Source: an optimization exercise on an open RTL-to-GDS flow (aim: small area and a short achievable clock period). Production flows keep margins and buffers that such runs may drop. Where RTL was checked, it was by simulation tests only, not by an equivalence proof against the original. Some runs may be left out. An edit can pass the tests and still lose a function that they never use. Function not checked in run 2: the RTL went through the layout flow alone. Power and IR drop assume default switching activity.

[design/flow/design.v]
module counter #(
    parameter W = 32  
    )(
        input logic clock, reset,
        input logic load, cnt_up,
        input logic [W-1:0] cnt_in,
        output logic [W-1:0] cnt_out
    );
    logic [W-1:0] cnt_ff;
    assign cnt_out = cnt_ff;
    always_ff@(posedge clock) begin
        if (reset)
            cnt_ff <= '0;
        else if(load)
            cnt_ff <= cnt_in;
        else if(cnt_up)
            cnt_ff <= cnt_ff + 1'b1;
    end
endmodule
module processing_element1#(
    parameter WIDTH=64
    )(
        input logic clock,
        input logic reset,
        input logic we,
        input logic [WIDTH-1:0] start_range_in, end_range_in,
        input logic [WIDTH-1:0] id_in,
        input logic in_range_in,
        input logic valid_in,
        output logic [WIDTH-1:0] start_range_out, end_range_out,
        output logic [WIDTH-1:0] id_out,
        output logic in_range_out,
        output logic valid_out
    );
    logic [WIDTH-1:0] start_reg, end_reg;
    assign start_range_out = start_reg;
    assign end_range_out = end_reg;
    always_ff@(posedge clock) begin
        if(reset) begin
            start_reg <= '0;
            end_reg <= '0;
            id_out <= '0;
            in_range_out <= '0;
            valid_out <= '0;
        end
        else begin
            if(we) begin
                start_reg <= start_range_in;
                end_reg <= end_range_in;
                in_range_out <= '0;
                valid_out <= '0;
            end
            else begin
                if(valid_in && ((start_reg <= id_in && id_in <= end_reg) || in_range_in)) begin
                    in_range_out <= '1;
                end
                else
                    in_range_out <= '0;
                valid_out <= valid_in;
            end
            id_out <= id_in;
        end
    end
endmodule
module day5_puzzle1#(
    parameter WIDTH=64,
    parameter DEPTH=183
    )(
        input logic clock, reset,
        input logic load_ranges,
        input logic [WIDTH-1:0] start_range, end_range,
        input logic [WIDTH-1:0] id,
        output logic [31:0] total_fresh
    );
    generate
        logic [DEPTH:0][WIDTH-1:0] start_ranges;
        logic [DEPTH:0][WIDTH-1:0] end_ranges;
        logic [DEPTH:0][WIDTH-1:0] ids;
        logic [DEPTH:0] in_range;
        logic [DEPTH:0] valid;
        assign start_ranges[0] = start_range;
        assign end_ranges[0] = end_range;
        assign ids[0] = id;
        assign in_range[0] = '0;
        assign valid[0] = ~load_ranges;
        genvar i;
        for(i=0;i<DEPTH;i++) begin : g_pe
            processing_element1#(.WIDTH(WIDTH)) processing_element_inst(
                .clock(clock),
                .reset(reset),
                .we(load_ranges),
                .start_range_in(start_ranges[i]),
                .end_range_in(end_ranges[i]),
                .start_range_out(start_ranges[i+1]),
                .end_range_out(end_ranges[i+1]),
                .id_in(ids[i]),
                .id_out(ids[i+1]),
                .in_range_in(in_range[i]),
                .in_range_out(in_range[i+1]),
                .valid_in(valid[i]),
                .valid_out(valid[i+1])
                );
        end
        counter #(.W(32)) counter_inst(.clock(clock), .reset(reset), .load('0), .cnt_up(in_range[DEPTH] & ~load_ranges), .cnt_in('0), .cnt_out(total_fresh));
    endgenerate
endmodule
module day5_top(
        input  logic        clock,
        input  logic        reset,
        input  logic        load_ranges,
        input  logic [63:0] start_range,
        input  logic [63:0] end_range,
        input  logic [63:0] id,
        output logic [31:0] total_fresh
    );
    day5_puzzle1 #(.WIDTH(64), .DEPTH(16)) day5_puzzle_inst(
        .clock(clock), .reset(reset), .load_ranges(load_ranges),
        .start_range(start_range), .end_range(end_range), .id(id),
        .total_fresh(total_fresh));
endmodule
[design/flow/run.sh]
#!/bin/bash
# synth_recipe.tcl (not shown) runs the flow's synth.tcl, then flattens the netlist and writes it again
# the make line also repeats each setting of config.mk as NAME=value (left out here)
make -C /OpenROAD-flow-scripts/flow DESIGN_CONFIG=/design/flow/config.mk WORK_HOME=/design/flow/orfs CLKGATE_MAP_FILE= SYNTH_SCRIPT=/design/flow/synth_recipe.tcl finish
[design/flow/config.mk]
export PLATFORM = sky130hd
export DESIGN_NAME = day5_top
export DESIGN_NICKNAME = day5_top
export VERILOG_FILES = /design/flow/design.v
export SDC_FILE = /design/flow/constraint.sdc
export NUM_CORES = 4
export LEC_CHECK = 0
export CAP_MARGIN = 20
export CORE_MARGIN = 2
export CORE_UTILIZATION = 40
export SLEW_MARGIN = 20
[design/flow/constraint.sdc]
create_clock -name core_clock -period 3.3 [get_ports {clock}]
set_input_delay 0.6600 -clock core_clock [delete_from_list [all_inputs] [get_ports {clock}]]
set_output_delay 0.6600 -clock core_clock [all_outputs]
set_load 0.01 [all_outputs]
==> run_1/congestion.png <==
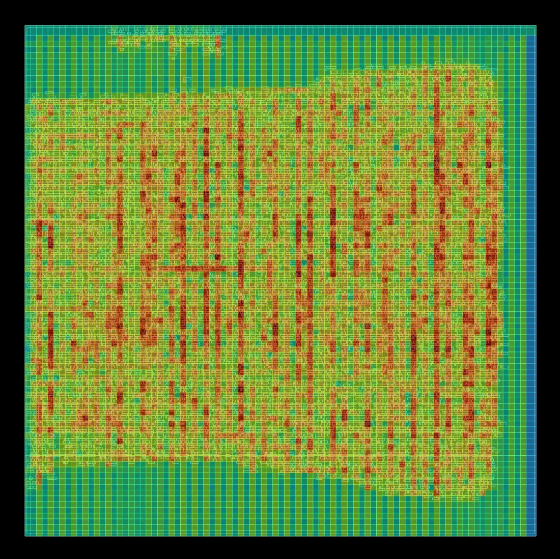
busiest layer in global routing: met2
GR Layer Usage met1: 26.6%

==> run_1/power_grid.png <==
Scale bar: 200 microns. Pins as bars on the die edge. Tap cells in gray.
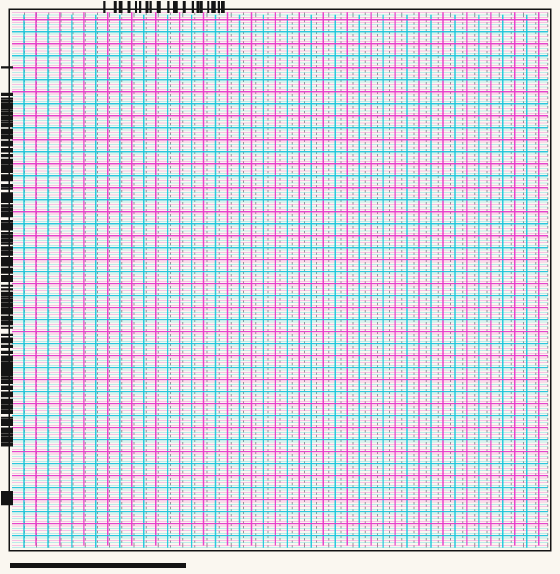
[magenta] VDD
[cyan] VSS
met5 straps: 44
tap cells: 4950
met4 straps: 44
met1 rails: 224
signal pins: 227
core area: 369000 sq um
maximum vdd ir drop: 437 uV
Die W: 612 microns
Die Y: 612 microns

==> results.py, run 1 <==
metrics = {
    "yosys": {
        "synth_area_sq_um": 148000,
        "ys_types": 75,
        "ys_warn_count": 2,
        "syn_area_per_cell_sq_um": 9.19,
        "synth_edf_count": 0,
        "seq_area_frac_synth_pct": 41.6,
        "synth_fp_nets": 18300,
        "ys.flop_type": "dfxtp_1",
        "async_flop_share_pct": 0,
        "syn_inst": 16100,
        "ys_seq_elements": 3071,
    },
    "detailed_routing": {
        "vias_per_cell": 4.88,
        "ant_nets": 0,
        "via_count": 105000,
        "drc": 0,
        "routed-wl-met3_microns": 8350,
        "wl_per_cell_microns": 16.5,
        "top_layer": "met4",
        "met1Wirelength_microns": 182000,
        "drtIter0Drc": 5504,
        "drt_first_pass_iters": 5,
        "dr_wl_met2_microns": 146000,
        "wl_microns": 353000,
    },
    "critical_path": {
        "worstSetupPathType": "reg2reg",
        "cp_slowest_cell": "nor4b_1",
        "crit_buf_inv": 2,
        "worstPathArrival_ps": 3820,
        "required_ps": 4130,
        "worstPathMaxFanout": 3,
        "cp_top_family": "simple AND/OR/NAND/NOR gates",
        "rr_worst_depth": 10,
        "path_cells": "inv_1 > ha_1 > nand4_1 > nor3_1 > nor4b_1 > buf_4 > and4_1 > a31oi_1 > a21boi_0 > a211oi_1",
        "critPathMaxStageDelay_ps": 700,
        "end_kind": "register",
        "start_kind": "register",
        "rrSetupSlack_ps": 310,
    },
    "sta": {
        "final_hold_viol_count": 0,
        "drv_slew": 0,
        "max_freq_mhz": 334,
        "finalCritPeriodShare_pct": 90.6,
        "tns_ps": 0,
        "skew_ps": 33.8,
        "setup_viol": 0,
        "rsz0062_at_grt": "no",
        "period_minus_slack_ps": 2990,
        "holdWs_ps": 168,
        "relSlewSlack_pct": 30.5,
        "tightest_slew_ps": 1040,
    },
    "grt": {
        "grt_overflow_total": 0,
        "grt_pass1_vias": 103000,
        "grt_usage_pct": 18.5,
        "grt_pass1_wl_microns": 565000,
        "antenna_found_initial": 1,
        "grt_max_degree": 200,
    },
    "worst_hold_path": {
        "hold_depth": 2,
        "min_from": "reset",
        "hp-class": "in2reg",
    },
    "outcome": {
        "status": "finished clean",
    },
    "finish": {
        "regArea_sq_um": 61500,
        "multiInputGateArea_sq_um": 76300,
        "drive_gt1_share_pct": 4.44,
        "fillers": 35600,
        "area_growth_syn_to_layout_pct": 12.9,
        "final_cell_mix": "nor2_1, dfxtp_1, inv_1",
        "layout_commonest_cell": "nor2_1",
        "nets": 18500,
    },
    "die": {
        "start_util_pct": 40.1,
        "row_count": 223,
    },
    "clocking": {
        "clockBufferDepth": 4,
        "clk_latency_ps": 900,
        "clock-sinks": 3071,
        "clk_pin_slew_ps": 60,
        "cts_tree": "built",
        "numCtsBuffers": 333,
        "hold_buffers": 0,
        "cts.repair.resized": 0,
        "post_cts_buffers": 0,
        "root_buffer": "clkbuf_16",
        "htreeDepth": 5,
    },
    "placement": {
        "place_congestion": 0.865,
        "dpl.hpwl_microns": 270000,
        "portBuffers": 226,
    },
    "power_and_ir_drop": {
        "fin_total_pwr_mw": 80.0,
        "p_per_area_nw_per_um2": 479,
        "leakage_nw": 76.2,
    },
    "job": {
        "maxCapViolations": 0,
    },
}
==> run_1/layout.png <==
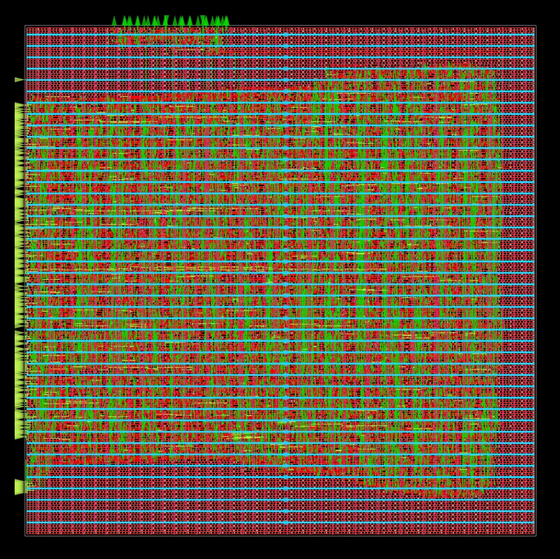
cell area after layout: 167000 sq um
Die ar.: 375000 sq um
Top-Level Pins: 227

run 1: stage by stage:
stage | instances | instance area [sq um] | setup WS, ps | util [%]
after floorplan | 16100 | 148000 | 901 | -
after global placement | 20900 | 156000 | 5.52 | 42.3
after detailed placement | 20900 | 156000 | 12.1 | 42.3
after CTS | 21500 | 167000 | 278 | 45.3
after global routing | 21500 | 167000 | 201 | 45.3
final | 21500 | 167000 | 310 | 45.3
run 1: worst max path at each step:
stage,endpoint,from,slack [ps],cells after the start
floorplan,register,id[59],900,8
global placement,register,id[55],6,10
detailed placement,register,id[55],10,10
CTS,register,register,280,10
global route,register,register,200,10
finish,register,register,310,10
run 1: worst register-to-register path: cells and delay by family, from the launching register on:
family                     cells  cell delay [ps]
buffers and inverters          2              340
AOI/OAI and AO/OA              3              410
adders and majority gates      1              290
and+or+nand+nor                4             1510
DFF                            1              360
run 1: metal layers:
metal | up-vias | GRT usage (%)
li1 | 54600 | -
met1 | 48200 | 26.6
met2 | 1298 | 28.1
met3 | 618 | 1.62
met4 | 0 | 8.18
met5 | - | 0
run 1: layout make-up:
cell class,count,area share (%)
timing repair buffer,384,2.34
multi-input combinational,10400,45.7
sequential,3071,36.8
antenna,2,0.00300
tap,4950,3.71
clock inverter,117,0.831
clock buffer,476,5.87
inverter,2095,4.71
run 1: cells by family after synthesis:
| group | Yosys count | share of synthesized area, % |
|---|---|---|
| AOI/OAI and AO/OA | 1766 | 7.38 |
| xor gates and xnor gates | 27 | 0.160 |
| adders and majority gates | 2049 | 17.3 |
| buffers and inverters | 2662 | 6.85 |
| DFF | 3071 | 41.6 |
| muxes | 2052 | 13.9 |
| and+or+nand+nor | 4468 | 12.8 |
run 1: power breakdown:
group / leakage (nW) / switching, mW / internal, mW
sequential: 24.8 / 0.307 / 37.4
clock: 5.51 / 15.2 / 22.7
combinational: 45.8 / 2.57 / 1.75
total: 76.2 / 18.1 / 61.9
run 1: synthesized netlist by cell type (all sizes together) (9+ instances only):
cell type     n  area, sq um
nor2       3179        11900
dfxtp      3071        61500
inv        2095         7860
ha         2049        25600
mux2i      2049        20500
a21oi       762         3820
nand2       442         1660
clkbuf      373         1400
nand4       370         2310
a21o        340         2550
o21ai       279         1400
buf         194          873
nand3       124          626
and4         78          686
a211oi       69          518
nor3         64          343
a221oi       60          526
nor4         54          338
nor2b        53          332
o211ai       52          390
o21a         26          195
o21bai       21          158
a221o        19          190
a31oi        19          119
xor2         18          158
and3         17          108
and2         15         93.8
nand2b       13         81.3
a21boi       12         90.1
o31ai        12         90.1
nor4b        11         96.3
o21ba        11          110
o211a        10          100
or2          10         62.6
or3          10         62.6
a2111o        9          101
or4           9         71.3
xnor2         9         78.8
==> run 2: changes to the inputs <==
==> design/flow/design.v (replaced) <==
module day5_top(
        input  logic        clock,
        input  logic        reset,
        input  logic        load_ranges,
        input  logic [63:0] start_range,
        input  logic [63:0] end_range,
        input  logic [63:0] id,
        output logic [31:0] total_fresh
    );
    localparam int DEPTH = 16;
    function automatic logic ge64(input logic [63:0] a, input logic [63:0] b);
        logic [63:0] g, t;
        g = a & ~b;
        t = a | ~b;
        for (int w = 1; w < 64; w = w * 2)
            for (int i = 0; i < 64; i = i + 2 * w) begin
                g[i] = g[i + w] | (t[i + w] & g[i]);
                t[i] = t[i + w] & t[i];
            end
        ge64 = g[0] | t[0];
    endfunction
    logic [DEPTH-1:0][63:0] rs, re;
    always_ff @(posedge clock) begin
        rs[0] <= load_ranges ? start_range : rs[DEPTH-1];
        re[0] <= load_ranges ? end_range   : re[DEPTH-1];
        for (int k = 1; k < DEPTH; k++) begin
            rs[k] <= rs[k-1];
            re[k] <= re[k-1];
        end
    end
    logic [DEPTH-1:0] hit1;
    logic             v1;
    always_ff @(posedge clock) begin
        for (int k = 0; k < DEPTH; k++)
            hit1[k] <= ge64(id, rs[k]) & ge64(re[k], id);
        v1 <= ~reset & ~load_ranges;
    end
    logic f2;
    always_ff @(posedge clock)
        f2 <= ~reset & v1 & (|hit1);
    always_ff @(posedge clock) begin
        if (reset)
            total_fresh <= '0;
        else if (f2)
            total_fresh <= total_fresh + 32'd1;
    end
endmodule
--- a/design/flow/config.mk
+++ b/design/flow/config.mk
@@ -7,5 +7,6 @@
 export LEC_CHECK = 0
+export ABC_AREA = 1
 export CAP_MARGIN = 20
 export CORE_MARGIN = 2
-export CORE_UTILIZATION = 40
+export CORE_UTILIZATION = 55
 export SLEW_MARGIN = 20
==> results.py, run 2 <==
metrics = {
    "power_and_ir_drop": {
        "leakage_nw": 46.6,
        "fin_total_pwr_mw": 63.4,
        "p_per_area_nw_per_um2": 658,
    },
    "clocking": {
        "clk_pin_slew_ps": 60,
        "clock-sinks": 2098,
        "cts.repair.resized": 0,
        "numCtsBuffers": 213,
        "hold_buffers": 0,
        "cts_tree": "built",
        "clockBufferDepth": 3,
        "post_cts_buffers": 0,
        "root_buffer": "clkbuf_16",
        "htreeDepth": 4,
    },
    "die": {
        "top_level_ports": 227,
        "start_util_pct": 55.4,
    },
    "sta": {
        "relSlewSlack_pct": 36.3,
        "rsz0062_at_grt": "no",
        "finalCritPeriodShare_pct": 87.0,
        "max_freq_mhz": 348,
        "period_minus_slack_ps": 2870,
        "tightest_slew_ps": 953,
        "tns_ps": 0,
        "drv_slew": 0,
        "holdWs_ps": 283,
        "final_hold_viol_count": 0,
        "setup_viol": 0,
    },
    "critical_path": {
        "cp_top_family": "simple AND/OR/NAND/NOR gates",
        "worstPathArrival_ps": 3630,
        "worstPathMaxFanout": 31,
        "start_kind": "input pin",
        "r2r_end": "hit1[15]",
        "crit_top_cell": "nand2_1",
        "end_kind": "register",
        "crit_buf_inv": 3,
        "cp_slowest_cell": "clkdlybuf4s50_1",
        "timing.critical_path.to": "hit1[13]",
        "path_cells": "clkdlybuf4s50_1 > inv_2 > nand2_1 > nand2_1 > nor3_1 > nand2_1 > nor2_1 > nand2_1 > nand2_1 > nor2_1 > nand2_1 > nand2_1 > nand2_1 > nand2_1 > inv_1",
        "critPathMaxStageDelay_ps": 600,
        "worstSetupPathType": "in2reg",
        "cp_num_cells": 15,
        "required_ps": 4060,
        "rr_worst_depth": 13,
        "cp-startpoint": "id[6]",
        "reg2reg_from": "re[1023]",
        "rrSetupSlack_ps": 910,
    },
    "grt": {
        "grt_pass1_wl_microns": 385000,
        "grt_pass1_vias": 68700,
        "grt_overflow_total": 0,
        "grt_max_degree": 64,
        "grt_usage_pct": 32.5,
        "antenna_found_initial": 9,
    },
    "detailed_routing": {
        "vias_per_cell": 5.29,
        "drt_first_pass_iters": 8,
        "via_count": 74900,
        "ant_nets": 0,
        "wl_microns": 256000,
        "drc": 0,
        "drtIter0Drc": 5670,
    },
    "yosys": {
        "synth_edf_count": 0,
        "seq_area_frac_synth_pct": 50.6,
        "synth_fp_nets": 11800,
        "synth_area_sq_um": 83000,
        "synthTopCellsByArea": "dfxtp_1, nand2_1, nor2_1",
        "synth_area_leader_cell": "dfxtp_1",
        "syn_inst": 11600,
        "ys_seq_elements": 2098,
        "synth_most_common_cell": "nand2_1",
        "ys_warn_count": 1,
        "syn_area_per_cell_sq_um": 7.14,
        "ys.flop_type": "dfxtp_1",
        "synth_top_area_share_pct": 50.6,
        "ys_top_cells_by_count": "nand2_1, dfxtp_1, nor2_1",
        "async_flop_share_pct": 0,
        "ys_types": 48,
    },
    "finish": {
        "multiInputGateArea_sq_um": 33400,
        "postLayoutCoreUtil_pct": 64.4,
        "layout_commonest_cell": "nand2_1",
        "regArea_sq_um": 42000,
        "drive_gt1_share_pct": 6.88,
        "fillers": 13100,
        "area_growth_syn_to_layout_pct": 16.1,
        "nets": 12200,
        "final_cell_mix": "nand2_1, dfxtp_1, nor2_1",
        "diodes": 0,
    },
    "job": {
        "maxCapViolations": 0,
    },
    "worst_hold_path": {
        "hp-class": "in2reg",
    },
    "placement": {
        "dpl.hpwl_microns": 193000,
        "place_congestion": 1.00,
        "portBuffers": 226,
    },
    "outcome": {
        "status": "finished clean",
    },
}
run 2: cell types whose count changed in the layout (fill, tap and decap cells not counted), moves of 140 or more:
cell	delta
a21oi_1	-415
inv_1	-705
o21ai_0	+641
nand2_1	+3125
mux2i_1	-2049
nor2_1	-1733
nand4_1	-346
nand3_1	+302
dfxtp_1	-973
buf_4	+169
o21ai_1	+140
o22ai_1	+291
ha_1	-2048
a21o_1	-340
run 2: worst reg2reg max path, cell delays in order, from the launching register on:
cell and delay (ps):
dfxtp_1 320, inv_1 110, nand2_1 100, o21ai_1 80, nor2_1 210, nand3_1 260, nor2_1 560, buf_4 220
nand3_1 90, nor2_1 150, nor2_1 60, nand2_1 60, nand2_1 70, inv_1 50
run 2: through the flow:
| step | instance area [sq um] | instances | worst slack, ps |
|---|---|---|---|
| floorplan | 83000 | 11600 | 1390 |
| global placement | 89000 | 13800 | -253 |
| detailed placement | 89000 | 13800 | -302 |
| CTS | 96400 | 14200 | 546 |
| global route | 96400 | 14200 | 322 |
| finish | 96400 | 14200 | 428 |
run 2: power by group:
group          total (mW)  internal [mW]  switching, mW
clock                25.2           15.0           10.2
combinational        8.77           3.01           5.76
sequential           29.5           27.8           1.69
run 2: how the worst min path moves through the flow:
stage	startpoint	to	slack, ps	cells after the start
2_1_floorplan	re[937]	re[1001]	330	0
3_3_place_gp	re[343]	re[407]	330	0
3_5_place_dp	re[725]	re[789]	330	0
4_1_cts	load_ranges	v1	260	2
5_1_grt	load_ranges	v1	280	2
6_report	load_ranges	v1	280	2
run 2: cell families (layout without fill, tap and decap cells):
kind of cell | count (synthesis) | in the layout | share of synthesized area [%]
and+or+nand+nor | 5657 | 5657 | 27.0
DFF | 2098 | 2098 | 50.6
AOI/OAI and AO/OA | 1934 | 1934 | 12.6
buffers and inverters | 1877 | 2416 | 9.15
muxes | 42 | 42 | 0.570
xor gates and xnor gates | 9 | 9 | 0.0950
adders and majority gates | 1 | 1 | 0.0151
run 2: routing by layer:
layer | part of all wire, % | up-vias | global-route usage (%)
li1 | - | 37300 | -
met1 | 45 | 34700 | 45.0
met2 | 43 | 2508 | 49.8
met3 | 8.5 | 442 | 6.32
met4 | 4.2 | 4 | 13.2
met5 | 0.0086 | - | 0
run 2: area by class of cell:
cell class | instances | share of cell area, %
flip-flops and latches | 2098 | 43.6
well taps | 2016 | 2.62
inverters | 1443 | 5.62
clock buffers | 326 | 6.62
multi-input cells | 7643 | 34.7
clock inverters | 67 | 1.02
repair buffers | 580 | 5.90
==> run_2/power_grid.png <==
Scale bar: 100 microns. Pins as bars on the die edge. Tap cells in gray.
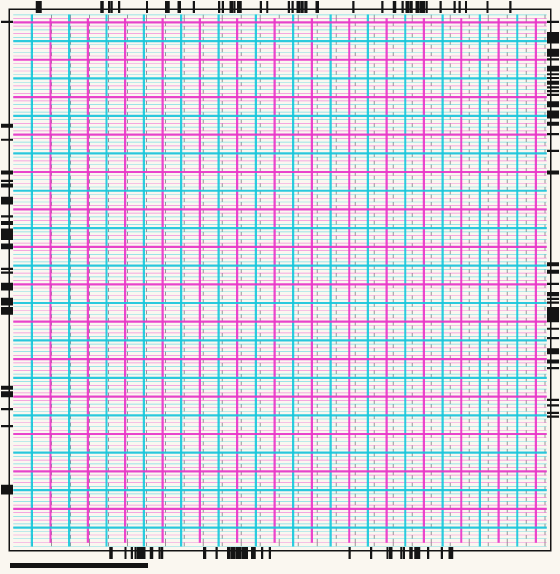
[magenta] VDD
[cyan] VSS
met4 straps: 28
tap cells: 2016
signal pins: 227
maximum vdd ir drop: 550 uV
Die W: 392 microns
Die Y: 392 microns
core area: 150000 sq um

==> run_2/layout.png <==
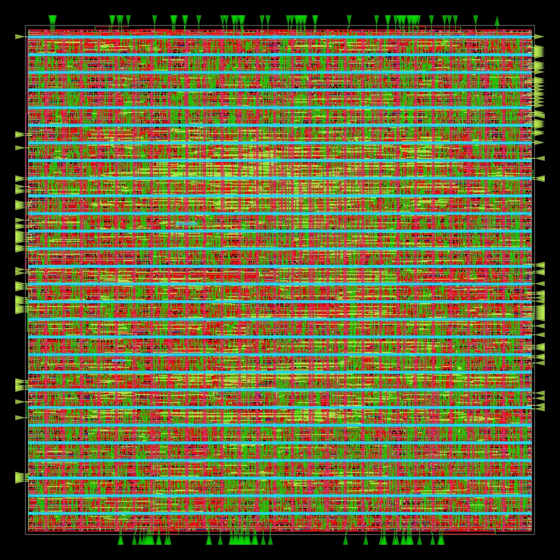
# rows: 142
final non-filler cell total: 14200
cell area after layout: 96400 sq um
Die ar.: 154000 sq um

==> run_2/congestion.png <==
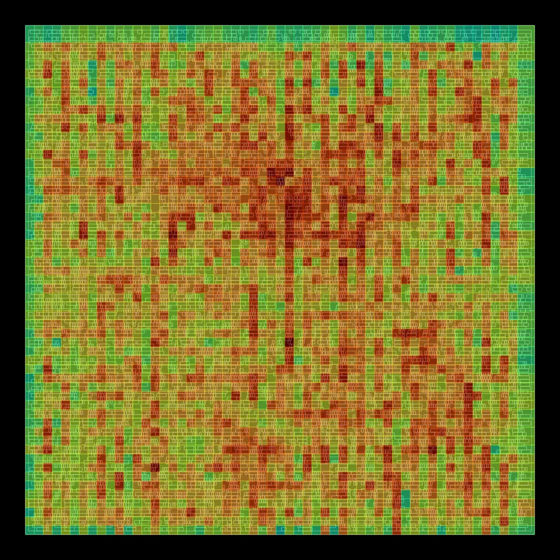
GR Util met3: 6.32%
per-cell routed wire length: 18.1 microns
GR Layer Usage met1: 45.0%
Global Route met2 Usage: 49.8%

==> run_2/clk_routes.png <==
Scale bar: 100 microns.
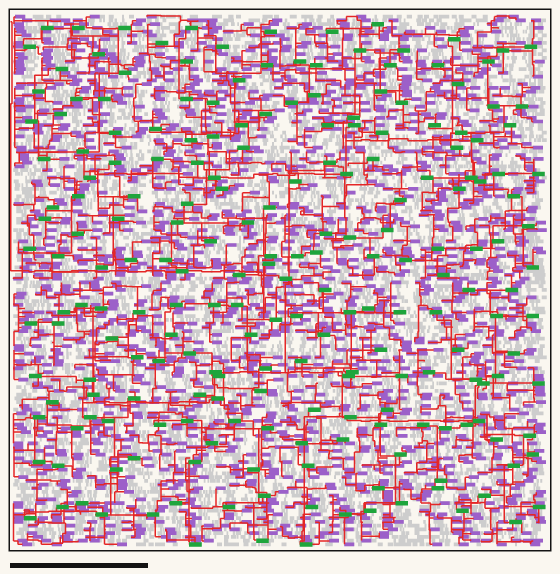
[red] clock wires | length: 23.8 mm
[purple] flip-flops | count: 2098
[green] clock drivers | count: 213
routed clock nets: 214
clock network power: 25.2 mW
clock share of power: 39.7%
Worst-Skew Late Latency: 830 ps
Clock Skew: 33.5 ps

==> run 3: changes to the inputs <==
--- a/design/flow/design.v
+++ b/design/flow/design.v
@@ -40,2 +40,6 @@
         f2 <= ~reset & v1 & (|hit1);
+    logic [31:0] carry;
+    always_comb
+        for (int i = 0; i < 32; i++)
+            carry[i] = f2 & (&(total_fresh | ~((32'd1 << i) - 32'd1)));
     always_ff @(posedge clock) begin
@@ -43,4 +47,4 @@
             total_fresh <= '0;
-        else if (f2)
-            total_fresh <= total_fresh + 32'd1;
+        else
+            total_fresh <= total_fresh ^ carry;
     end
--- a/design/flow/config.mk
+++ b/design/flow/config.mk
@@ -11,2 +11,5 @@
 export CORE_UTILIZATION = 55
+export CTS_CLUSTER_DIAMETER = 100
+export CTS_CLUSTER_SIZE = 20
+export SETUP_SLACK_MARGIN = 1.5
 export SLEW_MARGIN = 20
==> run_3/logic_types.png <==
Scale bar: 100 microns.
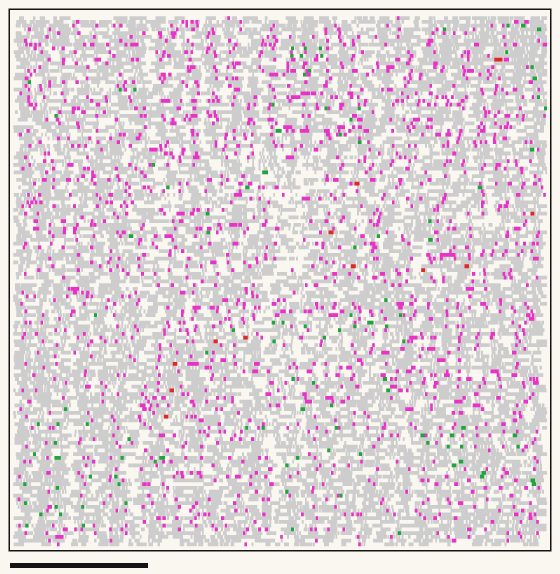
[red] AND-OR and OR-AND gates | cells: 12 | most used: a22o_1
[green] AND and OR gates | cells: 114 | most used: or2_2 | where: all over the die
[magenta] inverting AOI/OAI gates | cells: 1743 | most used: o21ai_0 | where: all over the die
multi-input gate share of total cell area: 36.9%
final non-filler cell total: 13800
most common cell after layout, fill and taps aside: nand2_1

==> run_3/sizes.png <==
Scale bar: 100 microns.
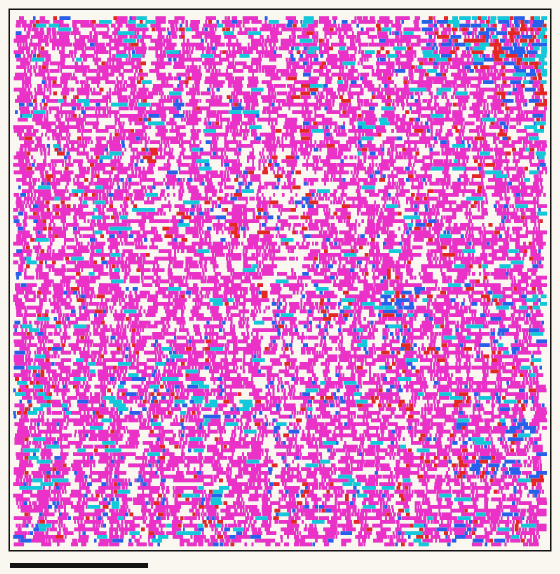
[red] _3 and _4 cells | cells: 585
[blue] _2 cells | cells: 749
[cyan] _6 and larger | cells: 375
[magenta] _0 and _1 cells | cells: 10173
non-clock buffer count: 800
worst setup margin: 1390 ps
P&R area growth vs syn: 18.5%

==> results.py, run 3 <==
metrics = {
    "worst_hold_path": {
        "hold_depth": 0,
        "min_from": "re[375]",
        "hp-class": "reg2reg",
    },
    "critical_path": {
        "critPathMaxStageDelay_ps": 370,
        "end_kind": "output pin",
        "crit_buf_inv": 1,
        "cp_top_family": "flip-flops",
        "worstPathArrival_ps": 1250,
        "start_kind": "register",
        "path_cells": "buf_6",
        "r2r_end": "total_fresh[29]",
        "required_ps": 2640,
        "worstSetupPathType": "reg2out",
        "rrSetupSlack_ps": 1440,
        "worstPathMaxFanout": 5,
        "cp_slowest_cell": "dfxtp_4",
    },
    "yosys": {
        "syn_area_per_cell_sq_um": 7.23,
        "seq_area_frac_synth_pct": 51.0,
        "ys_top_cells_by_count": "nand2_1, dfxtp_1, inv_1",
        "ys_warn_count": 1,
        "ys_seq_elements": 2098,
        "synth_edf_count": 0,
        "async_flop_share_pct": 0,
        "synth_most_common_cell": "nand2_1",
        "ys.flop_type": "dfxtp_1",
        "ys_types": 53,
        "syn_inst": 11400,
    },
    "detailed_routing": {
        "via_count": 74800,
        "wl_microns": 262000,
        "drc": 0,
        "drtIter0Drc": 6444,
        "ant_nets": 0,
        "drt_first_pass_iters": 6,
    },
    "power_and_ir_drop": {
        "pwr-share-comb_pct": 18.2,
        "p_int_mw": 37.6,
        "fin_total_pwr_mw": 53.8,
        "max-vdd-ir-drop_uv": 469,
        "switchingPower_mw": 16.2,
        "power_frac_clock_pct": 27.1,
        "p_seq_share_pct": 54.8,
        "swShare_pct": 30.1,
        "p_per_area_nw_per_um2": 552,
    },
    "grt": {
        "grt_max_degree": 62,
        "grt_overflow_total": 0,
        "antenna_found_initial": 4,
        "grt_pass1_vias": 68200,
        "grt_pass1_wl_microns": 386000,
    },
    "finish": {
        "final_cell_mix": "nand2_1, dfxtp_1, inv_1",
        "multiInputGateArea_sq_um": 35900,
        "fillers": 12800,
        "regArea_sq_um": 42100,
    },
    "sta": {
        "tns_ps": 0,
        "drv_slew": 0,
        "max_freq_mhz": 523,
        "tightest_slew_ps": 670,
        "period_minus_slack_ps": 1910,
        "setup_viol": 0,
        "skew_ps": 34.7,
        "relSlewSlack_pct": 54.9,
    },
    "clocking": {
        "cts_tree": "built",
        "htreeDepth": 3,
        "numCtsBuffers": 114,
        "root_buffer": "clkbuf_16",
        "clk_latency_ps": 780,
        "clk_pin_slew_ps": 80,
        "clock-sinks": 2098,
        "clockBufferDepth": 3,
    },
    "placement": {
        "portBuffers": 226,
        "dp_cells": 13500,
        "pre_cts_ws_ps": -206,
        "dpl.hpwl_microns": 187000,
    },
    "die": {
        "top_level_ports": 227,
        "coreArea_sq_um": 148000,
        "start_util_pct": 55.5,
    },
    "job": {
        "maxCapViolations": 0,
    },
    "outcome": {
        "status": "finished clean",
    },
}
==> run_3/layout.png <==
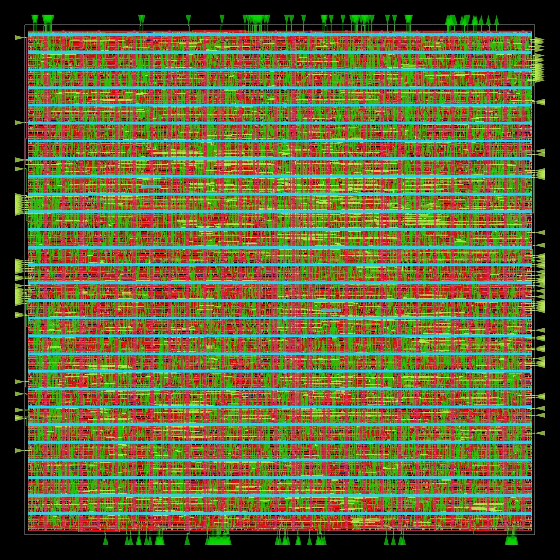
# rows: 141
Die W: 391 microns
Die Y: 391 microns
cell area after layout: 97500 sq um
Die ar.: 153000 sq um

==> run_3/congestion.png <==
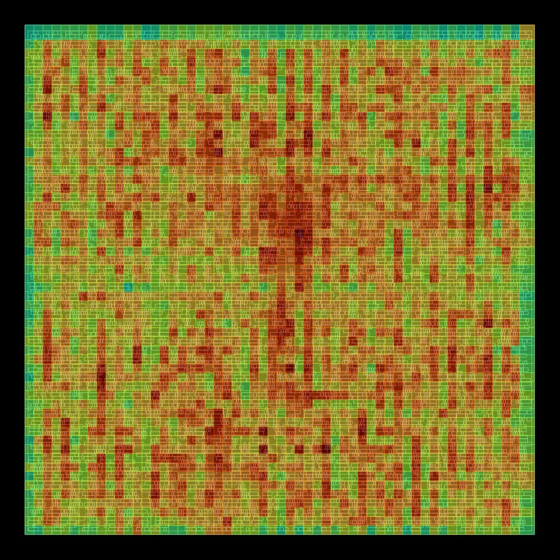
Total GRT Usage: 32.7%
GR Layer Usage met1: 46.0%
per-cell routed wire length: 18.9 microns
Global Route met2 Usage: 52.2%

-- run 3: how the worst max path moves through the flow --
stage / from / cells after the start / to / slack, ps
after global routing: total_fresh[17] / 10 / total_fresh[26] / 1350
after floorplan: id[29] / 17 / hit1[3] / 1450
after global placement: id[1] / 13 / hit1[12] / -210
final: total_fresh[4] / 1 / total_fresh[4] / 1390
after detailed placement: id[1] / 13 / hit1[12] / -210
after CTS: total_fresh[4] / 1 / total_fresh[4] / 1350
-- run 3: cell type report --
| cell class | instances | share of cell area [%] |
|---|---|---|
| clock inverter | 5 | 0.0680 |
| timing repair buffer | 800 | 8.85 |
| inverter | 1349 | 5.46 |
| tap | 1930 | 2.48 |
| sequential | 2098 | 43.2 |
| timing repair inverter | 9 | 0.0565 |
| clock buffer | 117 | 2.99 |
| multi-input combinational | 7504 | 36.9 |
| antenna | 1 | 0.00257 |
-- run 3: logic make-up after synthesis --
family                   share of synthesized area [%]
AO/OA/AOI/OAI                                     11.7
multiplexers                                     0.534
adder cells (fa/ha/maj)                         0.0152
XOR/XNOR                                        0.0106
flip-flops                                        51.0
AND/OR/NAND/NOR                                   28.0
buffers and inverters                             8.71
-- run 3: metal layers --
metal	up-vias	global-route usage [%]	part of all wire [%]
met1	35100	46.0	45
met3	425	3.46	6.5
li1	37000	-	-
met4	4	11.7	4.0
met2	2356	52.2	45
met5	-	0	0.010
-- run 3: worst register-to-register path: cells and delay by family, from the launching register on --
kind                   cells  cell delay (ps)
AND/OR/NAND/NOR           10             1030
buffers and inverters      3              380
flip-flops                 1              360
-- run 3: power by group through the flow --
stage | clock network [mW] | logic (mW) | registers [mW]
floorplan | 0 | 5.48 | 29.3
global placement | 0 | 8.21 | 29.9
detailed placement | 0 | 8.38 | 29.9
CTS | 14.7 | 9.09 | 29.4
global route | 15.6 | 10.7 | 29.7
finish | 14.6 | 9.77 | 29.5
-- run 3: stage by stage --
step	hold slack [ps]	cell area, sq um	util, %
finish	329	97500	65.8
global route	341	97500	65.8
CTS	329	94900	64.0
detailed placement	335	88400	59.6
global placement	333	88400	59.6
floorplan	326	82900	-
-- run 3: repair_timing --
action,4_1_cts,5_1_grt
resized for setup,866,672
setup buffers,108,76
gates cloned,31,16
setup endpoints to repair,62,64
pin swaps,124,263
==> run 4: changes to the inputs <==
==> design/flow/design.v (replaced) <==
module cmp_node_n(input logic ghn, thn, gln, tln, output logic g, t);
    assign g = ~(ghn & (thn | gln));
    assign t = ~(thn | tln);
endmodule
module cmp_node_p(input logic gh, th, gl, tl, output logic gn, tn);
    assign gn = ~(gh | (th & gl));
    assign tn = ~(th & tl);
endmodule
module cmp_grp(input logic [7:0] a, nb, output logic g, t);
    always_comb begin
        logic [7:0] gg, tt;
        gg = a & nb;
        tt = a | nb;
        for (int w = 1; w < 8; w = w * 2)
            for (int i = 0; i < 8; i = i + 2 * w) begin
                gg[i] = gg[i + w] | (tt[i + w] & gg[i]);
                tt[i] = tt[i + w] & tt[i];
            end
        g = gg[0];
        t = tt[0];
    end
endmodule
module cmp_ge64(input logic [63:0] a, input logic [63:0] nb, output logic ge);
    logic [63:0] ac, nbc;
    assign ac  = {a[63:1], a[0] | nb[0]};
    assign nbc = {nb[63:1], a[0] | nb[0]};
    logic [7:0] gl0, tl0;   
    for (genvar i = 0; i < 8; i++) begin : lg
        cmp_grp u(.a(ac[8*i+7:8*i]), .nb(nbc[8*i+7:8*i]), .g(gl0[i]), .t(tl0[i]));
    end
    logic [3:0] gl1, tl1;   
    for (genvar i = 0; i < 4; i++) begin : nl1
        cmp_node_p u(.gh(gl0[2*i+1]), .th(tl0[2*i+1]), .gl(gl0[2*i]), .tl(tl0[2*i]), .gn(gl1[i]), .tn(tl1[i]));
    end
    logic [1:0] gl2, tl2;   
    for (genvar i = 0; i < 2; i++) begin : nl2
        cmp_node_n u(.ghn(gl1[2*i+1]), .thn(tl1[2*i+1]), .gln(gl1[2*i]), .tln(tl1[2*i]), .g(gl2[i]), .t(tl2[i]));
    end
    logic [0:0] gl3, tl3;   
    for (genvar i = 0; i < 1; i++) begin : nl3
        cmp_node_p u(.gh(gl2[2*i+1]), .th(tl2[2*i+1]), .gl(gl2[2*i]), .tl(tl2[2*i]), .gn(gl3[i]), .tn(tl3[i]));
    end
    assign ge = ~gl3[0];
endmodule
module day5_top(
        input  logic        clock,
        input  logic        reset,
        input  logic        load_ranges,
        input  logic [63:0] start_range,
        input  logic [63:0] end_range,
        input  logic [63:0] id,
        output logic [31:0] total_fresh
    );
    localparam int DEPTH = 16;
    logic [DEPTH-1:0][63:0] nrs, re;
    always_ff @(posedge clock) begin
        nrs[0] <= load_ranges ? ~start_range : nrs[DEPTH-1];
        re[0]  <= load_ranges ? end_range    : re[DEPTH-1];
        for (int k = 1; k < DEPTH; k++) begin
            nrs[k] <= nrs[k-1];
            re[k]  <= re[k-1];
        end
    end
    logic [63:0]      nid;
    logic [DEPTH-1:0] ge_s, le_e;
    assign nid = ~id;
    for (genvar k = 0; k < DEPTH; k++) begin : g_slot
        cmp_ge64 u_s(.a(id),    .nb(nrs[k]), .ge(ge_s[k]));   
        cmp_ge64 u_e(.a(re[k]), .nb(nid),    .ge(le_e[k]));   
    end
    logic [DEPTH-1:0] hit1;
    logic             v1;
    always_ff @(posedge clock) begin
        hit1 <= ge_s & le_e;
        v1   <= ~reset & ~load_ranges;
    end
    logic f2;
    always_ff @(posedge clock)
        f2 <= ~reset & v1 & (|hit1);
    logic [31:0] carry;
    always_comb
        for (int i = 0; i < 32; i++)
            carry[i] = f2 & (&(total_fresh | ~((32'd1 << i) - 32'd1)));
    always_ff @(posedge clock) begin
        if (reset)
            total_fresh <= '0;
        else
            total_fresh <= total_fresh ^ carry;
    end
endmodule
--- a/design/flow/config.mk
+++ b/design/flow/config.mk
@@ -7,6 +7,5 @@
 export LEC_CHECK = 0
-export ABC_AREA = 1
 export CAP_MARGIN = 20
 export CORE_MARGIN = 2
-export CORE_UTILIZATION = 55
+export CORE_UTILIZATION = 60
 export CTS_CLUSTER_DIAMETER = 100
@@ -15 +14,2 @@
 export SLEW_MARGIN = 20
+export SYNTH_HIERARCHICAL = 1
==> results.py, run 4 <==
metrics = {
    "sta": {
        "period_minus_slack_ps": 2120,
        "drv_slew": 0,
        "setup_viol": 0,
        "rsz0062_at_grt": "yes",
        "skew_ps": 21.3,
        "finalCritPeriodShare_pct": 64.2,
        "tightest_slew_ps": 771,
    },
    "yosys": {
        "syn_inst": 8012,
        "synth_area_sq_um": 75400,
        "ys_warn_count": 8,
        "synth_fp_nets": 8208,
    },
    "grt": {
        "antenna_found_initial": 8,
        "grt_max_degree": 50,
        "grt_pass1_vias": 60700,
        "grt_pass1_wl_microns": 340000,
        "grt_overflow_total": 0,
    },
    "clocking": {
        "htreeDepth": 3,
        "hold_buffers": 0,
        "clk_latency_ps": 760,
        "clock-sinks": 2098,
        "numCtsBuffers": 114,
    },
    "detailed_routing": {
        "wl_microns": 223000,
        "vias_per_cell": 6.29,
        "ant_nets": 0,
        "drc": 0,
        "drt_first_pass_iters": 7,
        "via_count": 65100,
        "drtIter0Drc": 6531,
    },
    "die": {
        "top_level_ports": 227,
        "dieArea_sq_um": 128000,
        "die_width_microns": 358,
        "start_util_pct": 60.2,
        "coreArea_sq_um": 125000,
    },
    "power_and_ir_drop": {
        "switchingPower_mw": 14.8,
        "swShare_pct": 28.4,
        "leakage_nw": 34.2,
        "p_int_mw": 37.4,
        "power_frac_clock_pct": 27.4,
        "p_seq_share_pct": 57.3,
        "pwr-share-comb_pct": 15.2,
        "p_per_area_nw_per_um2": 592,
    },
    "outcome": {
        "status": "finished clean",
    },
    "critical_path": {
        "critPathMaxStageDelay_ps": 390,
        "r2r_end": "hit1[0]",
        "worstSetupPathType": "in2reg",
        "path_cells": "clkdlybuf4s15_1 > bufbuf_16 > a22oi_1 > nor3_1 > a21oi_1 > o211ai_1 > a21oi_2 > o21ai_2 > a21oi_4 > inv_1 > and2_1",
        "worstPathArrival_ps": 2780,
        "reg2reg_from": "nrs[0]",
        "start_kind": "input pin",
        "end_kind": "register",
        "rr_worst_depth": 8,
        "worstPathMaxFanout": 16,
    },
    "finish": {
        "area_growth_syn_to_layout_pct": 17.1,
        "final_cell_mix": "dfxtp_1, nor2_1, nand2_1",
        "nets": 8885,
        "layout_commonest_cell": "dfxtp_1",
    },
    "worst_hold_path": {
        "hold_end": "nrs[192]",
        "hold_depth": 0,
        "hp-class": "reg2reg",
    },
    "placement": {
        "portBuffers": 226,
        "dpl.hpwl_microns": 151000,
        "place_congestion": 0.915,
    },
    "job": {
        "maxCapViolations": 0,
    },
}
run 4: worst max-delay path by stage:
stage,from,slack [ps],endpoint,cells after the start
after CTS,nrs[0],1220,hit1[0],8
final,id[45],1180,hit1[0],11
after detailed placement,id[13],-90,hit1[11],14
after global placement,id[13],-60,hit1[11],14
after floorplan,id[2],1100,hit1[0],10
after global routing,id[15],1170,hit1[15],13
run 4: power by group through the flow:
stage,registers [mW],clock network [mW],logic [mW]
2_1_floorplan,29.7,0,4.73
3_3_place_gp,30.4,0,7.26
3_5_place_dp,30.4,0,7.42
4_1_cts,29.9,14.5,7.83
5_1_grt,30.2,15.4,8.66
6_report,30.0,14.3,7.96
run 4: final cells by class:
class,instances,area [sq um],area share [%]
Antenna cell,3,7.51,0.00851
Clock buffer,122,3000,3.40
Clock inverter,1,8.76,0.00993
Inverter,166,717,0.813
Multi-Input combinational cell,5724,33600,38.0
Sequential cell,2098,42100,47.7
Tap cell,1650,2060,2.34
Timing Repair Buffer,580,6720,7.62
Timing Repair inverter,5,37.5,0.0425
run 4: through the flow:
stage / TNS, ps / instance area, sq um / setup WS, ps / hold slack [ps] / total power [mW]
after floorplan: 0 / 75500 / 1100 / 323 / 34.4
after global placement: -154 / 82200 / -64.4 / 330 / 37.6
after detailed placement: -260 / 82200 / -91.2 / 330 / 37.8
after CTS: 0 / 87700 / 1220 / 346 / 52.2
after global routing: 0 / 88200 / 1170 / 350 / 54.3
final: 0 / 88200 / 1180 / 340 / 52.3
run 4: metal layers:
| layer | GRT usage, % | part of all wire (%) | vias up |
|---|---|---|---|
| li1 | - | - | 30900 |
| met1 | 43.9 | 42 | 31200 |
| met2 | 54.3 | 46 | 2434 |
| met3 | 4.92 | 6.6 | 473 |
| met4 | 16.5 | 5.3 | 4 |
| met5 | 0 | 0.014 | - |
run 4: timing repair:
| action | CTS | global route |
|---|---|---|
| resized for setup | 534 | 98 |
| setup buffers | 67 | 22 |
| endpoints found under the hold margin | 0 | 0 |
| endpoints found under the setup margin | 62 | 67 |
| pin swaps | 148 | 67 |
| cloned | 34 | 5 |
run 4: critical path, delay by kind of cell:
| family | cells | cell delay (ps) |
|---|---|---|
| compound gates | 6 | 1250 |
| buf+inv | 3 | 650 |
| simple gates | 2 | 190 |
==> run_4/power_grid.png <==
Scale bar: 100 microns. Pins as bars on the die edge. Tap cells in gray.
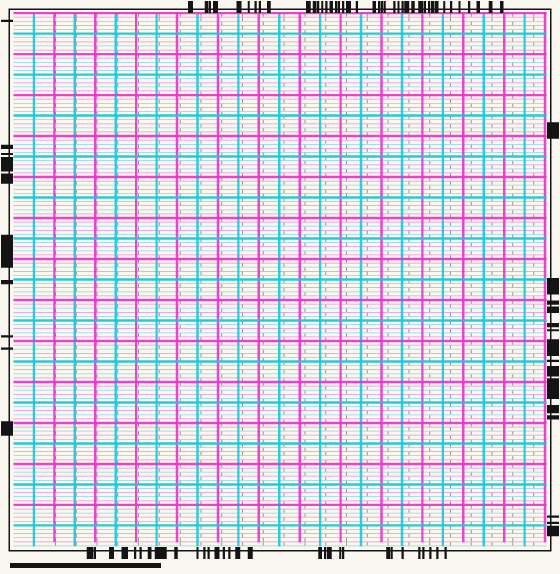
[cyan] VSS
[magenta] VDD
met1 rails: 131
signal pins: 227
met5 straps: 26
Die Y: 358 microns
maximum vdd ir drop: 452 uV

==> run_4/layout.png <==
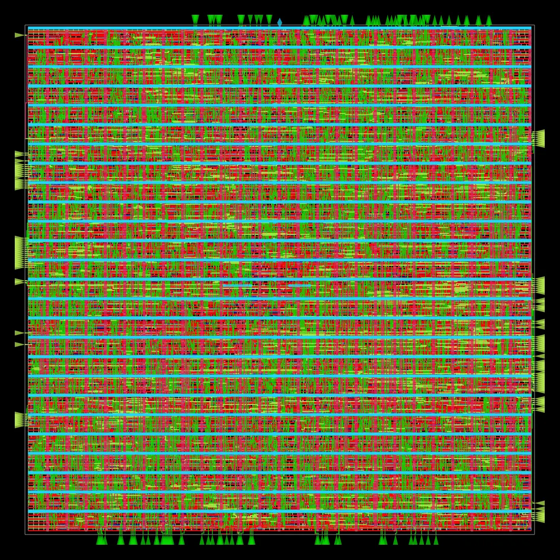
# rows: 130
Final Core Density: 70.5%
final non-filler cell total: 10300

==> run_4/sizes.png <==
Scale bar: 100 microns.
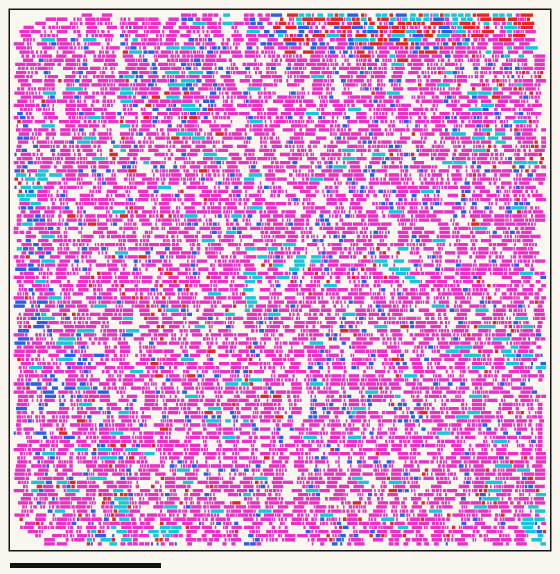
[red] _3 and _4 cells | cells: 337
[blue] _2 cells | cells: 687
[magenta] _0 and _1 cells | cells: 7361
[cyan] _6 and larger | cells: 311
worst setup margin: 1180 ps
non-clock buffer count: 580

==> run_4/congestion.png <==
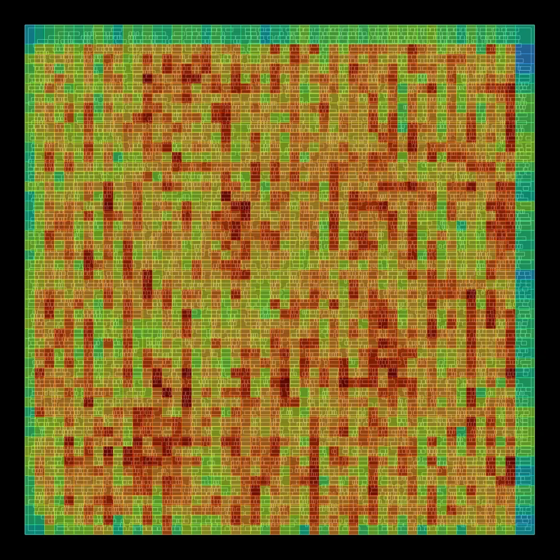
Total GRT Usage: 33.5%
per-cell routed wire length: 21.5 microns
GR Util met3: 4.92%
Global Route met2 Usage: 54.3%
GR Layer Usage met1: 43.9%

==> run 5: changes to the inputs <==
--- a/design/flow/design.v
+++ b/design/flow/design.v
@@ -79,12 +79,14 @@
         f2 <= ~reset & v1 & (|hit1);
-    logic [31:0] carry;
+    logic [31:0] count, carry;
     always_comb
         for (int i = 0; i < 32; i++)
-            carry[i] = f2 & (&(total_fresh | ~((32'd1 << i) - 32'd1)));
+            carry[i] = f2 & (&(count | ~((32'd1 << i) - 32'd1)));
     always_ff @(posedge clock) begin
         if (reset)
-            total_fresh <= '0;
+            count <= '0;
         else
-            total_fresh <= total_fresh ^ carry;
+            count <= count ^ carry;
     end
+    always_ff @(posedge clock)
+        total_fresh <= count;
 endmodule
==> run_5/clk_routes.png <==
Scale bar: 100 microns.
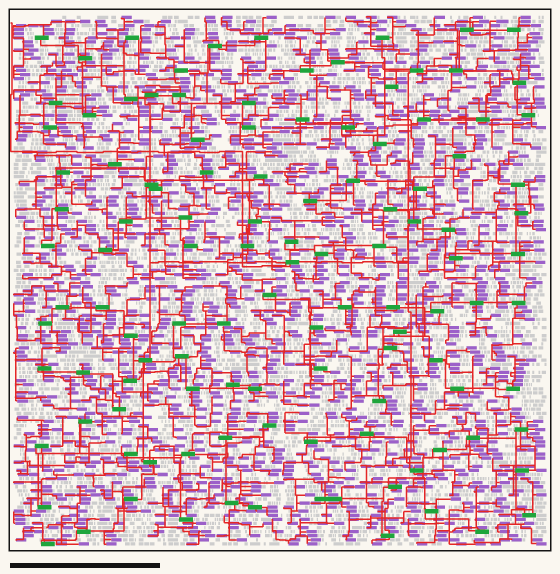
[green] clock drivers | count: 116
[red] clock wires | length: 20.4 mm
[purple] flip-flops | count: 2130
routed clock nets: 117
flops lie: all over the die
Worst-Skew Late Latency: 760 ps
clock network power: 14.6 mW

==> run_5/logic_types.png <==
Scale bar: 100 microns.
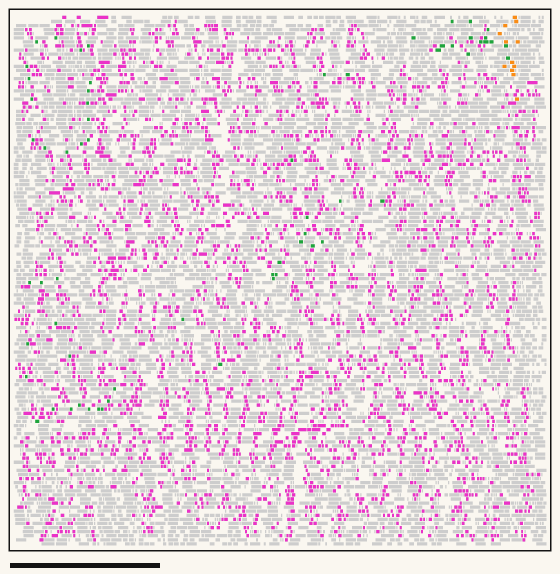
[magenta] inverting AOI/OAI gates | cells: 2799 | most used: o211ai_1 | where: all over the die
[orange] XOR/XNOR gates | cells: 12 | most used: xnor2_1 | where: top right
[green] AND and OR gates | cells: 63 | most used: or2_1 | where: all over the die
multi-input gate share of total cell area: 37.8%
final non-filler cell total: 10400
most common cell after layout, fill and taps aside: dfxtp_1

==> results.py, run 5 <==
metrics = {
    "outcome": {
        "status": "finished clean",
    },
    "finish": {
        "diodes": 0,
        "drive_gt1_share_pct": 17.4,
        "final_cell_mix": "dfxtp_1, nor2_1, nand2_1",
        "fillers": 9545,
        "nets": 8970,
    },
    "detailed_routing": {
        "via_count": 66000,
        "top_layer": "met4",
        "wl_microns": 232000,
        "ant_nets": 0,
        "drc": 0,
        "vias_per_cell": 6.33,
        "drt_first_pass_iters": 6,
        "routed-wl-met3_microns": 15400,
        "met1Wirelength_microns": 97000,
        "drtIter0Drc": 6616,
        "wl_per_cell_microns": 22.2,
        "dr_wl_met2_microns": 107000,
    },
    "grt": {
        "grt_usage_pct": 34.0,
        "grt_overflow_total": 0,
        "grt_pass1_wl_microns": 351000,
        "grt_max_degree": 49,
        "grt_pass1_vias": 61800,
        "antenna_found_initial": 2,
    },
    "die": {
        "dieArea_sq_um": 130000,
        "top_level_ports": 227,
        "start_util_pct": 60.4,
        "row_count": 130,
    },
    "clocking": {
        "clockBufferDepth": 3,
        "root_buffer": "clkbuf_16",
        "clock-sinks": 2130,
        "clk_pin_slew_ps": 80,
        "htreeDepth": 3,
        "cts_tree": "built",
        "numCtsBuffers": 116,
    },
    "yosys": {
        "synth_area_sq_um": 76000,
        "synth_fp_nets": 8240,
        "ys_warn_count": 8,
        "syn_inst": 8044,
        "syn_area_per_cell_sq_um": 9.45,
    },
    "critical_path": {
        "start_kind": "register",
        "worstPathMaxFanout": 2,
        "critPathMaxStageDelay_ps": 350,
        "worstSetupPathType": "reg2reg",
        "rrSetupSlack_ps": 1220,
        "required_ps": 3950,
        "cp-startpoint": "nrs[768]",
        "cp_slowest_cell": "a21oi_2",
        "reg2reg_from": "nrs[768]",
        "worstPathArrival_ps": 2730,
        "end_kind": "register",
        "path_cells": "or2_1 > a22oi_2 > o211ai_1 > a21oi_2 > o21ai_4 > a21oi_4 > inv_2 > and2_1",
    },
    "placement": {
        "place_congestion": 0.923,
        "placed_cell_area_sq_um": 82900,
        "portBuffers": 226,
        "dpl.hpwl_microns": 153000,
    },
    "sta": {
        "skew_ps": 23.4,
        "setup_viol": 0,
        "finalCritPeriodShare_pct": 63.0,
        "max_freq_mhz": 481,
        "period_minus_slack_ps": 2080,
        "drv_slew": 0,
        "rsz0062_at_grt": "yes",
        "tightest_slew_ps": 785,
        "final_hold_viol_count": 0,
        "relSlewSlack_pct": 47.2,
        "holdWs_ps": 225,
    },
    "worst_hold_path": {
        "hp-class": "in2reg",
        "min_from": "reset",
    },
    "power_and_ir_drop": {
        "leakage_nw": 34.9,
        "p_per_area_nw_per_um2": 591,
    },
    "job": {
        "maxCapViolations": 0,
    },
}
==> run_5/power_grid.png <==
Scale bar: 100 microns. Pins as bars on the die edge. Tap cells in gray.
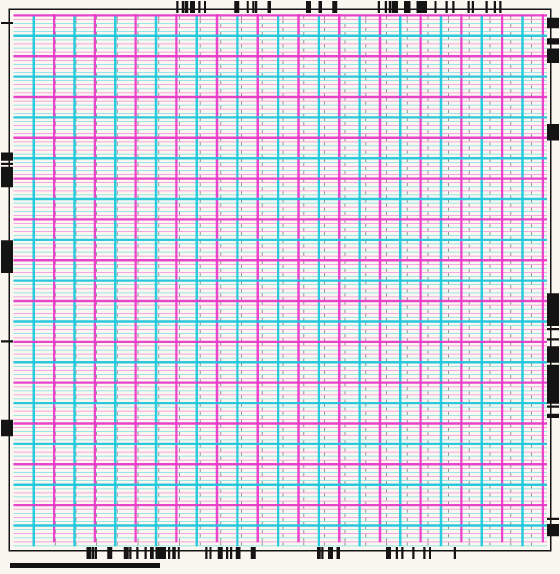
[magenta] VDD
[cyan] VSS
met1 rails: 131
tap cells: 1650
maximum vdd ir drop: 452 uV
Die W: 360 microns
core area: 126000 sq um
Die Y: 360 microns

==> run_5/sizes.png <==
Scale bar: 100 microns.
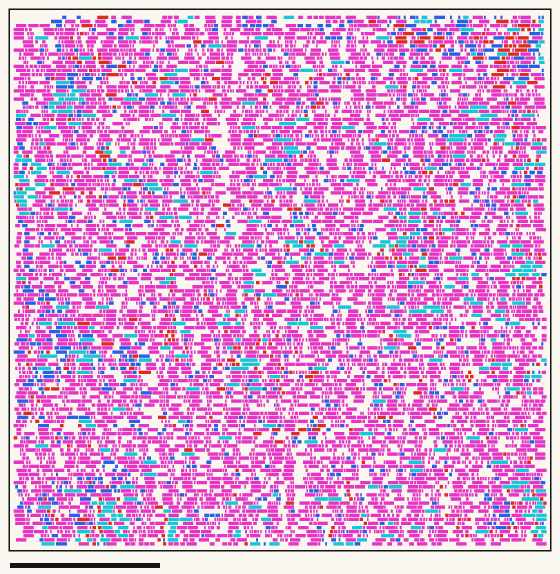
[cyan] _6 and larger | cells: 343
[blue] _2 cells | cells: 808
[red] _3 and _4 cells | cells: 379
[magenta] _0 and _1 cells | cells: 7248
cell area after layout: 90300 sq um
P&R area growth vs syn: 18.8%
non-clock buffer count: 634
worst setup margin: 1220 ps

## run 5: area by class of cell
type | count | area, sq um | share of cell area (%)
timing repair inverter | 3 | 17.5 | 0.0194
clock inverter | 1 | 11.3 | 0.0125
timing repair buffer | 634 | 7520 | 8.33
tap | 1650 | 2060 | 2.29
multi-input combinational | 5723 | 34100 | 37.8
sequential | 2130 | 42800 | 47.4
clock buffer | 121 | 3030 | 3.35
inverter | 166 | 747 | 0.828
## run 5: path summary, 6_finish.rpt
path,end,cells past startpoint
max reg2reg,hit1[12],8
min,v1,2
max,hit1[12],8
min reg2reg,nrs[576],0
## run 5: metal layers
layer	vias up	global-route usage [%]
li1	31200	-
met1	31700	44.8
met2	2714	55.5
met3	479	4.31
met4	0	16.6
met5	-	0
## run 5: worst max-delay path, delay by kind of cell (launching register included)
| family | cells | cell delay (ps) |
|---|---|---|
| AO/OA/AOI/OAI | 5 | 1110 |
| AND/OR/NAND/NOR | 2 | 430 |
| flip-flops | 1 | 340 |
| buffers and inverters | 1 | 110 |
## run 5: metrics by stage
step	utilization [%]	power, mW	std cells	setup TNS (ps)	setup WS [ps]
2_1_floorplan	-	34.8	8044	0	1100
3_3_place_gp	66.0	38.1	10100	-111	-88.1
3_5_place_dp	66.0	38.2	10100	-165	-144
4_1_cts	70.6	52.9	10400	0	1250
5_1_grt	71.8	55.3	10400	0	1130
6_report	71.8	53.4	10400	0	1220
## run 5: power by group
group	internal, mW	leakage [nW]	total (mW)	switching (mW)
combinational	3.53	15.5	8.36	4.83
clock	6.47	1.50	14.6	8.11
sequential	28.1	18.0	30.4	2.28
total	38.1	34.9	53.4	15.2
## run 5: timing repair
action / 4_1_cts / 5_1_grt
setup buffers: 82 / 28
gates cloned: 40 / 10
hold buffers: 0 / 0
setup endpoints to repair: 66 / 66
resized for setup: 620 / 299
pin swaps: 141 / 174
==> run 6: changes to the inputs <==
--- a/design/flow/design.v
+++ b/design/flow/design.v
@@ -22,3 +22,3 @@
 endmodule
-module cmp_ge64(input logic [63:0] a, input logic [63:0] nb, output logic ge);
+module cmp_lt64(input logic [63:0] a, input logic [63:0] nb, output logic lt);
     logic [63:0] ac, nbc;
@@ -42,3 +42,3 @@
     end
-    assign ge = ~gl3[0];
+    assign lt = gl3[0];
 endmodule
@@ -64,13 +64,14 @@
     logic [63:0]      nid;
-    logic [DEPTH-1:0] ge_s, le_e;
+    logic [DEPTH-1:0] lt_s, gt_e;
     assign nid = ~id;
     for (genvar k = 0; k < DEPTH; k++) begin : g_slot
-        cmp_ge64 u_s(.a(id),    .nb(nrs[k]), .ge(ge_s[k]));   
-        cmp_ge64 u_e(.a(re[k]), .nb(nid),    .ge(le_e[k]));   
+        cmp_lt64 u_s(.a(id),    .nb(nrs[k]), .lt(lt_s[k]));   
+        cmp_lt64 u_e(.a(re[k]), .nb(nid),    .lt(gt_e[k]));   
     end
-    logic [DEPTH-1:0] hit1;
+    logic [DEPTH-1:0] below1, above1;
     logic             v1;
     always_ff @(posedge clock) begin
-        hit1 <= ge_s & le_e;
-        v1   <= ~reset & ~load_ranges;
+        below1 <= lt_s;
+        above1 <= gt_e;
+        v1     <= ~reset & ~load_ranges;
     end
@@ -78,15 +79,13 @@
     always_ff @(posedge clock)
-        f2 <= ~reset & v1 & (|hit1);
-    logic [31:0] count, carry;
+        f2 <= ~reset & v1 & (|(~below1 & ~above1));
+    logic [31:0] carry;
     always_comb
         for (int i = 0; i < 32; i++)
-            carry[i] = f2 & (&(count | ~((32'd1 << i) - 32'd1)));
+            carry[i] = f2 & (&(total_fresh | ~((32'd1 << i) - 32'd1)));
     always_ff @(posedge clock) begin
         if (reset)
-            count <= '0;
+            total_fresh <= '0;
         else
-            count <= count ^ carry;
+            total_fresh <= total_fresh ^ carry;
     end
-    always_ff @(posedge clock)
-        total_fresh <= count;
 endmodule
--- a/design/flow/config.mk
+++ b/design/flow/config.mk
@@ -12,3 +12,3 @@
 export CTS_CLUSTER_SIZE = 20
-export SETUP_SLACK_MARGIN = 1.5
+export SETUP_SLACK_MARGIN = 1.3
 export SLEW_MARGIN = 20
==> results.py, run 6 <==
metrics = {
    "clocking": {
        "numCtsBuffers": 115,
        "root_buffer": "clkbuf_16",
        "cts_tree": "built",
        "clk_latency_ps": 760,
        "clockBufferDepth": 3,
        "clock-sinks": 2114,
        "clk_pin_slew_ps": 80,
        "htreeDepth": 3,
    },
    "die": {
        "coreArea_sq_um": 124000,
        "top_level_ports": 227,
        "row_count": 129,
        "start_util_pct": 60.7,
    },
    "critical_path": {
        "r2r_end": "below1[2]",
        "required_ps": 3940,
        "path_cells": "clkdlybuf4s50_1 > buf_4 > a22oi_1 > o211ai_1 > a21oi_2 > o21ai_4 > a21oi_2",
        "rrSetupSlack_ps": 1390,
        "worstPathArrival_ps": 2710,
        "start_kind": "input pin",
        "cp-startpoint": "id[40]",
        "rr_worst_depth": 7,
        "cp_slowest_cell": "clkdlybuf4s50_1",
        "worstPathMaxFanout": 12,
        "crit_top_cell": "a21oi_2",
        "critPathMaxStageDelay_ps": 720,
        "reg2reg_from": "nrs[133]",
        "worstSetupPathType": "in2reg",
        "timing.critical_path.to": "below1[1]",
        "end_kind": "register",
    },
    "worst_hold_path": {
        "hp-class": "reg2reg",
    },
    "detailed_routing": {
        "ant_nets": 0,
        "via_count": 64600,
        "drc": 0,
        "drt_first_pass_iters": 7,
        "wl_per_cell_microns": 22.1,
        "vias_per_cell": 6.30,
        "wl_microns": 227000,
        "drtIter0Drc": 6623,
    },
    "placement": {
        "pre_cts_ws_ps": -24.5,
        "place_congestion": 0.926,
        "placed_cell_area_sq_um": 81900,
        "dpl.hpwl_microns": 155000,
        "portBuffers": 226,
    },
    "yosys": {
        "synth_area_sq_um": 75300,
        "ys_warn_count": 8,
        "synth_fp_nets": 8156,
        "syn_area_per_cell_sq_um": 9.46,
        "syn_inst": 7960,
    },
    "finish": {
        "regArea_sq_um": 42400,
        "nets": 8806,
        "layout_commonest_cell": "dfxtp_1",
        "drive_gt1_share_pct": 13.8,
        "fillers": 9569,
        "area_growth_syn_to_layout_pct": 15.0,
        "final_cell_mix": "dfxtp_1, nor2_1, nand2_1",
        "multiInputGateArea_sq_um": 32700,
    },
    "grt": {
        "grt_max_degree": 49,
        "grt_pass1_wl_microns": 343000,
        "antenna_found_initial": 17,
        "grt_overflow_total": 0,
        "grt_pass1_vias": 59700,
        "grt_usage_pct": 34.1,
    },
    "sta": {
        "finalCritPeriodShare_pct": 62.7,
        "rsz0062_at_grt": "yes",
        "tns_ps": 0,
        "drv_slew": 0,
        "final_hold_viol_count": 0,
        "holdWs_ps": 342,
        "period_minus_slack_ps": 2070,
        "max_freq_mhz": 483,
        "tightest_slew_ps": 708,
        "setup_viol": 0,
        "relSlewSlack_pct": 52.8,
        "setup_ws_ps": 1230,
    },
    "power_and_ir_drop": {
        "p_per_area_nw_per_um2": 606,
        "leakage_nw": 33.3,
        "fin_total_pwr_mw": 52.5,
    },
    "job": {
        "maxCapViolations": 0,
    },
    "outcome": {
        "status": "finished clean",
    },
}
[run 6: worst min path at each step]
stage | from | endpoint | slack, ps | cells after the start
final | re[384] | re[448] | 340 | 0
after global routing | re[384] | re[448] | 350 | 0
after CTS | re[384] | re[448] | 350 | 0
after detailed placement | re[256] | re[320] | 330 | 0
after global placement | nrs[256] | nrs[320] | 330 | 0
after floorplan | nrs[64] | nrs[128] | 320 | 0
[run 6: timing repair]
item	4_1_cts	5_1_grt
pin swaps	19	26
hold endpoints to repair	0	0
gates resized for setup	265	74
buffers inserted	61	20
setup endpoints to repair	68	37
hold buffers	0	0
gates cloned	25	7
[run 6: final cells by class]
| class | instances | area share (%) |
|---|---|---|
| flip-flops and latches | 2114 | 49.0 |
| multi-input cells | 5693 | 37.7 |
| repair buffers | 540 | 6.54 |
| clock buffers | 121 | 3.50 |
| well taps | 1637 | 2.37 |
| inverters | 132 | 0.788 |
| repair inverters | 14 | 0.104 |
| diodes | 10 | 0.0289 |
| clock inverters | 1 | 0.0101 |
[run 6: critical path, delay by kind of cell]
kind	cells	cell delay, ps
AO/OA/AOI/OAI	5	1030
buffers and inverters	2	1000
[run 6: layer usage]
layer | up-vias | share of wire, % | track usage [%]
met4 | 12 | 5.4 | 17.2
met5 | - | 0.033 | 0
met3 | 443 | 7.1 | 5.34
met1 | 30900 | 42 | 44.8
li1 | 30700 | - | -
met2 | 2589 | 46 | 54.8
[run 6: metrics by stage]
| step | utilization, % | instances |
|---|---|---|
| floorplan | - | 7960 |
| global placement | 66.0 | 10000 |
| detailed placement | 66.0 | 10000 |
| CTS | 69.4 | 10200 |
| global route | 69.7 | 10300 |
| finish | 69.7 | 10300 |
[run 6: where the power goes]
| group | total, mW | switching, mW | internal [mW] |
|---|---|---|---|
| sequential | 30.2 | 2.25 | 28.0 |
| combinational | 7.76 | 4.63 | 3.13 |
| clock | 14.5 | 8.01 | 6.46 |
==> run_6/layout.png <==
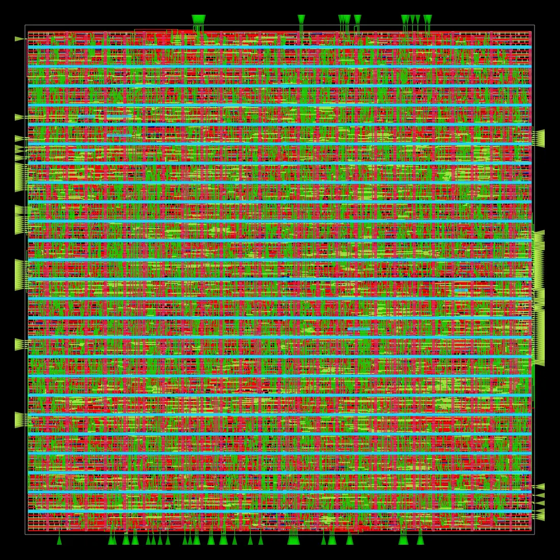
final non-filler cell total: 10300
cell area after layout: 86600 sq um
Die W: 358 microns
Die ar.: 128000 sq um

==> run_6/logic_types.png <==
Scale bar: 100 microns.
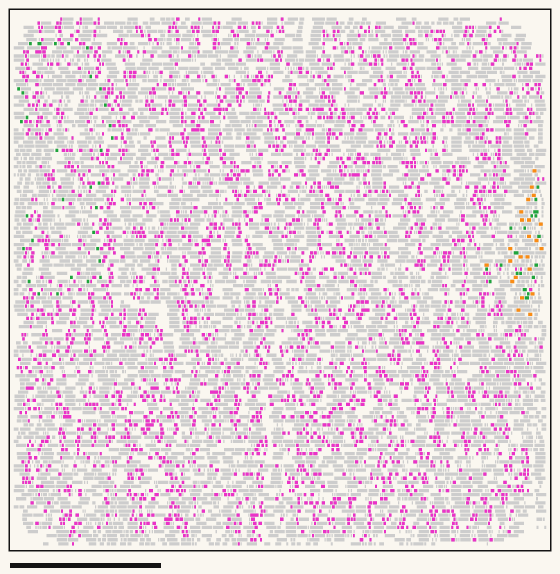
[magenta] inverting AOI/OAI gates | cells: 2806 | where: all over the die
[orange] XOR/XNOR gates | cells: 23 | most used: xor2_1 | where: right middle
[green] AND and OR gates | cells: 51 | most used: or2_1
multi-input gate share of total cell area: 37.7%

==> run_6/power_grid.png <==
Scale bar: 100 microns. Pins as bars on the die edge. Tap cells in gray.
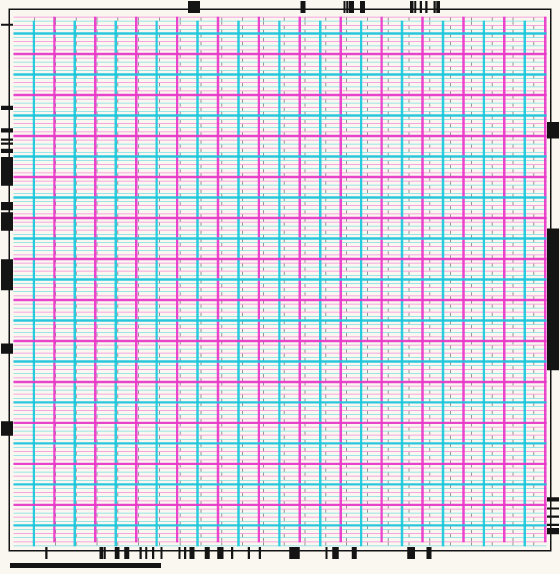
[cyan] VSS
[magenta] VDD
met5 straps: 25
rows: 129
Die Y: 358 microns
maximum vdd ir drop: 462 uV

==> run_6/clk_routes.png <==
Scale bar: 100 microns.
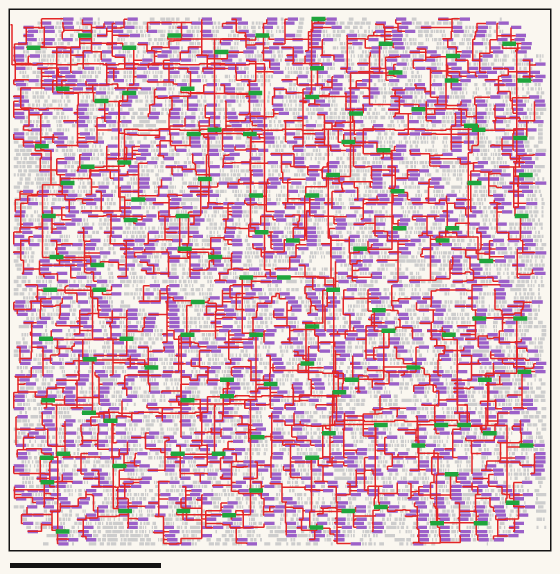
[purple] flip-flops | count: 2114
[red] clock wires | length: 19900 microns
[green] clock drivers | count: 115
flops lie: all over the die
clock network power: 14.5 mW
Clock Skew: 17.6 ps
clock share of power: 27.6%

==> run 7: changes to the inputs <==
--- a/design/flow/config.mk
+++ b/design/flow/config.mk
@@ -12,3 +12,3 @@
 export CTS_CLUSTER_SIZE = 20
-export SETUP_SLACK_MARGIN = 1.3
+export SETUP_SLACK_MARGIN = 1.5
 export SLEW_MARGIN = 20
==> run_7/sizes.png <==
Scale bar: 100 microns.
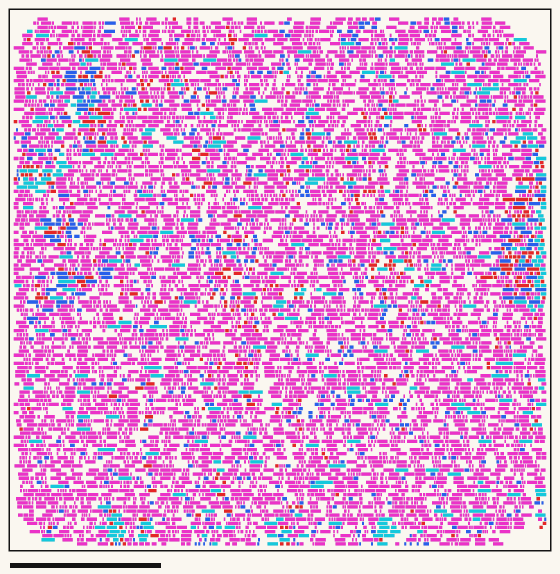
[blue] _2 cells | cells: 701
[magenta] _0 and _1 cells | cells: 7292
[red] _3 and _4 cells | cells: 411
[cyan] _6 and larger | cells: 308
P&R area growth vs syn: 17.3%
cell area after layout: 88300 sq um

==> run_7/clk_routes.png <==
Scale bar: 100 microns.
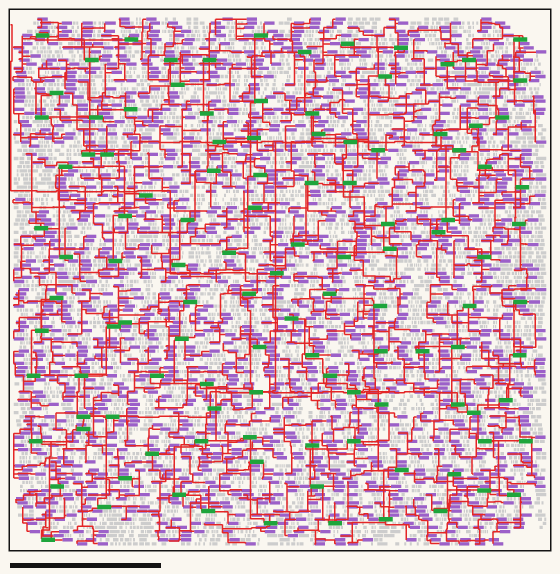
[red] clock wires | length: 20.3 mm
[purple] flip-flops | count: 2114
[green] clock drivers | count: 115
routed clock nets: 116
flops lie: all over the die
clock share of power: 27.5%
Clock Skew: 26.8 ps

==> results.py, run 7 <==
metrics = {
    "outcome": {
        "status": "finished clean",
    },
    "worst_hold_path": {
        "min_from": "re[704]",
        "hold_end": "re[768]",
        "hp-class": "reg2reg",
        "hold_depth": 0,
    },
    "yosys": {
        "syn_inst": 7960,
        "ys_warn_count": 8,
        "synth_fp_nets": 8156,
        "synth_area_sq_um": 75300,
        "syn_area_per_cell_sq_um": 9.46,
    },
    "sta": {
        "period_minus_slack_ps": 1920,
        "max_freq_mhz": 520,
        "rsz0062_at_grt": "yes",
        "setup_viol": 0,
        "holdWs_ps": 343,
        "relSlewSlack_pct": 59.0,
        "finalCritPeriodShare_pct": 58.3,
        "drv_slew": 0,
        "final_hold_viol_count": 0,
        "tightest_slew_ps": 613,
    },
    "power_and_ir_drop": {
        "p_int_mw": 37.7,
        "p_seq_share_pct": 57.3,
        "pwr-share-comb_pct": 15.2,
        "p_per_area_nw_per_um2": 598,
        "switchingPower_mw": 15.1,
        "swShare_pct": 28.6,
        "leakage_nw": 33.9,
    },
    "detailed_routing": {
        "ant_nets": 0,
        "via_count": 65600,
        "vias_per_cell": 6.33,
        "drt_first_pass_iters": 9,
        "drc": 0,
        "wl_microns": 232000,
        "drtIter0Drc": 6580,
        "wl_per_cell_microns": 22.4,
    },
    "critical_path": {
        "rrSetupSlack_ps": 1430,
        "reg2reg_from": "re[711]",
        "r2r_end": "above1[11]",
        "end_kind": "register",
        "worstPathArrival_ps": 2580,
        "worstSetupPathType": "in2reg",
        "worstPathMaxFanout": 5,
        "rr_worst_depth": 7,
        "start_kind": "input pin",
        "required_ps": 3960,
    },
    "job": {
        "maxCapViolations": 0,
    },
    "finish": {
        "final_cell_mix": "dfxtp_1, nor2_1, nand2_1",
        "fillers": 9458,
        "layout_commonest_cell": "dfxtp_1",
        "stdcell_count": 10400,
        "nets": 8903,
        "drive_gt1_share_pct": 16.3,
    },
    "clocking": {
        "root_buffer": "clkbuf_16",
        "clk_latency_ps": 760,
        "clockBufferDepth": 3,
        "cts_tree": "built",
        "htreeDepth": 3,
        "clk_pin_slew_ps": 90,
        "numCtsBuffers": 115,
        "clock-sinks": 2114,
    },
    "die": {
        "start_util_pct": 60.7,
        "row_count": 129,
        "die_h_microns": 358,
        "die_width_microns": 358,
        "dieArea_sq_um": 128000,
        "top_level_ports": 227,
    },
    "grt": {
        "grt_overflow_total": 0,
        "grt_pass1_wl_microns": 349000,
        "antenna_found_initial": 13,
        "grt_max_degree": 49,
        "grt_pass1_vias": 60500,
    },
    "placement": {
        "dp_cells": 10000,
        "dpl.hpwl_microns": 156000,
        "place_congestion": 0.918,
        "portBuffers": 226,
    },
}
==> run_7/power_grid.png <==
Scale bar: 100 microns. Pins as bars on the die edge. Tap cells in gray.
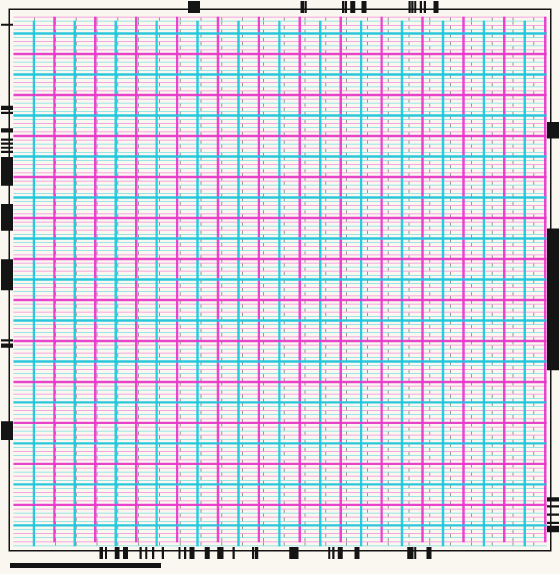
[cyan] VSS
[magenta] VDD
rows: 129
tap cells: 1637
signal pins: 227
met5 straps: 25
met1 rails: 130
maximum vdd ir drop: 524 uV
core area: 124000 sq um

==> run_7/congestion.png <==
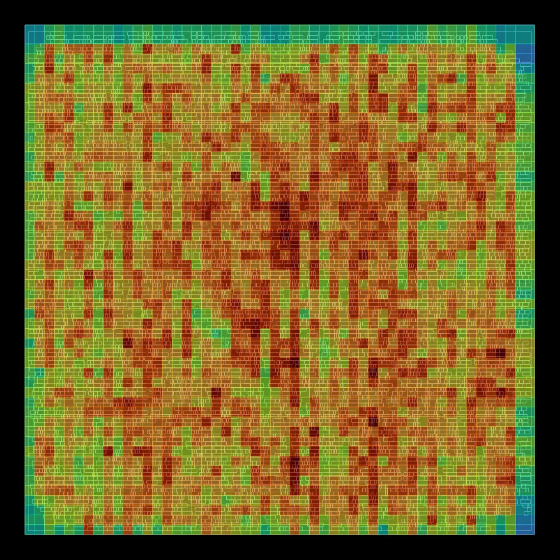
GR Layer Usage met1: 45.6%
Final Core Density: 71.2%
Total GRT Usage: 34.6%

[run 7: worst max-delay path: stages]
cell and delay (ps):
buf_8 110, clkinvlp_4 150, buf_6 120, buf_6 110, nor2_2 50, nor3_2 200
nand2_1 70, o211ai_1 480, a21oi_2 200, o21ai_2 310, a21oi_2 90
[run 7: timing repair]
action                                 4_1_cts  5_1_grt
setup endpoints to repair                   72       68
pin swaps                                   60      146
resized for setup                          472      238
endpoints found under the hold margin        0        0
buffers inserted                           111       57
hold buffers                                 0        0
cloned                                      32       15
[run 7: power by group through the flow]
stage | registers, mW | clock network, mW | logic [mW]
floorplan | 29.9 | 0 | 4.69
global placement | 30.7 | 0 | 7.12
detailed placement | 30.7 | 0 | 7.28
CTS | 30.1 | 14.6 | 7.67
global route | 30.5 | 15.6 | 8.71
finish | 30.3 | 14.5 | 8.02
[run 7: routing by layer]
layer  wire [microns]  track usage, %  vias to the layer above
met5               75               0                        -
met2           106000            55.7                     2711
met4            13200            16.7                       12
met3            17100            5.51                      523
li1                 -               -                    30900
met1            96000            45.6                    31400
[run 7: layout make-up]
type                       count  area [sq um]  share of cell area, %
multi-input combinational   5693         33100                   37.5
antenna                       13          32.5                 0.0368
clock inverter                 1          8.76                0.00992
clock buffer                 121          3030                   3.43
inverter                     132           697                  0.789
sequential                  2114         42400                   48.0
timing repair buffer         628          6800                   7.70
timing repair inverter        23           170                  0.193
tap                         1637          2050                   2.32
[run 7: how the worst max path moves through the flow]
stage,endpoint,slack [ps],from,cells past startpoint
final,above1[9],1380,id[7],11
after global routing,below1[2],1370,nrs[135],7
after floorplan,above1[0],1310,id[2],8
after CTS,total_fresh[27],1380,total_fresh[27],1
after detailed placement,below1[2],-5,id[5],9
after global placement,below1[2],40,id[5],9
[run 7: stage by stage]
stage          worst slack [ps]  area, sq um  utilization [%]  setup TNS, ps  total power [mW]
2_1_floorplan              1310        75500                -              0              34.6
3_3_place_gp               36.8        81700             65.8              0              37.8
3_5_place_dp              -5.50        81700             65.8          -5.50              38.0
4_1_cts                    1380        86900             70.0              0              52.4
5_1_grt                    1370        88300             71.2              0              54.8
6_report                   1380        88300             71.2              0              52.8
==> run 8: changes to the inputs <==
--- a/design/flow/design.v
+++ b/design/flow/design.v
@@ -44,2 +44,24 @@
 endmodule
+module cmp_le64(input logic [63:0] a, input logic [63:0] nb, output logic le);
+    logic [63:0] ac, nbc;
+    assign ac  = a;
+    assign nbc = nb;
+    logic [7:0] gl0, tl0;   
+    for (genvar i = 0; i < 8; i++) begin : lg
+        cmp_grp u(.a(ac[8*i+7:8*i]), .nb(nbc[8*i+7:8*i]), .g(gl0[i]), .t(tl0[i]));
+    end
+    logic [3:0] gl1, tl1;   
+    for (genvar i = 0; i < 4; i++) begin : nl1
+        cmp_node_p u(.gh(gl0[2*i+1]), .th(tl0[2*i+1]), .gl(gl0[2*i]), .tl(tl0[2*i]), .gn(gl1[i]), .tn(tl1[i]));
+    end
+    logic [1:0] gl2, tl2;   
+    for (genvar i = 0; i < 2; i++) begin : nl2
+        cmp_node_n u(.ghn(gl1[2*i+1]), .thn(tl1[2*i+1]), .gln(gl1[2*i]), .tln(tl1[2*i]), .g(gl2[i]), .t(tl2[i]));
+    end
+    logic [0:0] gl3, tl3;   
+    for (genvar i = 0; i < 1; i++) begin : nl3
+        cmp_node_p u(.gh(gl2[2*i+1]), .th(tl2[2*i+1]), .gl(gl2[2*i]), .tl(tl2[2*i]), .gn(gl3[i]), .tn(tl3[i]));
+    end
+    assign le = gl3[0];
+endmodule
 module day5_top(
@@ -54,24 +76,22 @@
     localparam int DEPTH = 16;
-    logic [DEPTH-1:0][63:0] nrs, re;
+    logic [DEPTH-1:0][63:0] nrs, nre;
     always_ff @(posedge clock) begin
         nrs[0] <= load_ranges ? ~start_range : nrs[DEPTH-1];
-        re[0]  <= load_ranges ? end_range    : re[DEPTH-1];
+        nre[0] <= load_ranges ? ~end_range   : nre[DEPTH-1];
         for (int k = 1; k < DEPTH; k++) begin
             nrs[k] <= nrs[k-1];
-            re[k]  <= re[k-1];
+            nre[k] <= nre[k-1];
         end
     end
-    logic [63:0]      nid;
-    logic [DEPTH-1:0] lt_s, gt_e;
-    assign nid = ~id;
+    logic [DEPTH-1:0] lt_s, le_e;
     for (genvar k = 0; k < DEPTH; k++) begin : g_slot
-        cmp_lt64 u_s(.a(id),    .nb(nrs[k]), .lt(lt_s[k]));   
-        cmp_lt64 u_e(.a(re[k]), .nb(nid),    .lt(gt_e[k]));   
+        cmp_lt64 u_s(.a(id), .nb(nrs[k]), .lt(lt_s[k]));   
+        cmp_le64 u_e(.a(id), .nb(nre[k]), .le(le_e[k]));   
     end
-    logic [DEPTH-1:0] below1, above1;
+    logic [DEPTH-1:0] below1, within1;
     logic             v1;
     always_ff @(posedge clock) begin
-        below1 <= lt_s;
-        above1 <= gt_e;
-        v1     <= ~reset & ~load_ranges;
+        below1  <= lt_s;
+        within1 <= le_e;
+        v1      <= ~reset & ~load_ranges;
     end
@@ -79,3 +99,3 @@
     always_ff @(posedge clock)
-        f2 <= ~reset & v1 & (|(~below1 & ~above1));
+        f2 <= ~reset & v1 & (|(~below1 & within1));
     logic [31:0] carry;
==> run_8/power_grid.png <==
Scale bar: 100 microns. Pins as bars on the die edge. Tap cells in gray.
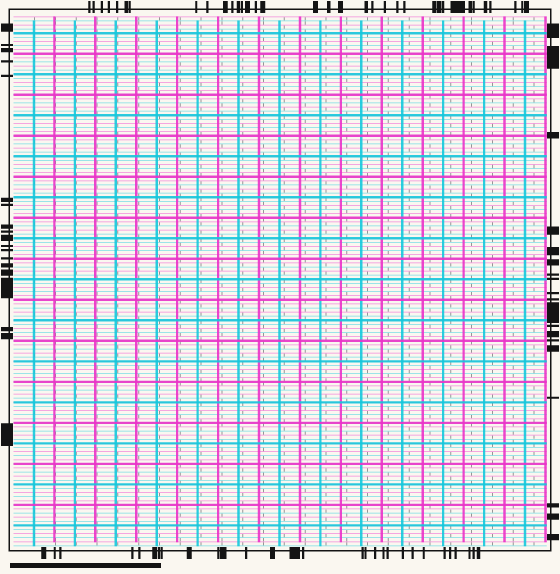
[cyan] VSS
[magenta] VDD
tap cells: 1637
met4 straps: 26
signal pins: 227
rows: 129
met5 straps: 25
Die W: 358 microns
maximum vdd ir drop: 458 uV
Die Y: 358 microns

==> run_8/clk_routes.png <==
Scale bar: 100 microns.
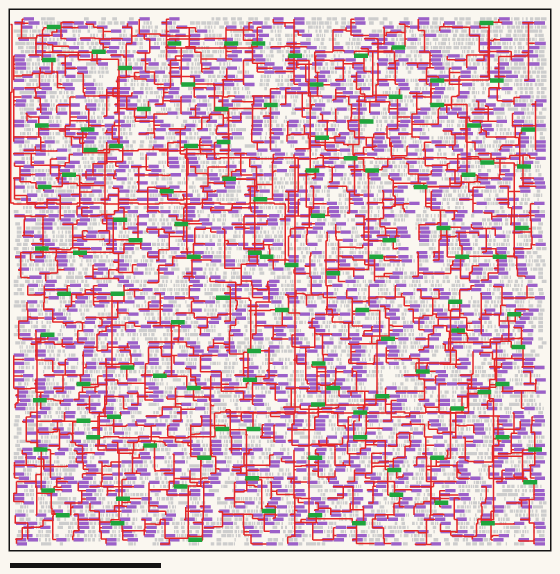
[purple] flip-flops | count: 2114
[red] clock wires | length: 20.1 mm
[green] clock drivers | count: 115
routed clock nets: 116
clock share of power: 27.3%
Worst-Skew Late Latency: 750 ps
clock network power: 14.3 mW

==> results.py, run 8 <==
metrics = {
    "detailed_routing": {
        "wl_microns": 217000,
        "drc": 0,
        "via_count": 63700,
        "ant_nets": 0,
        "drt_first_pass_iters": 8,
        "drtIter0Drc": 6273,
        "vias_per_cell": 6.28,
    },
    "critical_path": {
        "worstSetupPathType": "reg2reg",
        "critPathMaxStageDelay_ps": 560,
        "start_kind": "register",
        "crit_buf_inv": 0,
        "cp_num_cells": 7,
        "cp_slowest_cell": "o211ai_1",
        "path_cells": "nor2_4 > nor3_4 > nand2_1 > o211ai_1 > a21oi_2 > o21ai_4 > a21oi_2",
        "end_kind": "register",
        "cp-startpoint": "nrs[727]",
        "r2r_end": "below1[11]",
        "rr_worst_depth": 7,
        "required_ps": 3930,
        "rrSetupSlack_ps": 1400,
        "worstPathMaxFanout": 3,
        "cp_top_family": "compound AO/OA/AOI/OAI gates",
        "reg2reg_from": "nrs[727]",
        "worstPathArrival_ps": 2530,
        "crit_top_cell": "a21oi_2",
        "timing.critical_path.to": "below1[11]",
    },
    "placement": {
        "portBuffers": 226,
        "dpl.hpwl_microns": 153000,
        "place_congestion": 0.938,
    },
    "clocking": {
        "hold_buffers": 0,
        "clockBufferDepth": 3,
        "cts_tree": "built",
        "root_buffer": "clkbuf_16",
        "clk_pin_slew_ps": 90,
        "clock-sinks": 2114,
        "htreeDepth": 3,
        "numCtsBuffers": 115,
    },
    "outcome": {
        "status": "finished clean",
    },
    "sta": {
        "tightest_slew_ps": 697,
        "final_hold_viol_count": 0,
        "relSlewSlack_pct": 53.4,
        "holdWs_ps": 347,
        "finalCritPeriodShare_pct": 57.7,
        "rsz0062_at_grt": "yes",
        "period_minus_slack_ps": 1900,
        "drv_slew": 0,
        "max_freq_mhz": 525,
        "tns_ps": 0,
        "skew_ps": 30.0,
        "setup_viol": 0,
    },
    "power_and_ir_drop": {
        "p_seq_share_pct": 57.5,
        "p_int_mw": 37.5,
        "swShare_pct": 28.6,
        "switchingPower_mw": 15.0,
        "pwr-share-comb_pct": 15.2,
        "leakage_nw": 33.5,
        "p_per_area_nw_per_um2": 610,
    },
    "finish": {
        "drive_gt1_share_pct": 13.0,
        "diodes": 0,
        "nets": 8698,
        "layout_commonest_cell": "dfxtp_1",
        "area_growth_syn_to_layout_pct": 14.3,
        "final_cell_mix": "dfxtp_1, nor2_1, nand2_1",
    },
    "grt": {
        "grt_pass1_vias": 58100,
        "grt_overflow_total": 0,
        "antenna_found_initial": 2,
        "grt_max_degree": 97,
        "grt_pass1_wl_microns": 330000,
        "grt_usage_pct": 32.5,
    },
    "yosys": {
        "syn_inst": 7966,
        "synth_fp_nets": 8162,
        "syn_area_per_cell_sq_um": 9.45,
        "ys_warn_count": 8,
        "synth_area_sq_um": 75200,
    },
    "die": {
        "dieArea_sq_um": 128000,
        "start_util_pct": 60.6,
        "top_level_ports": 227,
        "row_count": 129,
        "coreArea_sq_um": 124000,
    },
    "worst_hold_path": {
        "hp-class": "reg2reg",
    },
    "job": {
        "maxCapViolations": 0,
    },
}
==> run_8/congestion.png <==
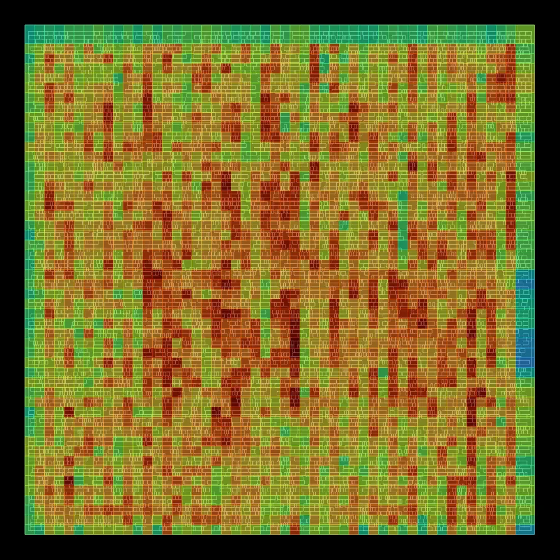
Final Core Density: 69.3%
per-cell routed wire length: 21.4 microns

==> run_8/logic_types.png <==
Scale bar: 100 microns.
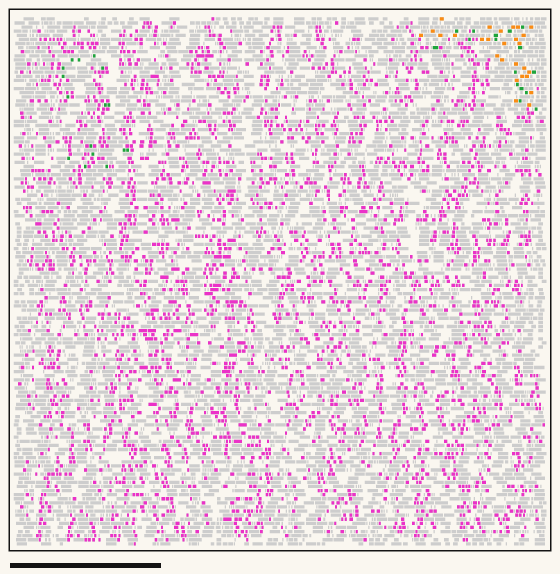
[magenta] inverting AOI/OAI gates | cells: 2799 | most used: o22ai_1 | where: all over the die
[orange] XOR/XNOR gates | cells: 27 | most used: xor2_1 | where: top right
[green] AND and OR gates | cells: 32 | most used: or2_1 | where: a horizontal strip, top
multi-input gate share of total cell area: 38.4%
final non-filler cell total: 10100

run 8: per-layer routing:
metal / global-route usage (%) / vias up / share of wire, %
met4: 15.2 / 2 / 5.1
met1: 44.8 / 30500 / 44
met3: 4.88 / 402 / 7.0
li1: - / 30500 / -
met2: 50.2 / 2317 / 44
met5: 0 / - / 0.0051
run 8: stage by stage:
step                util [%]  setup slack, ps  instances  total power [mW]  cell area, sq um
floorplan                  -             1520       7966              34.4             75200
global placement        65.2              194       9950              38.0             80900
detailed placement      65.2              143       9950              38.1             80900
CTS                     68.4             1360      10100              52.3             84900
global route            69.3             1360      10100              54.5             86000
finish                  69.3             1400      10100              52.5             86000
run 8: area by class of cell:
cell class	count	area (sq um)
Clock buffer	119	2980
Clock inverter	2	17.5
Fill cell	9716	38100
Inverter	146	548
Multi-Input combinational cell	5684	33000
Sequential cell	2114	42500
Tap cell	1637	2050
Timing Repair Buffer	441	4920
run 8: worst min path at each step:
stage	startpoint	end	slack, ps	cells after the start
3_5_place_dp	nrs[768]	nrs[832]	330	0
4_1_cts	nrs[448]	nrs[512]	350	0
2_1_floorplan	nrs[64]	nrs[128]	320	0
3_3_place_gp	nrs[896]	nrs[960]	330	0
5_1_grt	nrs[256]	nrs[320]	350	0
6_report	nrs[896]	nrs[960]	350	0
run 8: what timing repair did:
item | CTS | global route
buffers inserted | 39 | 23
resized for setup | 322 | 245
endpoints found under the hold margin | 0 | 0
pin swaps | 57 | 160
setup endpoints to repair | 67 | 69
cloned | 4 | 6
run 8: power by group through the flow:
stage	combinational (mW)	clock (mW)	sequential, mW
3_3_place_gp	7.36	0	30.6
3_5_place_dp	7.50	0	30.6
6_report	7.97	14.3	30.2
4_1_cts	7.70	14.5	30.1
2_1_floorplan	4.56	0	29.9
5_1_grt	8.67	15.4	30.5
==> run 9: changes to the inputs <==
--- a/design/flow/config.mk
+++ b/design/flow/config.mk
@@ -9,3 +9,3 @@
 export CORE_MARGIN = 2
-export CORE_UTILIZATION = 60
+export CORE_UTILIZATION = 50
 export CTS_CLUSTER_DIAMETER = 100
==> run_9/power_grid.png <==
Scale bar: 100 microns. Pins as bars on the die edge. Tap cells in gray.
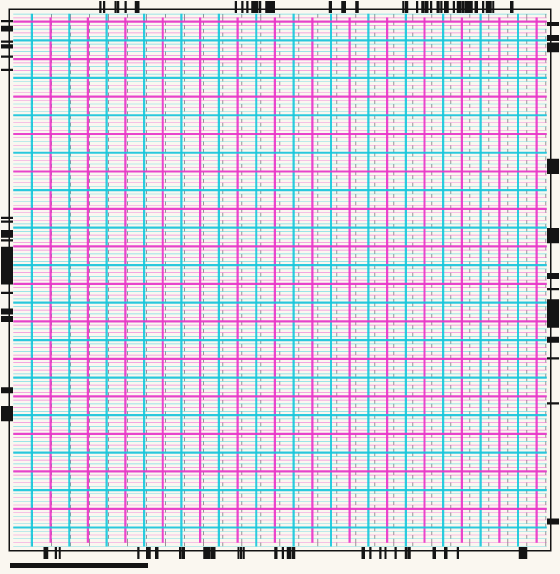
[magenta] VDD
[cyan] VSS
met5 straps: 28
met4 straps: 28
Die W: 392 microns
maximum vdd ir drop: 414 uV

==> run_9/logic_types.png <==
Scale bar: 100 microns.
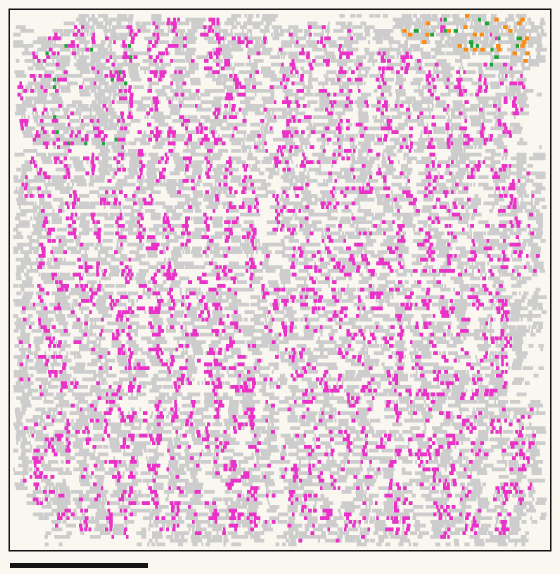
[orange] XOR/XNOR gates | cells: 27 | most used: xor2_1 | where: top right
[magenta] inverting AOI/OAI gates | cells: 2799 | most used: o22ai_1 | where: all over the die
[green] AND and OR gates | cells: 32 | most used: or2_1 | where: a horizontal strip, top
multi-input gate share of total cell area: 38.1%
final non-filler cell total: 10600

==> run_9/sizes.png <==
Scale bar: 100 microns.
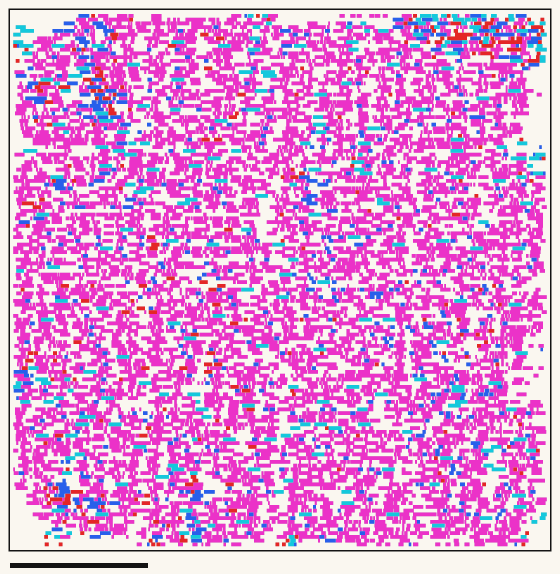
[red] _3 and _4 cells | cells: 271
[magenta] _0 and _1 cells | cells: 7379
[cyan] _6 and larger | cells: 271
[blue] _2 cells | cells: 612
P&R area growth vs syn: 15.4%
non-clock buffer count: 469
worst setup margin: 1370 ps
cell area after layout: 86900 sq um

==> run_9/congestion.png <==
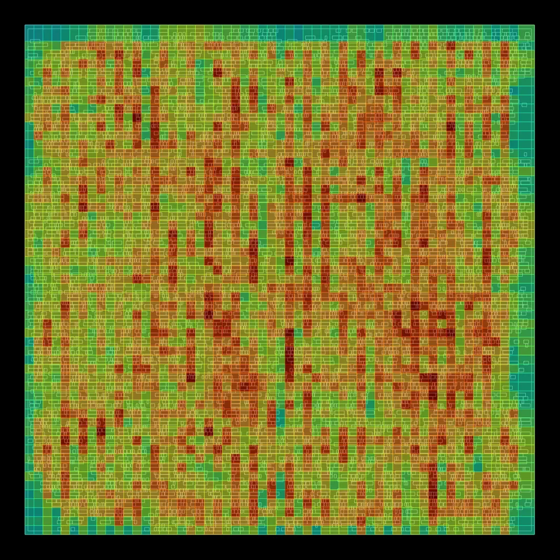
Total GRT Usage: 28.5%
per-cell routed wire length: 21.8 microns

==> results.py, run 9 <==
metrics = {
    "critical_path": {
        "worstPathArrival_ps": 2570,
        "worstSetupPathType": "reg2reg",
        "rrSetupSlack_ps": 1370,
        "rr_worst_depth": 7,
        "cp_slowest_cell": "o211ai_1",
        "path_cells": "nor2_4 > nor3_4 > nand2_1 > o211ai_1 > a21oi_4 > o21ai_4 > a21oi_2",
        "start_kind": "register",
        "critPathMaxStageDelay_ps": 510,
        "r2r_end": "below1[12]",
        "reg2reg_from": "nrs[775]",
        "required_ps": 3930,
        "worstPathMaxFanout": 2,
        "end_kind": "register",
    },
    "sta": {
        "tns_ps": 0,
        "period_minus_slack_ps": 1930,
        "final_hold_viol_count": 0,
        "finalCritPeriodShare_pct": 58.6,
        "relSlewSlack_pct": 51.4,
        "skew_ps": 23.0,
        "tightest_slew_ps": 726,
        "setup_viol": 0,
        "rsz0062_at_grt": "yes",
        "drv_slew": 0,
        "holdWs_ps": 325,
        "max_freq_mhz": 517,
    },
    "detailed_routing": {
        "ant_nets": 0,
        "drc": 0,
        "drt_first_pass_iters": 6,
        "via_count": 63300,
        "drtIter0Drc": 5320,
        "wl_microns": 230000,
        "vias_per_cell": 6.00,
    },
    "die": {
        "coreArea_sq_um": 150000,
        "top_level_ports": 227,
        "start_util_pct": 50.3,
        "dieArea_sq_um": 154000,
        "row_count": 142,
    },
    "yosys": {
        "syn_area_per_cell_sq_um": 9.45,
        "ys_warn_count": 8,
        "synth_fp_nets": 8162,
        "synth_area_sq_um": 75200,
        "syn_inst": 7966,
    },
    "clocking": {
        "clockBufferDepth": 3,
        "hold_buffers": 0,
        "clk_pin_slew_ps": 80,
        "cts_tree": "built",
        "numCtsBuffers": 115,
        "clk_latency_ps": 750,
        "clock-sinks": 2114,
        "htreeDepth": 3,
        "root_buffer": "clkbuf_16",
    },
    "power_and_ir_drop": {
        "leakage_nw": 33.7,
        "fin_total_pwr_mw": 52.7,
        "p_per_area_nw_per_um2": 607,
    },
    "placement": {
        "portBuffers": 226,
        "place_congestion": 0.959,
        "dpl.hpwl_microns": 162000,
    },
    "grt": {
        "grt_overflow_total": 0,
        "grt_pass1_vias": 57500,
        "antenna_found_initial": 4,
        "grt_max_degree": 97,
        "grt_pass1_wl_microns": 343000,
    },
    "worst_hold_path": {
        "hold_end": "nre[4]",
        "hp-class": "in2reg",
        "min_from": "load_ranges",
        "hold_depth": 2,
    },
    "finish": {
        "nets": 8726,
        "drive_gt1_share_pct": 13.5,
        "fillers": 13100,
        "postLayoutCoreUtil_pct": 58.1,
        "final_cell_mix": "dfxtp_1, nor2_1, nand2_1",
        "layout_commonest_cell": "dfxtp_1",
    },
    "job": {
        "maxCapViolations": 0,
    },
    "outcome": {
        "status": "finished clean",
    },
}
-- run 9: how the worst max path moves through the flow --
stage	start	endpoint	cells past startpoint
floorplan	load_ranges	nre[0]	4
global placement	id[0]	within1[1]	8
global route	nre[101]	within1[1]	7
CTS	total_fresh[23]	total_fresh[23]	1
detailed placement	id[5]	within1[1]	9
finish	nrs[775]	below1[12]	7
-- run 9: final cells by class --
cell class	instances	area, sq um	area share [%]
diodes	1	2.50	0.00288
clock buffers	117	2930	3.37
multi-input cells	5684	33100	38.1
clock inverters	3	26.3	0.0303
well taps	2016	2520	2.90
inverters	146	548	0.631
repair buffers	469	5280	6.08
flip-flops and latches	2114	42500	48.9
-- run 9: power breakdown --
group / total (mW) / switching, mW / internal (mW)
clock network: 14.3 / 8.07 / 6.28
registers: 30.2 / 2.19 / 28.0
logic: 8.16 / 5.00 / 3.16
-- run 9: through the flow --
step	area (sq um)	setup slack, ps	cells
floorplan	75200	1520	7966
global placement	81600	2.61	10300
detailed placement	81600	-22.3	10300
CTS	85600	1380	10500
global route	86900	1290	10600
finish	86900	1370	10600
-- run 9: what timing repair did --
item | CTS | global route
buffers inserted | 45 | 23
gates cloned | 3 | 11
resized for setup | 330 | 250
pin swaps | 63 | 159
setup endpoints to repair | 68 | 69
-- run 9: worst max-delay path, delay by kind of cell, from the launching register on --
kind	cells	cell delay, ps
compound gates	4	1130
flops	1	360
simple gates	3	330
-- run 9: routing by layer --
layer | track usage [%] | vias to the layer above | part of all wire, %
met5 | 0 | - | 0
met4 | 10.5 | 0 | 4.0
met3 | 3.87 | 299 | 6.7
met2 | 44.0 | 2153 | 44
met1 | 40.7 | 30400 | 45
li1 | - | 30500 | -
==> run 10: changes to the inputs <==
--- a/design/flow/config.mk
+++ b/design/flow/config.mk
@@ -9,3 +9,3 @@
 export CORE_MARGIN = 2
-export CORE_UTILIZATION = 50
+export CORE_UTILIZATION = 45
 export CTS_CLUSTER_DIAMETER = 100
==> run_10/layout.png <==
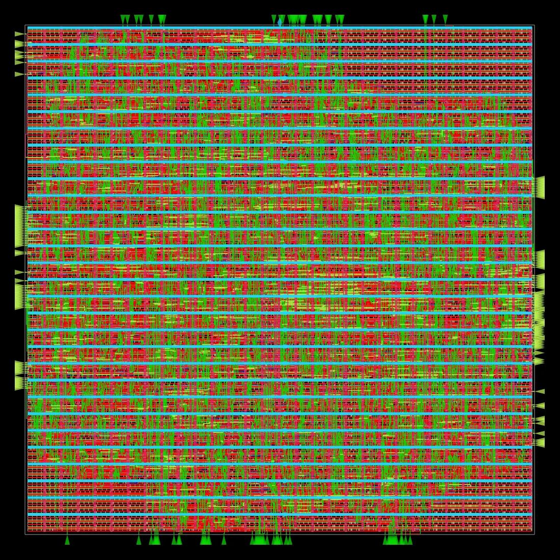
Die W: 413 microns
final non-filler cell total: 10800
Die ar.: 170000 sq um

==> run_10/logic_types.png <==
Scale bar: 100 microns.
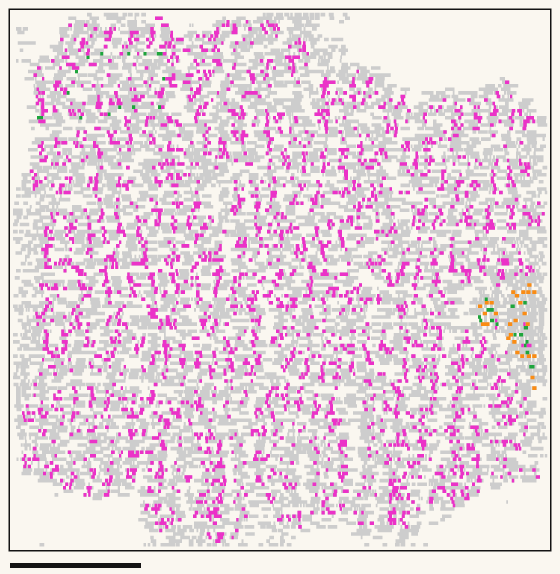
[magenta] inverting AOI/OAI gates | cells: 2799 | most used: o22ai_1 | where: all over the die
[orange] XOR/XNOR gates | cells: 27 | most used: xor2_1 | where: right middle
[green] AND and OR gates | cells: 32 | most used: or2_1
multi-input gate share of total cell area: 37.8%

==> run_10/congestion.png <==
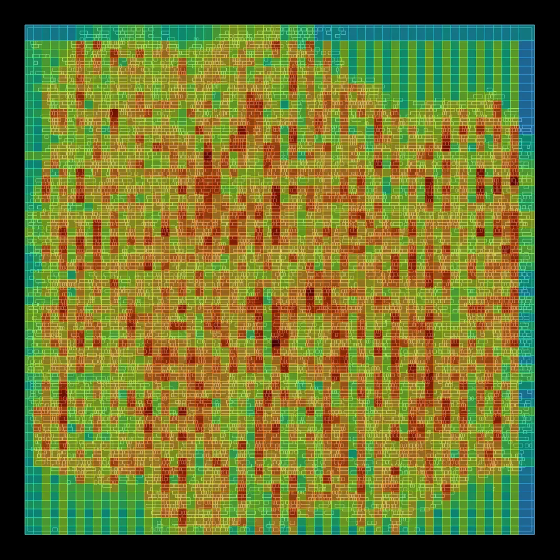
Total GRT Usage: 25.3%
per-cell routed wire length: 20.9 microns

==> run_10/power_grid.png <==
Scale bar: 100 microns. Pins as bars on the die edge. Tap cells in gray.
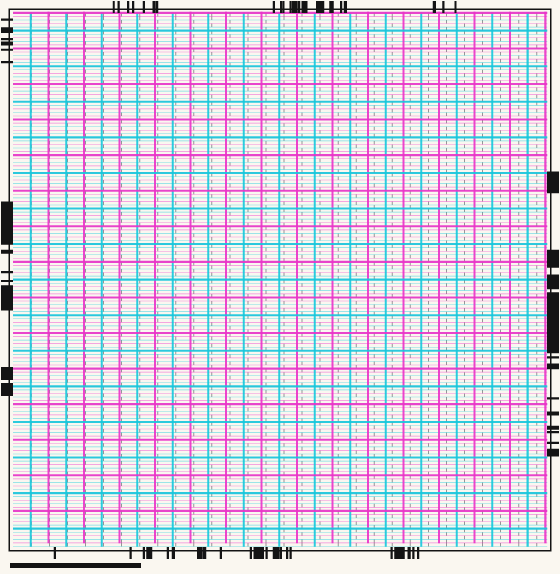
[cyan] VSS
[magenta] VDD
signal pins: 227
tap cells: 2204
Die Y: 413 microns
maximum vdd ir drop: 552 uV
core area: 167000 sq um

==> results.py, run 10 <==
metrics = {
    "critical_path": {
        "required_ps": 3940,
        "cp_slowest_cell": "o211ai_1",
        "path_cells": "nor2_2 > nor3_4 > nand2_1 > o211ai_1 > a21oi_2 > o21ai_2 > a21oi_2",
        "r2r_end": "below1[13]",
        "reg2reg_from": "nrs[837]",
        "end_kind": "register",
        "worstSetupPathType": "reg2reg",
        "cp_top_family": "compound AO/OA/AOI/OAI gates",
        "cp_num_cells": 7,
        "crit_top_cell": "a21oi_2",
        "rr_worst_depth": 7,
        "worstPathMaxFanout": 3,
        "crit_buf_inv": 0,
        "timing.critical_path.to": "below1[13]",
        "critPathMaxStageDelay_ps": 570,
        "cp-startpoint": "nrs[837]",
        "worstPathArrival_ps": 2700,
        "rrSetupSlack_ps": 1240,
        "start_kind": "register",
    },
    "sta": {
        "relSlewSlack_pct": 43.6,
        "skew_ps": 33.2,
        "final_hold_viol_count": 0,
        "drv_slew": 0,
        "period_minus_slack_ps": 2060,
        "rsz0062_at_grt": "yes",
        "tightest_slew_ps": 842,
        "setup_viol": 0,
        "max_freq_mhz": 485,
        "tns_ps": 0,
        "finalCritPeriodShare_pct": 62.4,
    },
    "die": {
        "start_util_pct": 45.1,
        "row_count": 150,
        "top_level_ports": 227,
    },
    "yosys": {
        "synth_area_sq_um": 75200,
        "syn_inst": 7966,
        "synth_fp_nets": 8162,
        "syn_area_per_cell_sq_um": 9.45,
        "ys_warn_count": 8,
    },
    "detailed_routing": {
        "drc": 0,
        "drt_first_pass_iters": 6,
        "wl_microns": 225000,
        "via_count": 63300,
        "ant_nets": 0,
        "drtIter0Drc": 5421,
        "vias_per_cell": 5.86,
    },
    "grt": {
        "antenna_found_initial": 4,
        "grt_max_degree": 97,
        "grt_overflow_total": 0,
        "grt_pass1_vias": 58400,
        "grt_pass1_wl_microns": 340000,
    },
    "clocking": {
        "clock-sinks": 2114,
        "clk_pin_slew_ps": 80,
        "root_buffer": "clkbuf_16",
        "cts_tree": "built",
        "clk_latency_ps": 770,
        "hold_buffers": 0,
        "numCtsBuffers": 116,
        "clockBufferDepth": 3,
        "htreeDepth": 3,
    },
    "finish": {
        "area_growth_syn_to_layout_pct": 15.7,
        "postLayoutCoreUtil_pct": 52.2,
        "layout_commonest_cell": "dfxtp_1",
        "nets": 8769,
        "final_cell_mix": "dfxtp_1, nor2_1, nand2_1",
        "stdcell_area_sq_um": 87100,
        "drive_gt1_share_pct": 13.5,
    },
    "placement": {
        "place_congestion": 0.879,
        "dp_cells": 10600,
        "dpl.hpwl_microns": 160000,
        "placed_cell_area_sq_um": 82100,
        "portBuffers": 226,
    },
    "worst_hold_path": {
        "hold_depth": 0,
        "min_from": "nrs[216]",
        "hp-class": "reg2reg",
    },
    "power_and_ir_drop": {
        "p_per_area_nw_per_um2": 607,
        "leakage_nw": 33.8,
        "fin_total_pwr_mw": 52.8,
    },
    "job": {
        "maxCapViolations": 0,
    },
    "outcome": {
        "status": "finished clean",
    },
}
## run 10: changes by cell type in the layout (fill, tap and decap cells not counted), sizes merged, moves of 2 or more
| cell | change |
|---|---|
| clkbuf | +2 |
| diode | +2 |
| buf | +41 |
| clkinv | +3 |
## run 10: worst min path at each step
stage          endpoint
4_1_cts        nre[472]
2_1_floorplan  nrs[128]
6_report       nrs[280]
5_1_grt        nre[472]
3_5_place_dp   nrs[512]
3_3_place_gp   nrs[192]
## run 10: power by group
part           total, mW  internal [mW]  leakage [nW]  switching (mW)
logic               7.98           3.15          14.4            4.83
clock network       14.6           6.41          1.50            8.21
registers           30.2           28.0          17.8            2.22
## run 10: cell type report
| type | count | area [sq um] |
|---|---|---|
| clock buffer | 119 | 2980 |
| timing repair buffer | 511 | 5290 |
| clock inverter | 8 | 87.6 |
| antenna | 3 | 7.51 |
| tap | 2204 | 2760 |
| inverter | 146 | 548 |
| multi-input combinational | 5684 | 32900 |
| fill | 15000 | 79600 |
| sequential | 2114 | 42500 |
## run 10: per-stage QoR
stage | hold slack [ps] | setup slack, ps
5_1_grt | 356 | 1290
3_5_place_dp | 331 | 21.7
6_report | 348 | 1240
3_3_place_gp | 333 | 62.6
4_1_cts | 346 | 1330
2_1_floorplan | 323 | 1520
## run 10: metal layers
metal	routed length, microns	track usage (%)
met5	0	0
met4	9290	8.95
met3	12100	3.08
met2	102000	40.7
met1	102000	35.0
## run 10: what timing repair did
| action | 4_1_cts | 5_1_grt |
|---|---|---|
| gates cloned | 3 | 5 |
| setup endpoints to repair | 67 | 68 |
| pin swaps | 82 | 87 |
| buffers inserted | 50 | 23 |
| gates resized for setup | 382 | 134 |
==> run 11: changes to the inputs <==
--- a/design/flow/design.v
+++ b/design/flow/design.v
@@ -1,9 +1 @@
-module cmp_node_n(input logic ghn, thn, gln, tln, output logic g, t);
-    assign g = ~(ghn & (thn | gln));
-    assign t = ~(thn | tln);
-endmodule
-module cmp_node_p(input logic gh, th, gl, tl, output logic gn, tn);
-    assign gn = ~(gh | (th & gl));
-    assign tn = ~(th & tl);
-endmodule
 module cmp_grp(input logic [7:0] a, nb, output logic g, t);
@@ -30,15 +22,13 @@
     end
-    logic [3:0] gl1, tl1;   
-    for (genvar i = 0; i < 4; i++) begin : nl1
-        cmp_node_p u(.gh(gl0[2*i+1]), .th(tl0[2*i+1]), .gl(gl0[2*i]), .tl(tl0[2*i]), .gn(gl1[i]), .tn(tl1[i]));
+    always_comb begin
+        logic [7:0] gg, tt;
+        gg = gl0;
+        tt = tl0;
+        for (int w = 1; w < 8; w = w * 2)
+            for (int i = 0; i < 8; i = i + 2 * w) begin
+                gg[i] = gg[i + w] | (tt[i + w] & gg[i]);
+                tt[i] = tt[i + w] & tt[i];
+            end
+        lt = ~gg[0];
     end
-    logic [1:0] gl2, tl2;   
-    for (genvar i = 0; i < 2; i++) begin : nl2
-        cmp_node_n u(.ghn(gl1[2*i+1]), .thn(tl1[2*i+1]), .gln(gl1[2*i]), .tln(tl1[2*i]), .g(gl2[i]), .t(tl2[i]));
-    end
-    logic [0:0] gl3, tl3;   
-    for (genvar i = 0; i < 1; i++) begin : nl3
-        cmp_node_p u(.gh(gl2[2*i+1]), .th(tl2[2*i+1]), .gl(gl2[2*i]), .tl(tl2[2*i]), .gn(gl3[i]), .tn(tl3[i]));
-    end
-    assign lt = gl3[0];
 endmodule
@@ -52,15 +42,13 @@
     end
-    logic [3:0] gl1, tl1;   
-    for (genvar i = 0; i < 4; i++) begin : nl1
-        cmp_node_p u(.gh(gl0[2*i+1]), .th(tl0[2*i+1]), .gl(gl0[2*i]), .tl(tl0[2*i]), .gn(gl1[i]), .tn(tl1[i]));
+    always_comb begin
+        logic [7:0] gg, tt;
+        gg = gl0;
+        tt = tl0;
+        for (int w = 1; w < 8; w = w * 2)
+            for (int i = 0; i < 8; i = i + 2 * w) begin
+                gg[i] = gg[i + w] | (tt[i + w] & gg[i]);
+                tt[i] = tt[i + w] & tt[i];
+            end
+        le = ~gg[0];
     end
-    logic [1:0] gl2, tl2;   
-    for (genvar i = 0; i < 2; i++) begin : nl2
-        cmp_node_n u(.ghn(gl1[2*i+1]), .thn(tl1[2*i+1]), .gln(gl1[2*i]), .tln(tl1[2*i]), .g(gl2[i]), .t(tl2[i]));
-    end
-    logic [0:0] gl3, tl3;   
-    for (genvar i = 0; i < 1; i++) begin : nl3
-        cmp_node_p u(.gh(gl2[2*i+1]), .th(tl2[2*i+1]), .gl(gl2[2*i]), .tl(tl2[2*i]), .gn(gl3[i]), .tn(tl3[i]));
-    end
-    assign le = gl3[0];
 endmodule
--- a/design/flow/config.mk
+++ b/design/flow/config.mk
@@ -9,3 +9,3 @@
 export CORE_MARGIN = 2
-export CORE_UTILIZATION = 45
+export CORE_UTILIZATION = 60
 export CTS_CLUSTER_DIAMETER = 100
==> results.py, run 11 <==
metrics = {
    "outcome": {
        "status": "finished clean",
    },
    "grt": {
        "grt_max_degree": 74,
        "grt_overflow_total": 0,
        "grt_pass1_vias": 58100,
        "grt_pass1_wl_microns": 328000,
        "antenna_found_initial": 6,
    },
    "finish": {
        "layout_commonest_cell": "dfxtp_1",
        "diodes": 0,
        "drive_gt1_share_pct": 11.7,
        "final_cell_mix": "dfxtp_1, nor2_1, nand2_1",
        "nets": 8748,
    },
    "die": {
        "start_util_pct": 60.4,
        "row_count": 129,
        "top_level_ports": 227,
    },
    "clocking": {
        "numCtsBuffers": 115,
        "htreeDepth": 3,
        "clk_pin_slew_ps": 90,
        "clk_latency_ps": 760,
        "clockBufferDepth": 3,
        "clock-sinks": 2114,
        "root_buffer": "clkbuf_16",
        "hold_buffers": 0,
        "cts_tree": "built",
    },
    "yosys": {
        "ys_warn_count": 10,
        "syn_area_per_cell_sq_um": 9.35,
        "syn_inst": 7966,
        "synth_area_sq_um": 74500,
        "synth_fp_nets": 8162,
    },
    "sta": {
        "tightest_slew_ps": 780,
        "holdWs_ps": 351,
        "relSlewSlack_pct": 48.0,
        "setup_viol": 0,
        "period_minus_slack_ps": 1910,
        "drv_slew": 0,
        "final_hold_viol_count": 0,
        "tns_ps": 0,
        "finalCritPeriodShare_pct": 57.9,
        "skew_ps": 25.4,
        "rsz0062_at_grt": "yes",
        "max_freq_mhz": 524,
    },
    "critical_path": {
        "rr_worst_depth": 6,
        "worstPathArrival_ps": 2550,
        "cp_slowest_cell": "dfxtp_4",
        "rrSetupSlack_ps": 1390,
        "reg2reg_from": "total_fresh[15]",
        "cp_top_family": "simple AND/OR/NAND/NOR gates",
        "path_cells": "buf_4 > nand4_1 > or2_4 > nor4_4 > nand4_1 > mux2_4",
        "required_ps": 3940,
        "r2r_end": "total_fresh[31]",
        "cp-startpoint": "total_fresh[15]",
        "critPathMaxStageDelay_ps": 370,
        "start_kind": "register",
        "crit_top_cell": "nand4_1",
        "end_kind": "register",
        "worstPathMaxFanout": 3,
        "worstSetupPathType": "reg2reg",
        "crit_buf_inv": 1,
    },
    "detailed_routing": {
        "ant_nets": 0,
        "drc": 0,
        "vias_per_cell": 6.34,
        "via_count": 64600,
        "drt_first_pass_iters": 6,
        "drtIter0Drc": 6971,
    },
    "worst_hold_path": {
        "min_from": "nre[320]",
        "hold_depth": 0,
        "hp-class": "reg2reg",
        "hold_end": "nre[384]",
    },
    "job": {
        "maxCapViolations": 0,
    },
    "placement": {
        "dp_cells": 10000,
        "dpl.hpwl_microns": 155000,
        "portBuffers": 226,
        "place_congestion": 0.917,
    },
    "power_and_ir_drop": {
        "leakage_nw": 33.6,
        "p_per_area_nw_per_um2": 611,
    },
}
-- run 11: per-layer routing --
metal  vias up  GRT usage [%]  share of wire [%]
met5         -              0              0.020
met1     30900           47.5                 45
met3       380           4.30                7.9
li1      30600              -                  -
met2      2746           49.7                 43
met4         8           12.8                3.9
-- run 11: where the power goes --
group	switching, mW	leakage (nW)	internal (mW)	total (mW)
combinational	4.60	14.3	3.05	7.65
clock	8.03	1.47	6.30	14.3
sequential	2.23	17.8	28.0	30.2
total	14.9	33.6	37.3	52.2
-- run 11: cell type report --
cell class              count  area, sq um
flip-flops and latches   2114        42400
fillers                  9675        38000
multi-input cells        5684        32200
repair buffers            491         5160
clock buffers             117         2930
well taps                1637         2050
inverters                 146          548
clock inverters             6         67.6
-- run 11: stage by stage --
stage | instance area (sq um) | setup WS [ps] | power (mW)
6_report | 85400 | 1390 | 52.2
3_5_place_dp | 80700 | 26.4 | 37.8
3_3_place_gp | 80700 | 118 | 37.6
5_1_grt | 85400 | 1300 | 54.2
2_1_floorplan | 74500 | 1520 | 34.2
4_1_cts | 84600 | 1380 | 51.9
-- run 11: worst max-delay path by stage --
stage	end	slack (ps)	cells past startpoint
after detailed placement	below1[15]	30	8
after floorplan	nre[0]	1520	4
final	total_fresh[31]	1390	6
after CTS	total_fresh[0]	1380	1
after global routing	total_fresh[31]	1300	6
after global placement	below1[15]	120	8
-- run 11: timing repair --
item	CTS	global route
resized for setup	336	189
endpoints found under the setup margin	77	69
pin swaps	49	107
cloned	2	6
setup buffers	36	12
==> run_11/sizes.png <==
Scale bar: 100 microns.
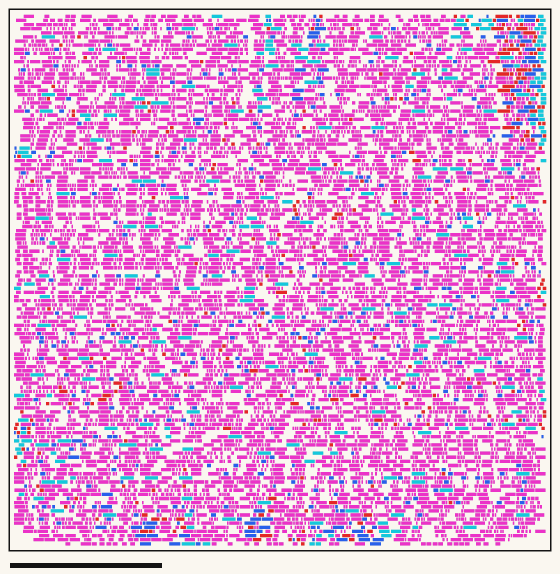
[cyan] _6 and larger | cells: 262
[blue] _2 cells | cells: 473
[red] _3 and _4 cells | cells: 263
[magenta] _0 and _1 cells | cells: 7560
non-clock buffer count: 491
worst setup margin: 1390 ps
cell area after layout: 85400 sq um
P&R area growth vs syn: 14.6%

==> run_11/layout.png <==
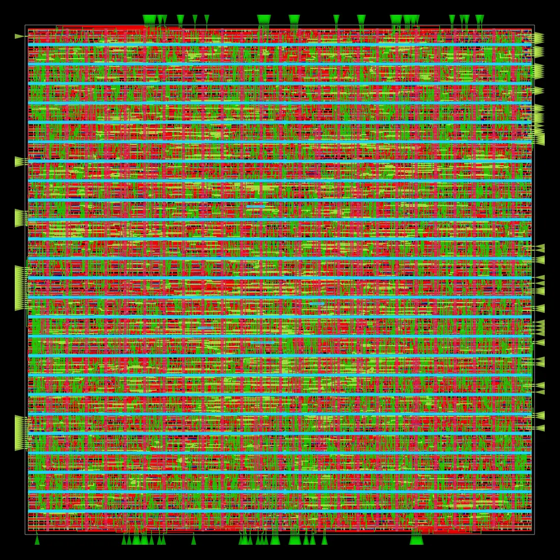
Routed WL: 220000 microns
final non-filler cell total: 10200
Die W: 356 microns
Die ar.: 127000 sq um

==> run_11/power_grid.png <==
Scale bar: 100 microns. Pins as bars on the die edge. Tap cells in gray.
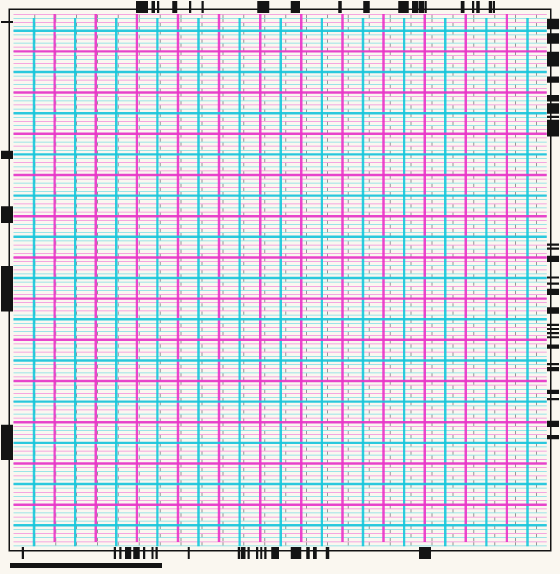
[magenta] VDD
[cyan] VSS
met1 rails: 130
rows: 129
signal pins: 227
met4 straps: 25
maximum vdd ir drop: 514 uV
core area: 123000 sq um
Die Y: 356 microns

==> run_11/congestion.png <==
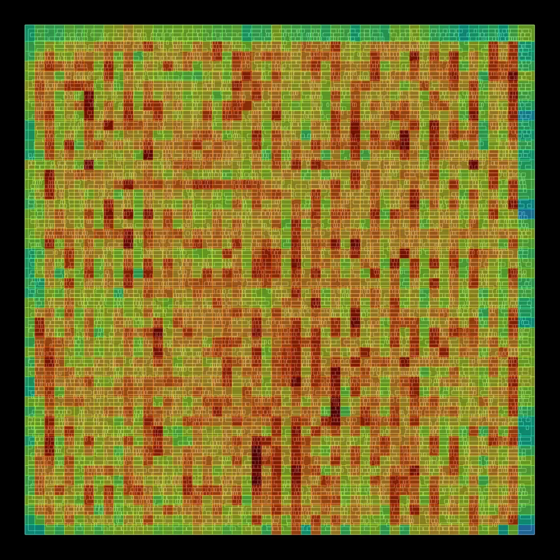
per-cell routed wire length: 21.6 microns
GR Layer Usage met1: 47.5%
GR Util met3: 4.30%
Total GRT Usage: 32.8%
Final Core Density: 69.2%

==> run 12: changes to the inputs <==
--- a/design/flow/design.v
+++ b/design/flow/design.v
@@ -88,12 +88,18 @@
         f2 <= ~reset & v1 & (|(~below1 & within1));
-    logic [31:0] carry;
-    always_comb
-        for (int i = 0; i < 32; i++)
-            carry[i] = f2 & (&(total_fresh | ~((32'd1 << i) - 32'd1)));
+    logic [3:0]  lo;
+    logic [27:0] hi, hi_inc;
+    logic        wrap;
+    assign wrap = f2 & (&lo);
     always_ff @(posedge clock) begin
-        if (reset)
-            total_fresh <= '0;
-        else
-            total_fresh <= total_fresh ^ carry;
+        if (reset) begin
+            lo <= '0;
+            hi <= '0;
+        end else begin
+            lo <= lo + {3'd0, f2};
+            if (wrap)
+                hi <= hi_inc;
+        end
+        hi_inc <= hi + 28'd1;
     end
+    assign total_fresh = {hi, lo};
 endmodule
==> results.py, run 12 <==
metrics = {
    "worst_hold_path": {
        "hold_depth": 2,
    },
    "placement": {
        "portBuffers": 226,
        "dp_cells": 10100,
        "placed_cell_area_sq_um": 81700,
    },
    "power_and_ir_drop": {
        "fin_total_pwr_mw": 52.8,
        "leakage_nw": 34.2,
        "swShare_pct": 28.3,
        "p_seq_share_pct": 57.9,
        "p_int_mw": 37.9,
        "pwr-share-comb_pct": 14.5,
    },
    "detailed_routing": {
        "ant_nets": 0,
        "vias_per_cell": 6.28,
        "wl_per_cell_microns": 21.1,
        "drc": 0,
        "via_count": 64800,
        "drtIter0Drc": 7315,
    },
    "sta": {
        "tightest_slew_ps": 738,
        "setup_ws_ps": 1250,
        "relSlewSlack_pct": 50.6,
        "setup_viol": 0,
    },
    "die": {
        "row_count": 130,
    },
    "grt": {
        "grt_pass1_vias": 58900,
        "grt_overflow_total": 0,
        "grt_usage_pct": 32.4,
    },
    "yosys": {
        "synth_area_sq_um": 75400,
        "ys_warn_count": 10,
    },
    "outcome": {
        "status": "finished clean",
    },
    "clocking": {
        "root_buffer": "clkbuf_16",
        "htreeDepth": 3,
        "clock-sinks": 2142,
        "hold_buffers": 0,
    },
    "finish": {
        "layout_commonest_cell": "dfxtp_1",
        "nets": 8856,
    },
    "critical_path": {
        "rrSetupSlack_ps": 1250,
        "start_kind": "register",
        "rr_worst_depth": 7,
    },
}
[run 12: layer usage]
layer  global-route usage [%]  part of all wire [%]
met1                     47.9                    46
met5                        0                 0.011
met2                     48.6                    43
met4                     11.3                   3.5
met3                     4.26                   7.4
[run 12: worst max-delay path: stages, from the launching register on]
cell and delay (ps):
dfxtp_1 410, o22ai_1 110, nor2_1 120, nand2_1 60, o211ai_1 610, a21oi_2 250
o21ai_4 280, a21oi_2 80
[run 12: power by group through the flow]
stage               clock network (mW)  logic, mW  registers, mW
floorplan                            0       4.28           30.2
global placement                     0       6.99           31.0
detailed placement                   0       7.16           31.0
CTS                               14.7       7.40           30.4
global route                      15.6       8.39           30.9
finish                            14.5       7.67           30.6
[run 12: area by class of cell]
| class | count | area [sq um] |
|---|---|---|
| Multi-Input combinational cell | 5743 | 32600 |
| Clock buffer | 119 | 2980 |
| Clock inverter | 6 | 63.8 |
| Tap cell | 1650 | 2060 |
| Sequential cell | 2142 | 43000 |
| Antenna cell | 1 | 2.50 |
| Fill cell | 9664 | 38300 |
| Timing Repair Buffer | 513 | 5570 |
| Inverter | 141 | 529 |
[run 12: repair_timing]
item,in CTS,in global routing
cloned,5,7
setup buffers,42,19
gates resized for setup,357,179
setup endpoints to repair,66,70
pin swaps,34,91
endpoints found under the hold margin,0,0
[run 12: worst max-delay path by stage]
stage                       endpoint  slack [ps]  cells after the start
after floorplan              nre[54]        1740                      4
after global placement    within1[2]         -10                      9
final                     within1[9]        1250                      7
after global routing      within1[9]        1230                      7
after CTS                 within1[9]        1330                      7
after detailed placement  within1[2]         -60                      7
==> run_12/layout.png <==
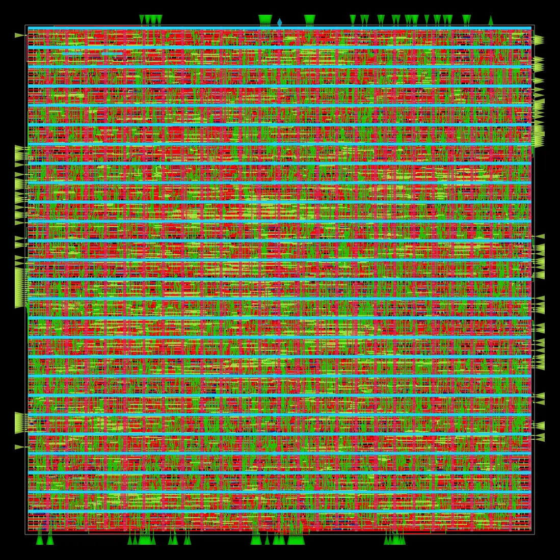
Die ar.: 129000 sq um
Final Core Density: 69.4%

==> run_12/power_grid.png <==
Scale bar: 100 microns. Pins as bars on the die edge. Tap cells in gray.
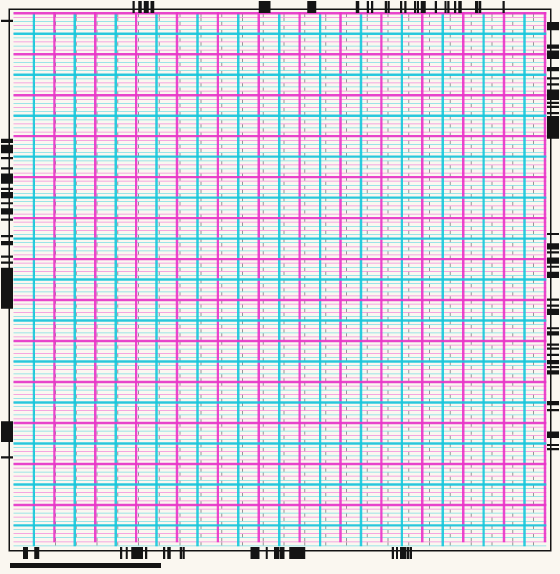
[cyan] VSS
[magenta] VDD
rows: 130
signal pins: 227
met5 straps: 26
Die W: 358 microns
maximum vdd ir drop: 554 uV
Die Y: 358 microns
core area: 125000 sq um

==> run_12/logic_types.png <==
Scale bar: 100 microns.
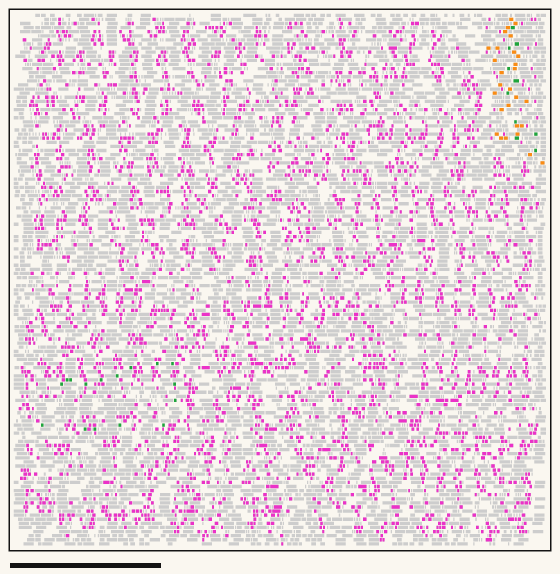
[orange] XOR/XNOR gates | cells: 28 | where: top right
[magenta] inverting AOI/OAI gates | cells: 2819 | most used: a21oi_1 | where: all over the die
[green] AND and OR gates | cells: 26 | most used: or2_2 | where: all over the die
multi-input gate share of total cell area: 37.5%
final non-filler cell total: 10300

==> run_12/clk_routes.png <==
Scale bar: 100 microns.
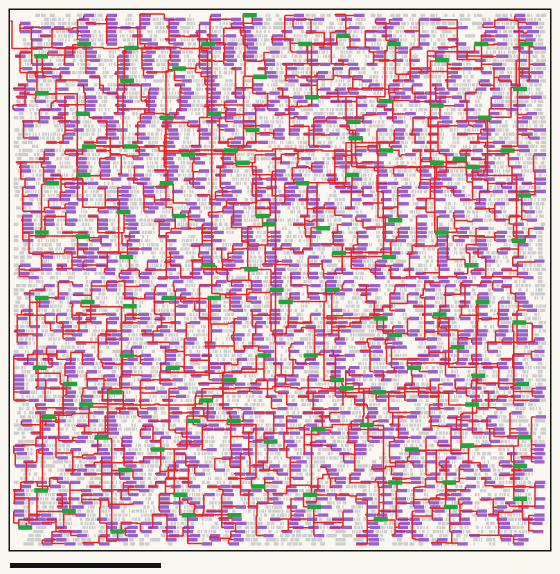
[red] clock wires | length: 20.0 mm
[purple] flip-flops | count: 2142
[green] clock drivers | count: 117
routed clock nets: 118
flops lie: all over the die
Clock Skew: 19.0 ps
Worst-Skew Late Latency: 760 ps
clock share of power: 27.5%
clock network power: 14.5 mW

-- re-timing with driven ports --
The results above use ideal ports. As a check the final layouts listed here were re-extracted and re-timed, cells and wires unchanged. Step 1: set_driving_cell puts a clkbuf_16 on clock and a buf_2 on each other input, an assumption about the parent block. Step 2 times the ports against the registers' clock, not the clock port: input delays grow and output delays shrink by t, the midpoint of the rising clock arrivals with the driver on. a / b / c = no drivers / after step 1 / after step 2; a / b = the first two.
run | t, ns | setup WS [ns]
run 1 | 0.994 | 0.310 / 0.310 / 0.014
run 2 | 0.893 | 0.428 / 0.479 / -0.415
run 3 | 0.849 | 1.390 / 1.308 / 0.670
run 4 | 0.824 | 1.180 / 1.203 / 0.407
run 5 | 0.824 | 1.221 / 1.221 / 0.441
run 6 | 0.839 | 1.230 / 1.260 / 0.421
run 7 | 0.825 | 1.378 / 1.335 / 0.586
run 8 | 0.813 | 1.397 / 1.328 / 0.642
run 9 | 0.825 | 1.367 / 1.340 / 0.587
run 10 | 0.835 | 1.240 / 1.240 / 0.545
run 11 | 0.824 | 1.390 / 1.343 / 0.698
run 12 | 0.830 | 1.251 / 1.251 / 0.477
Met with ideal ports but missed after step 2: setup timing in run 2.
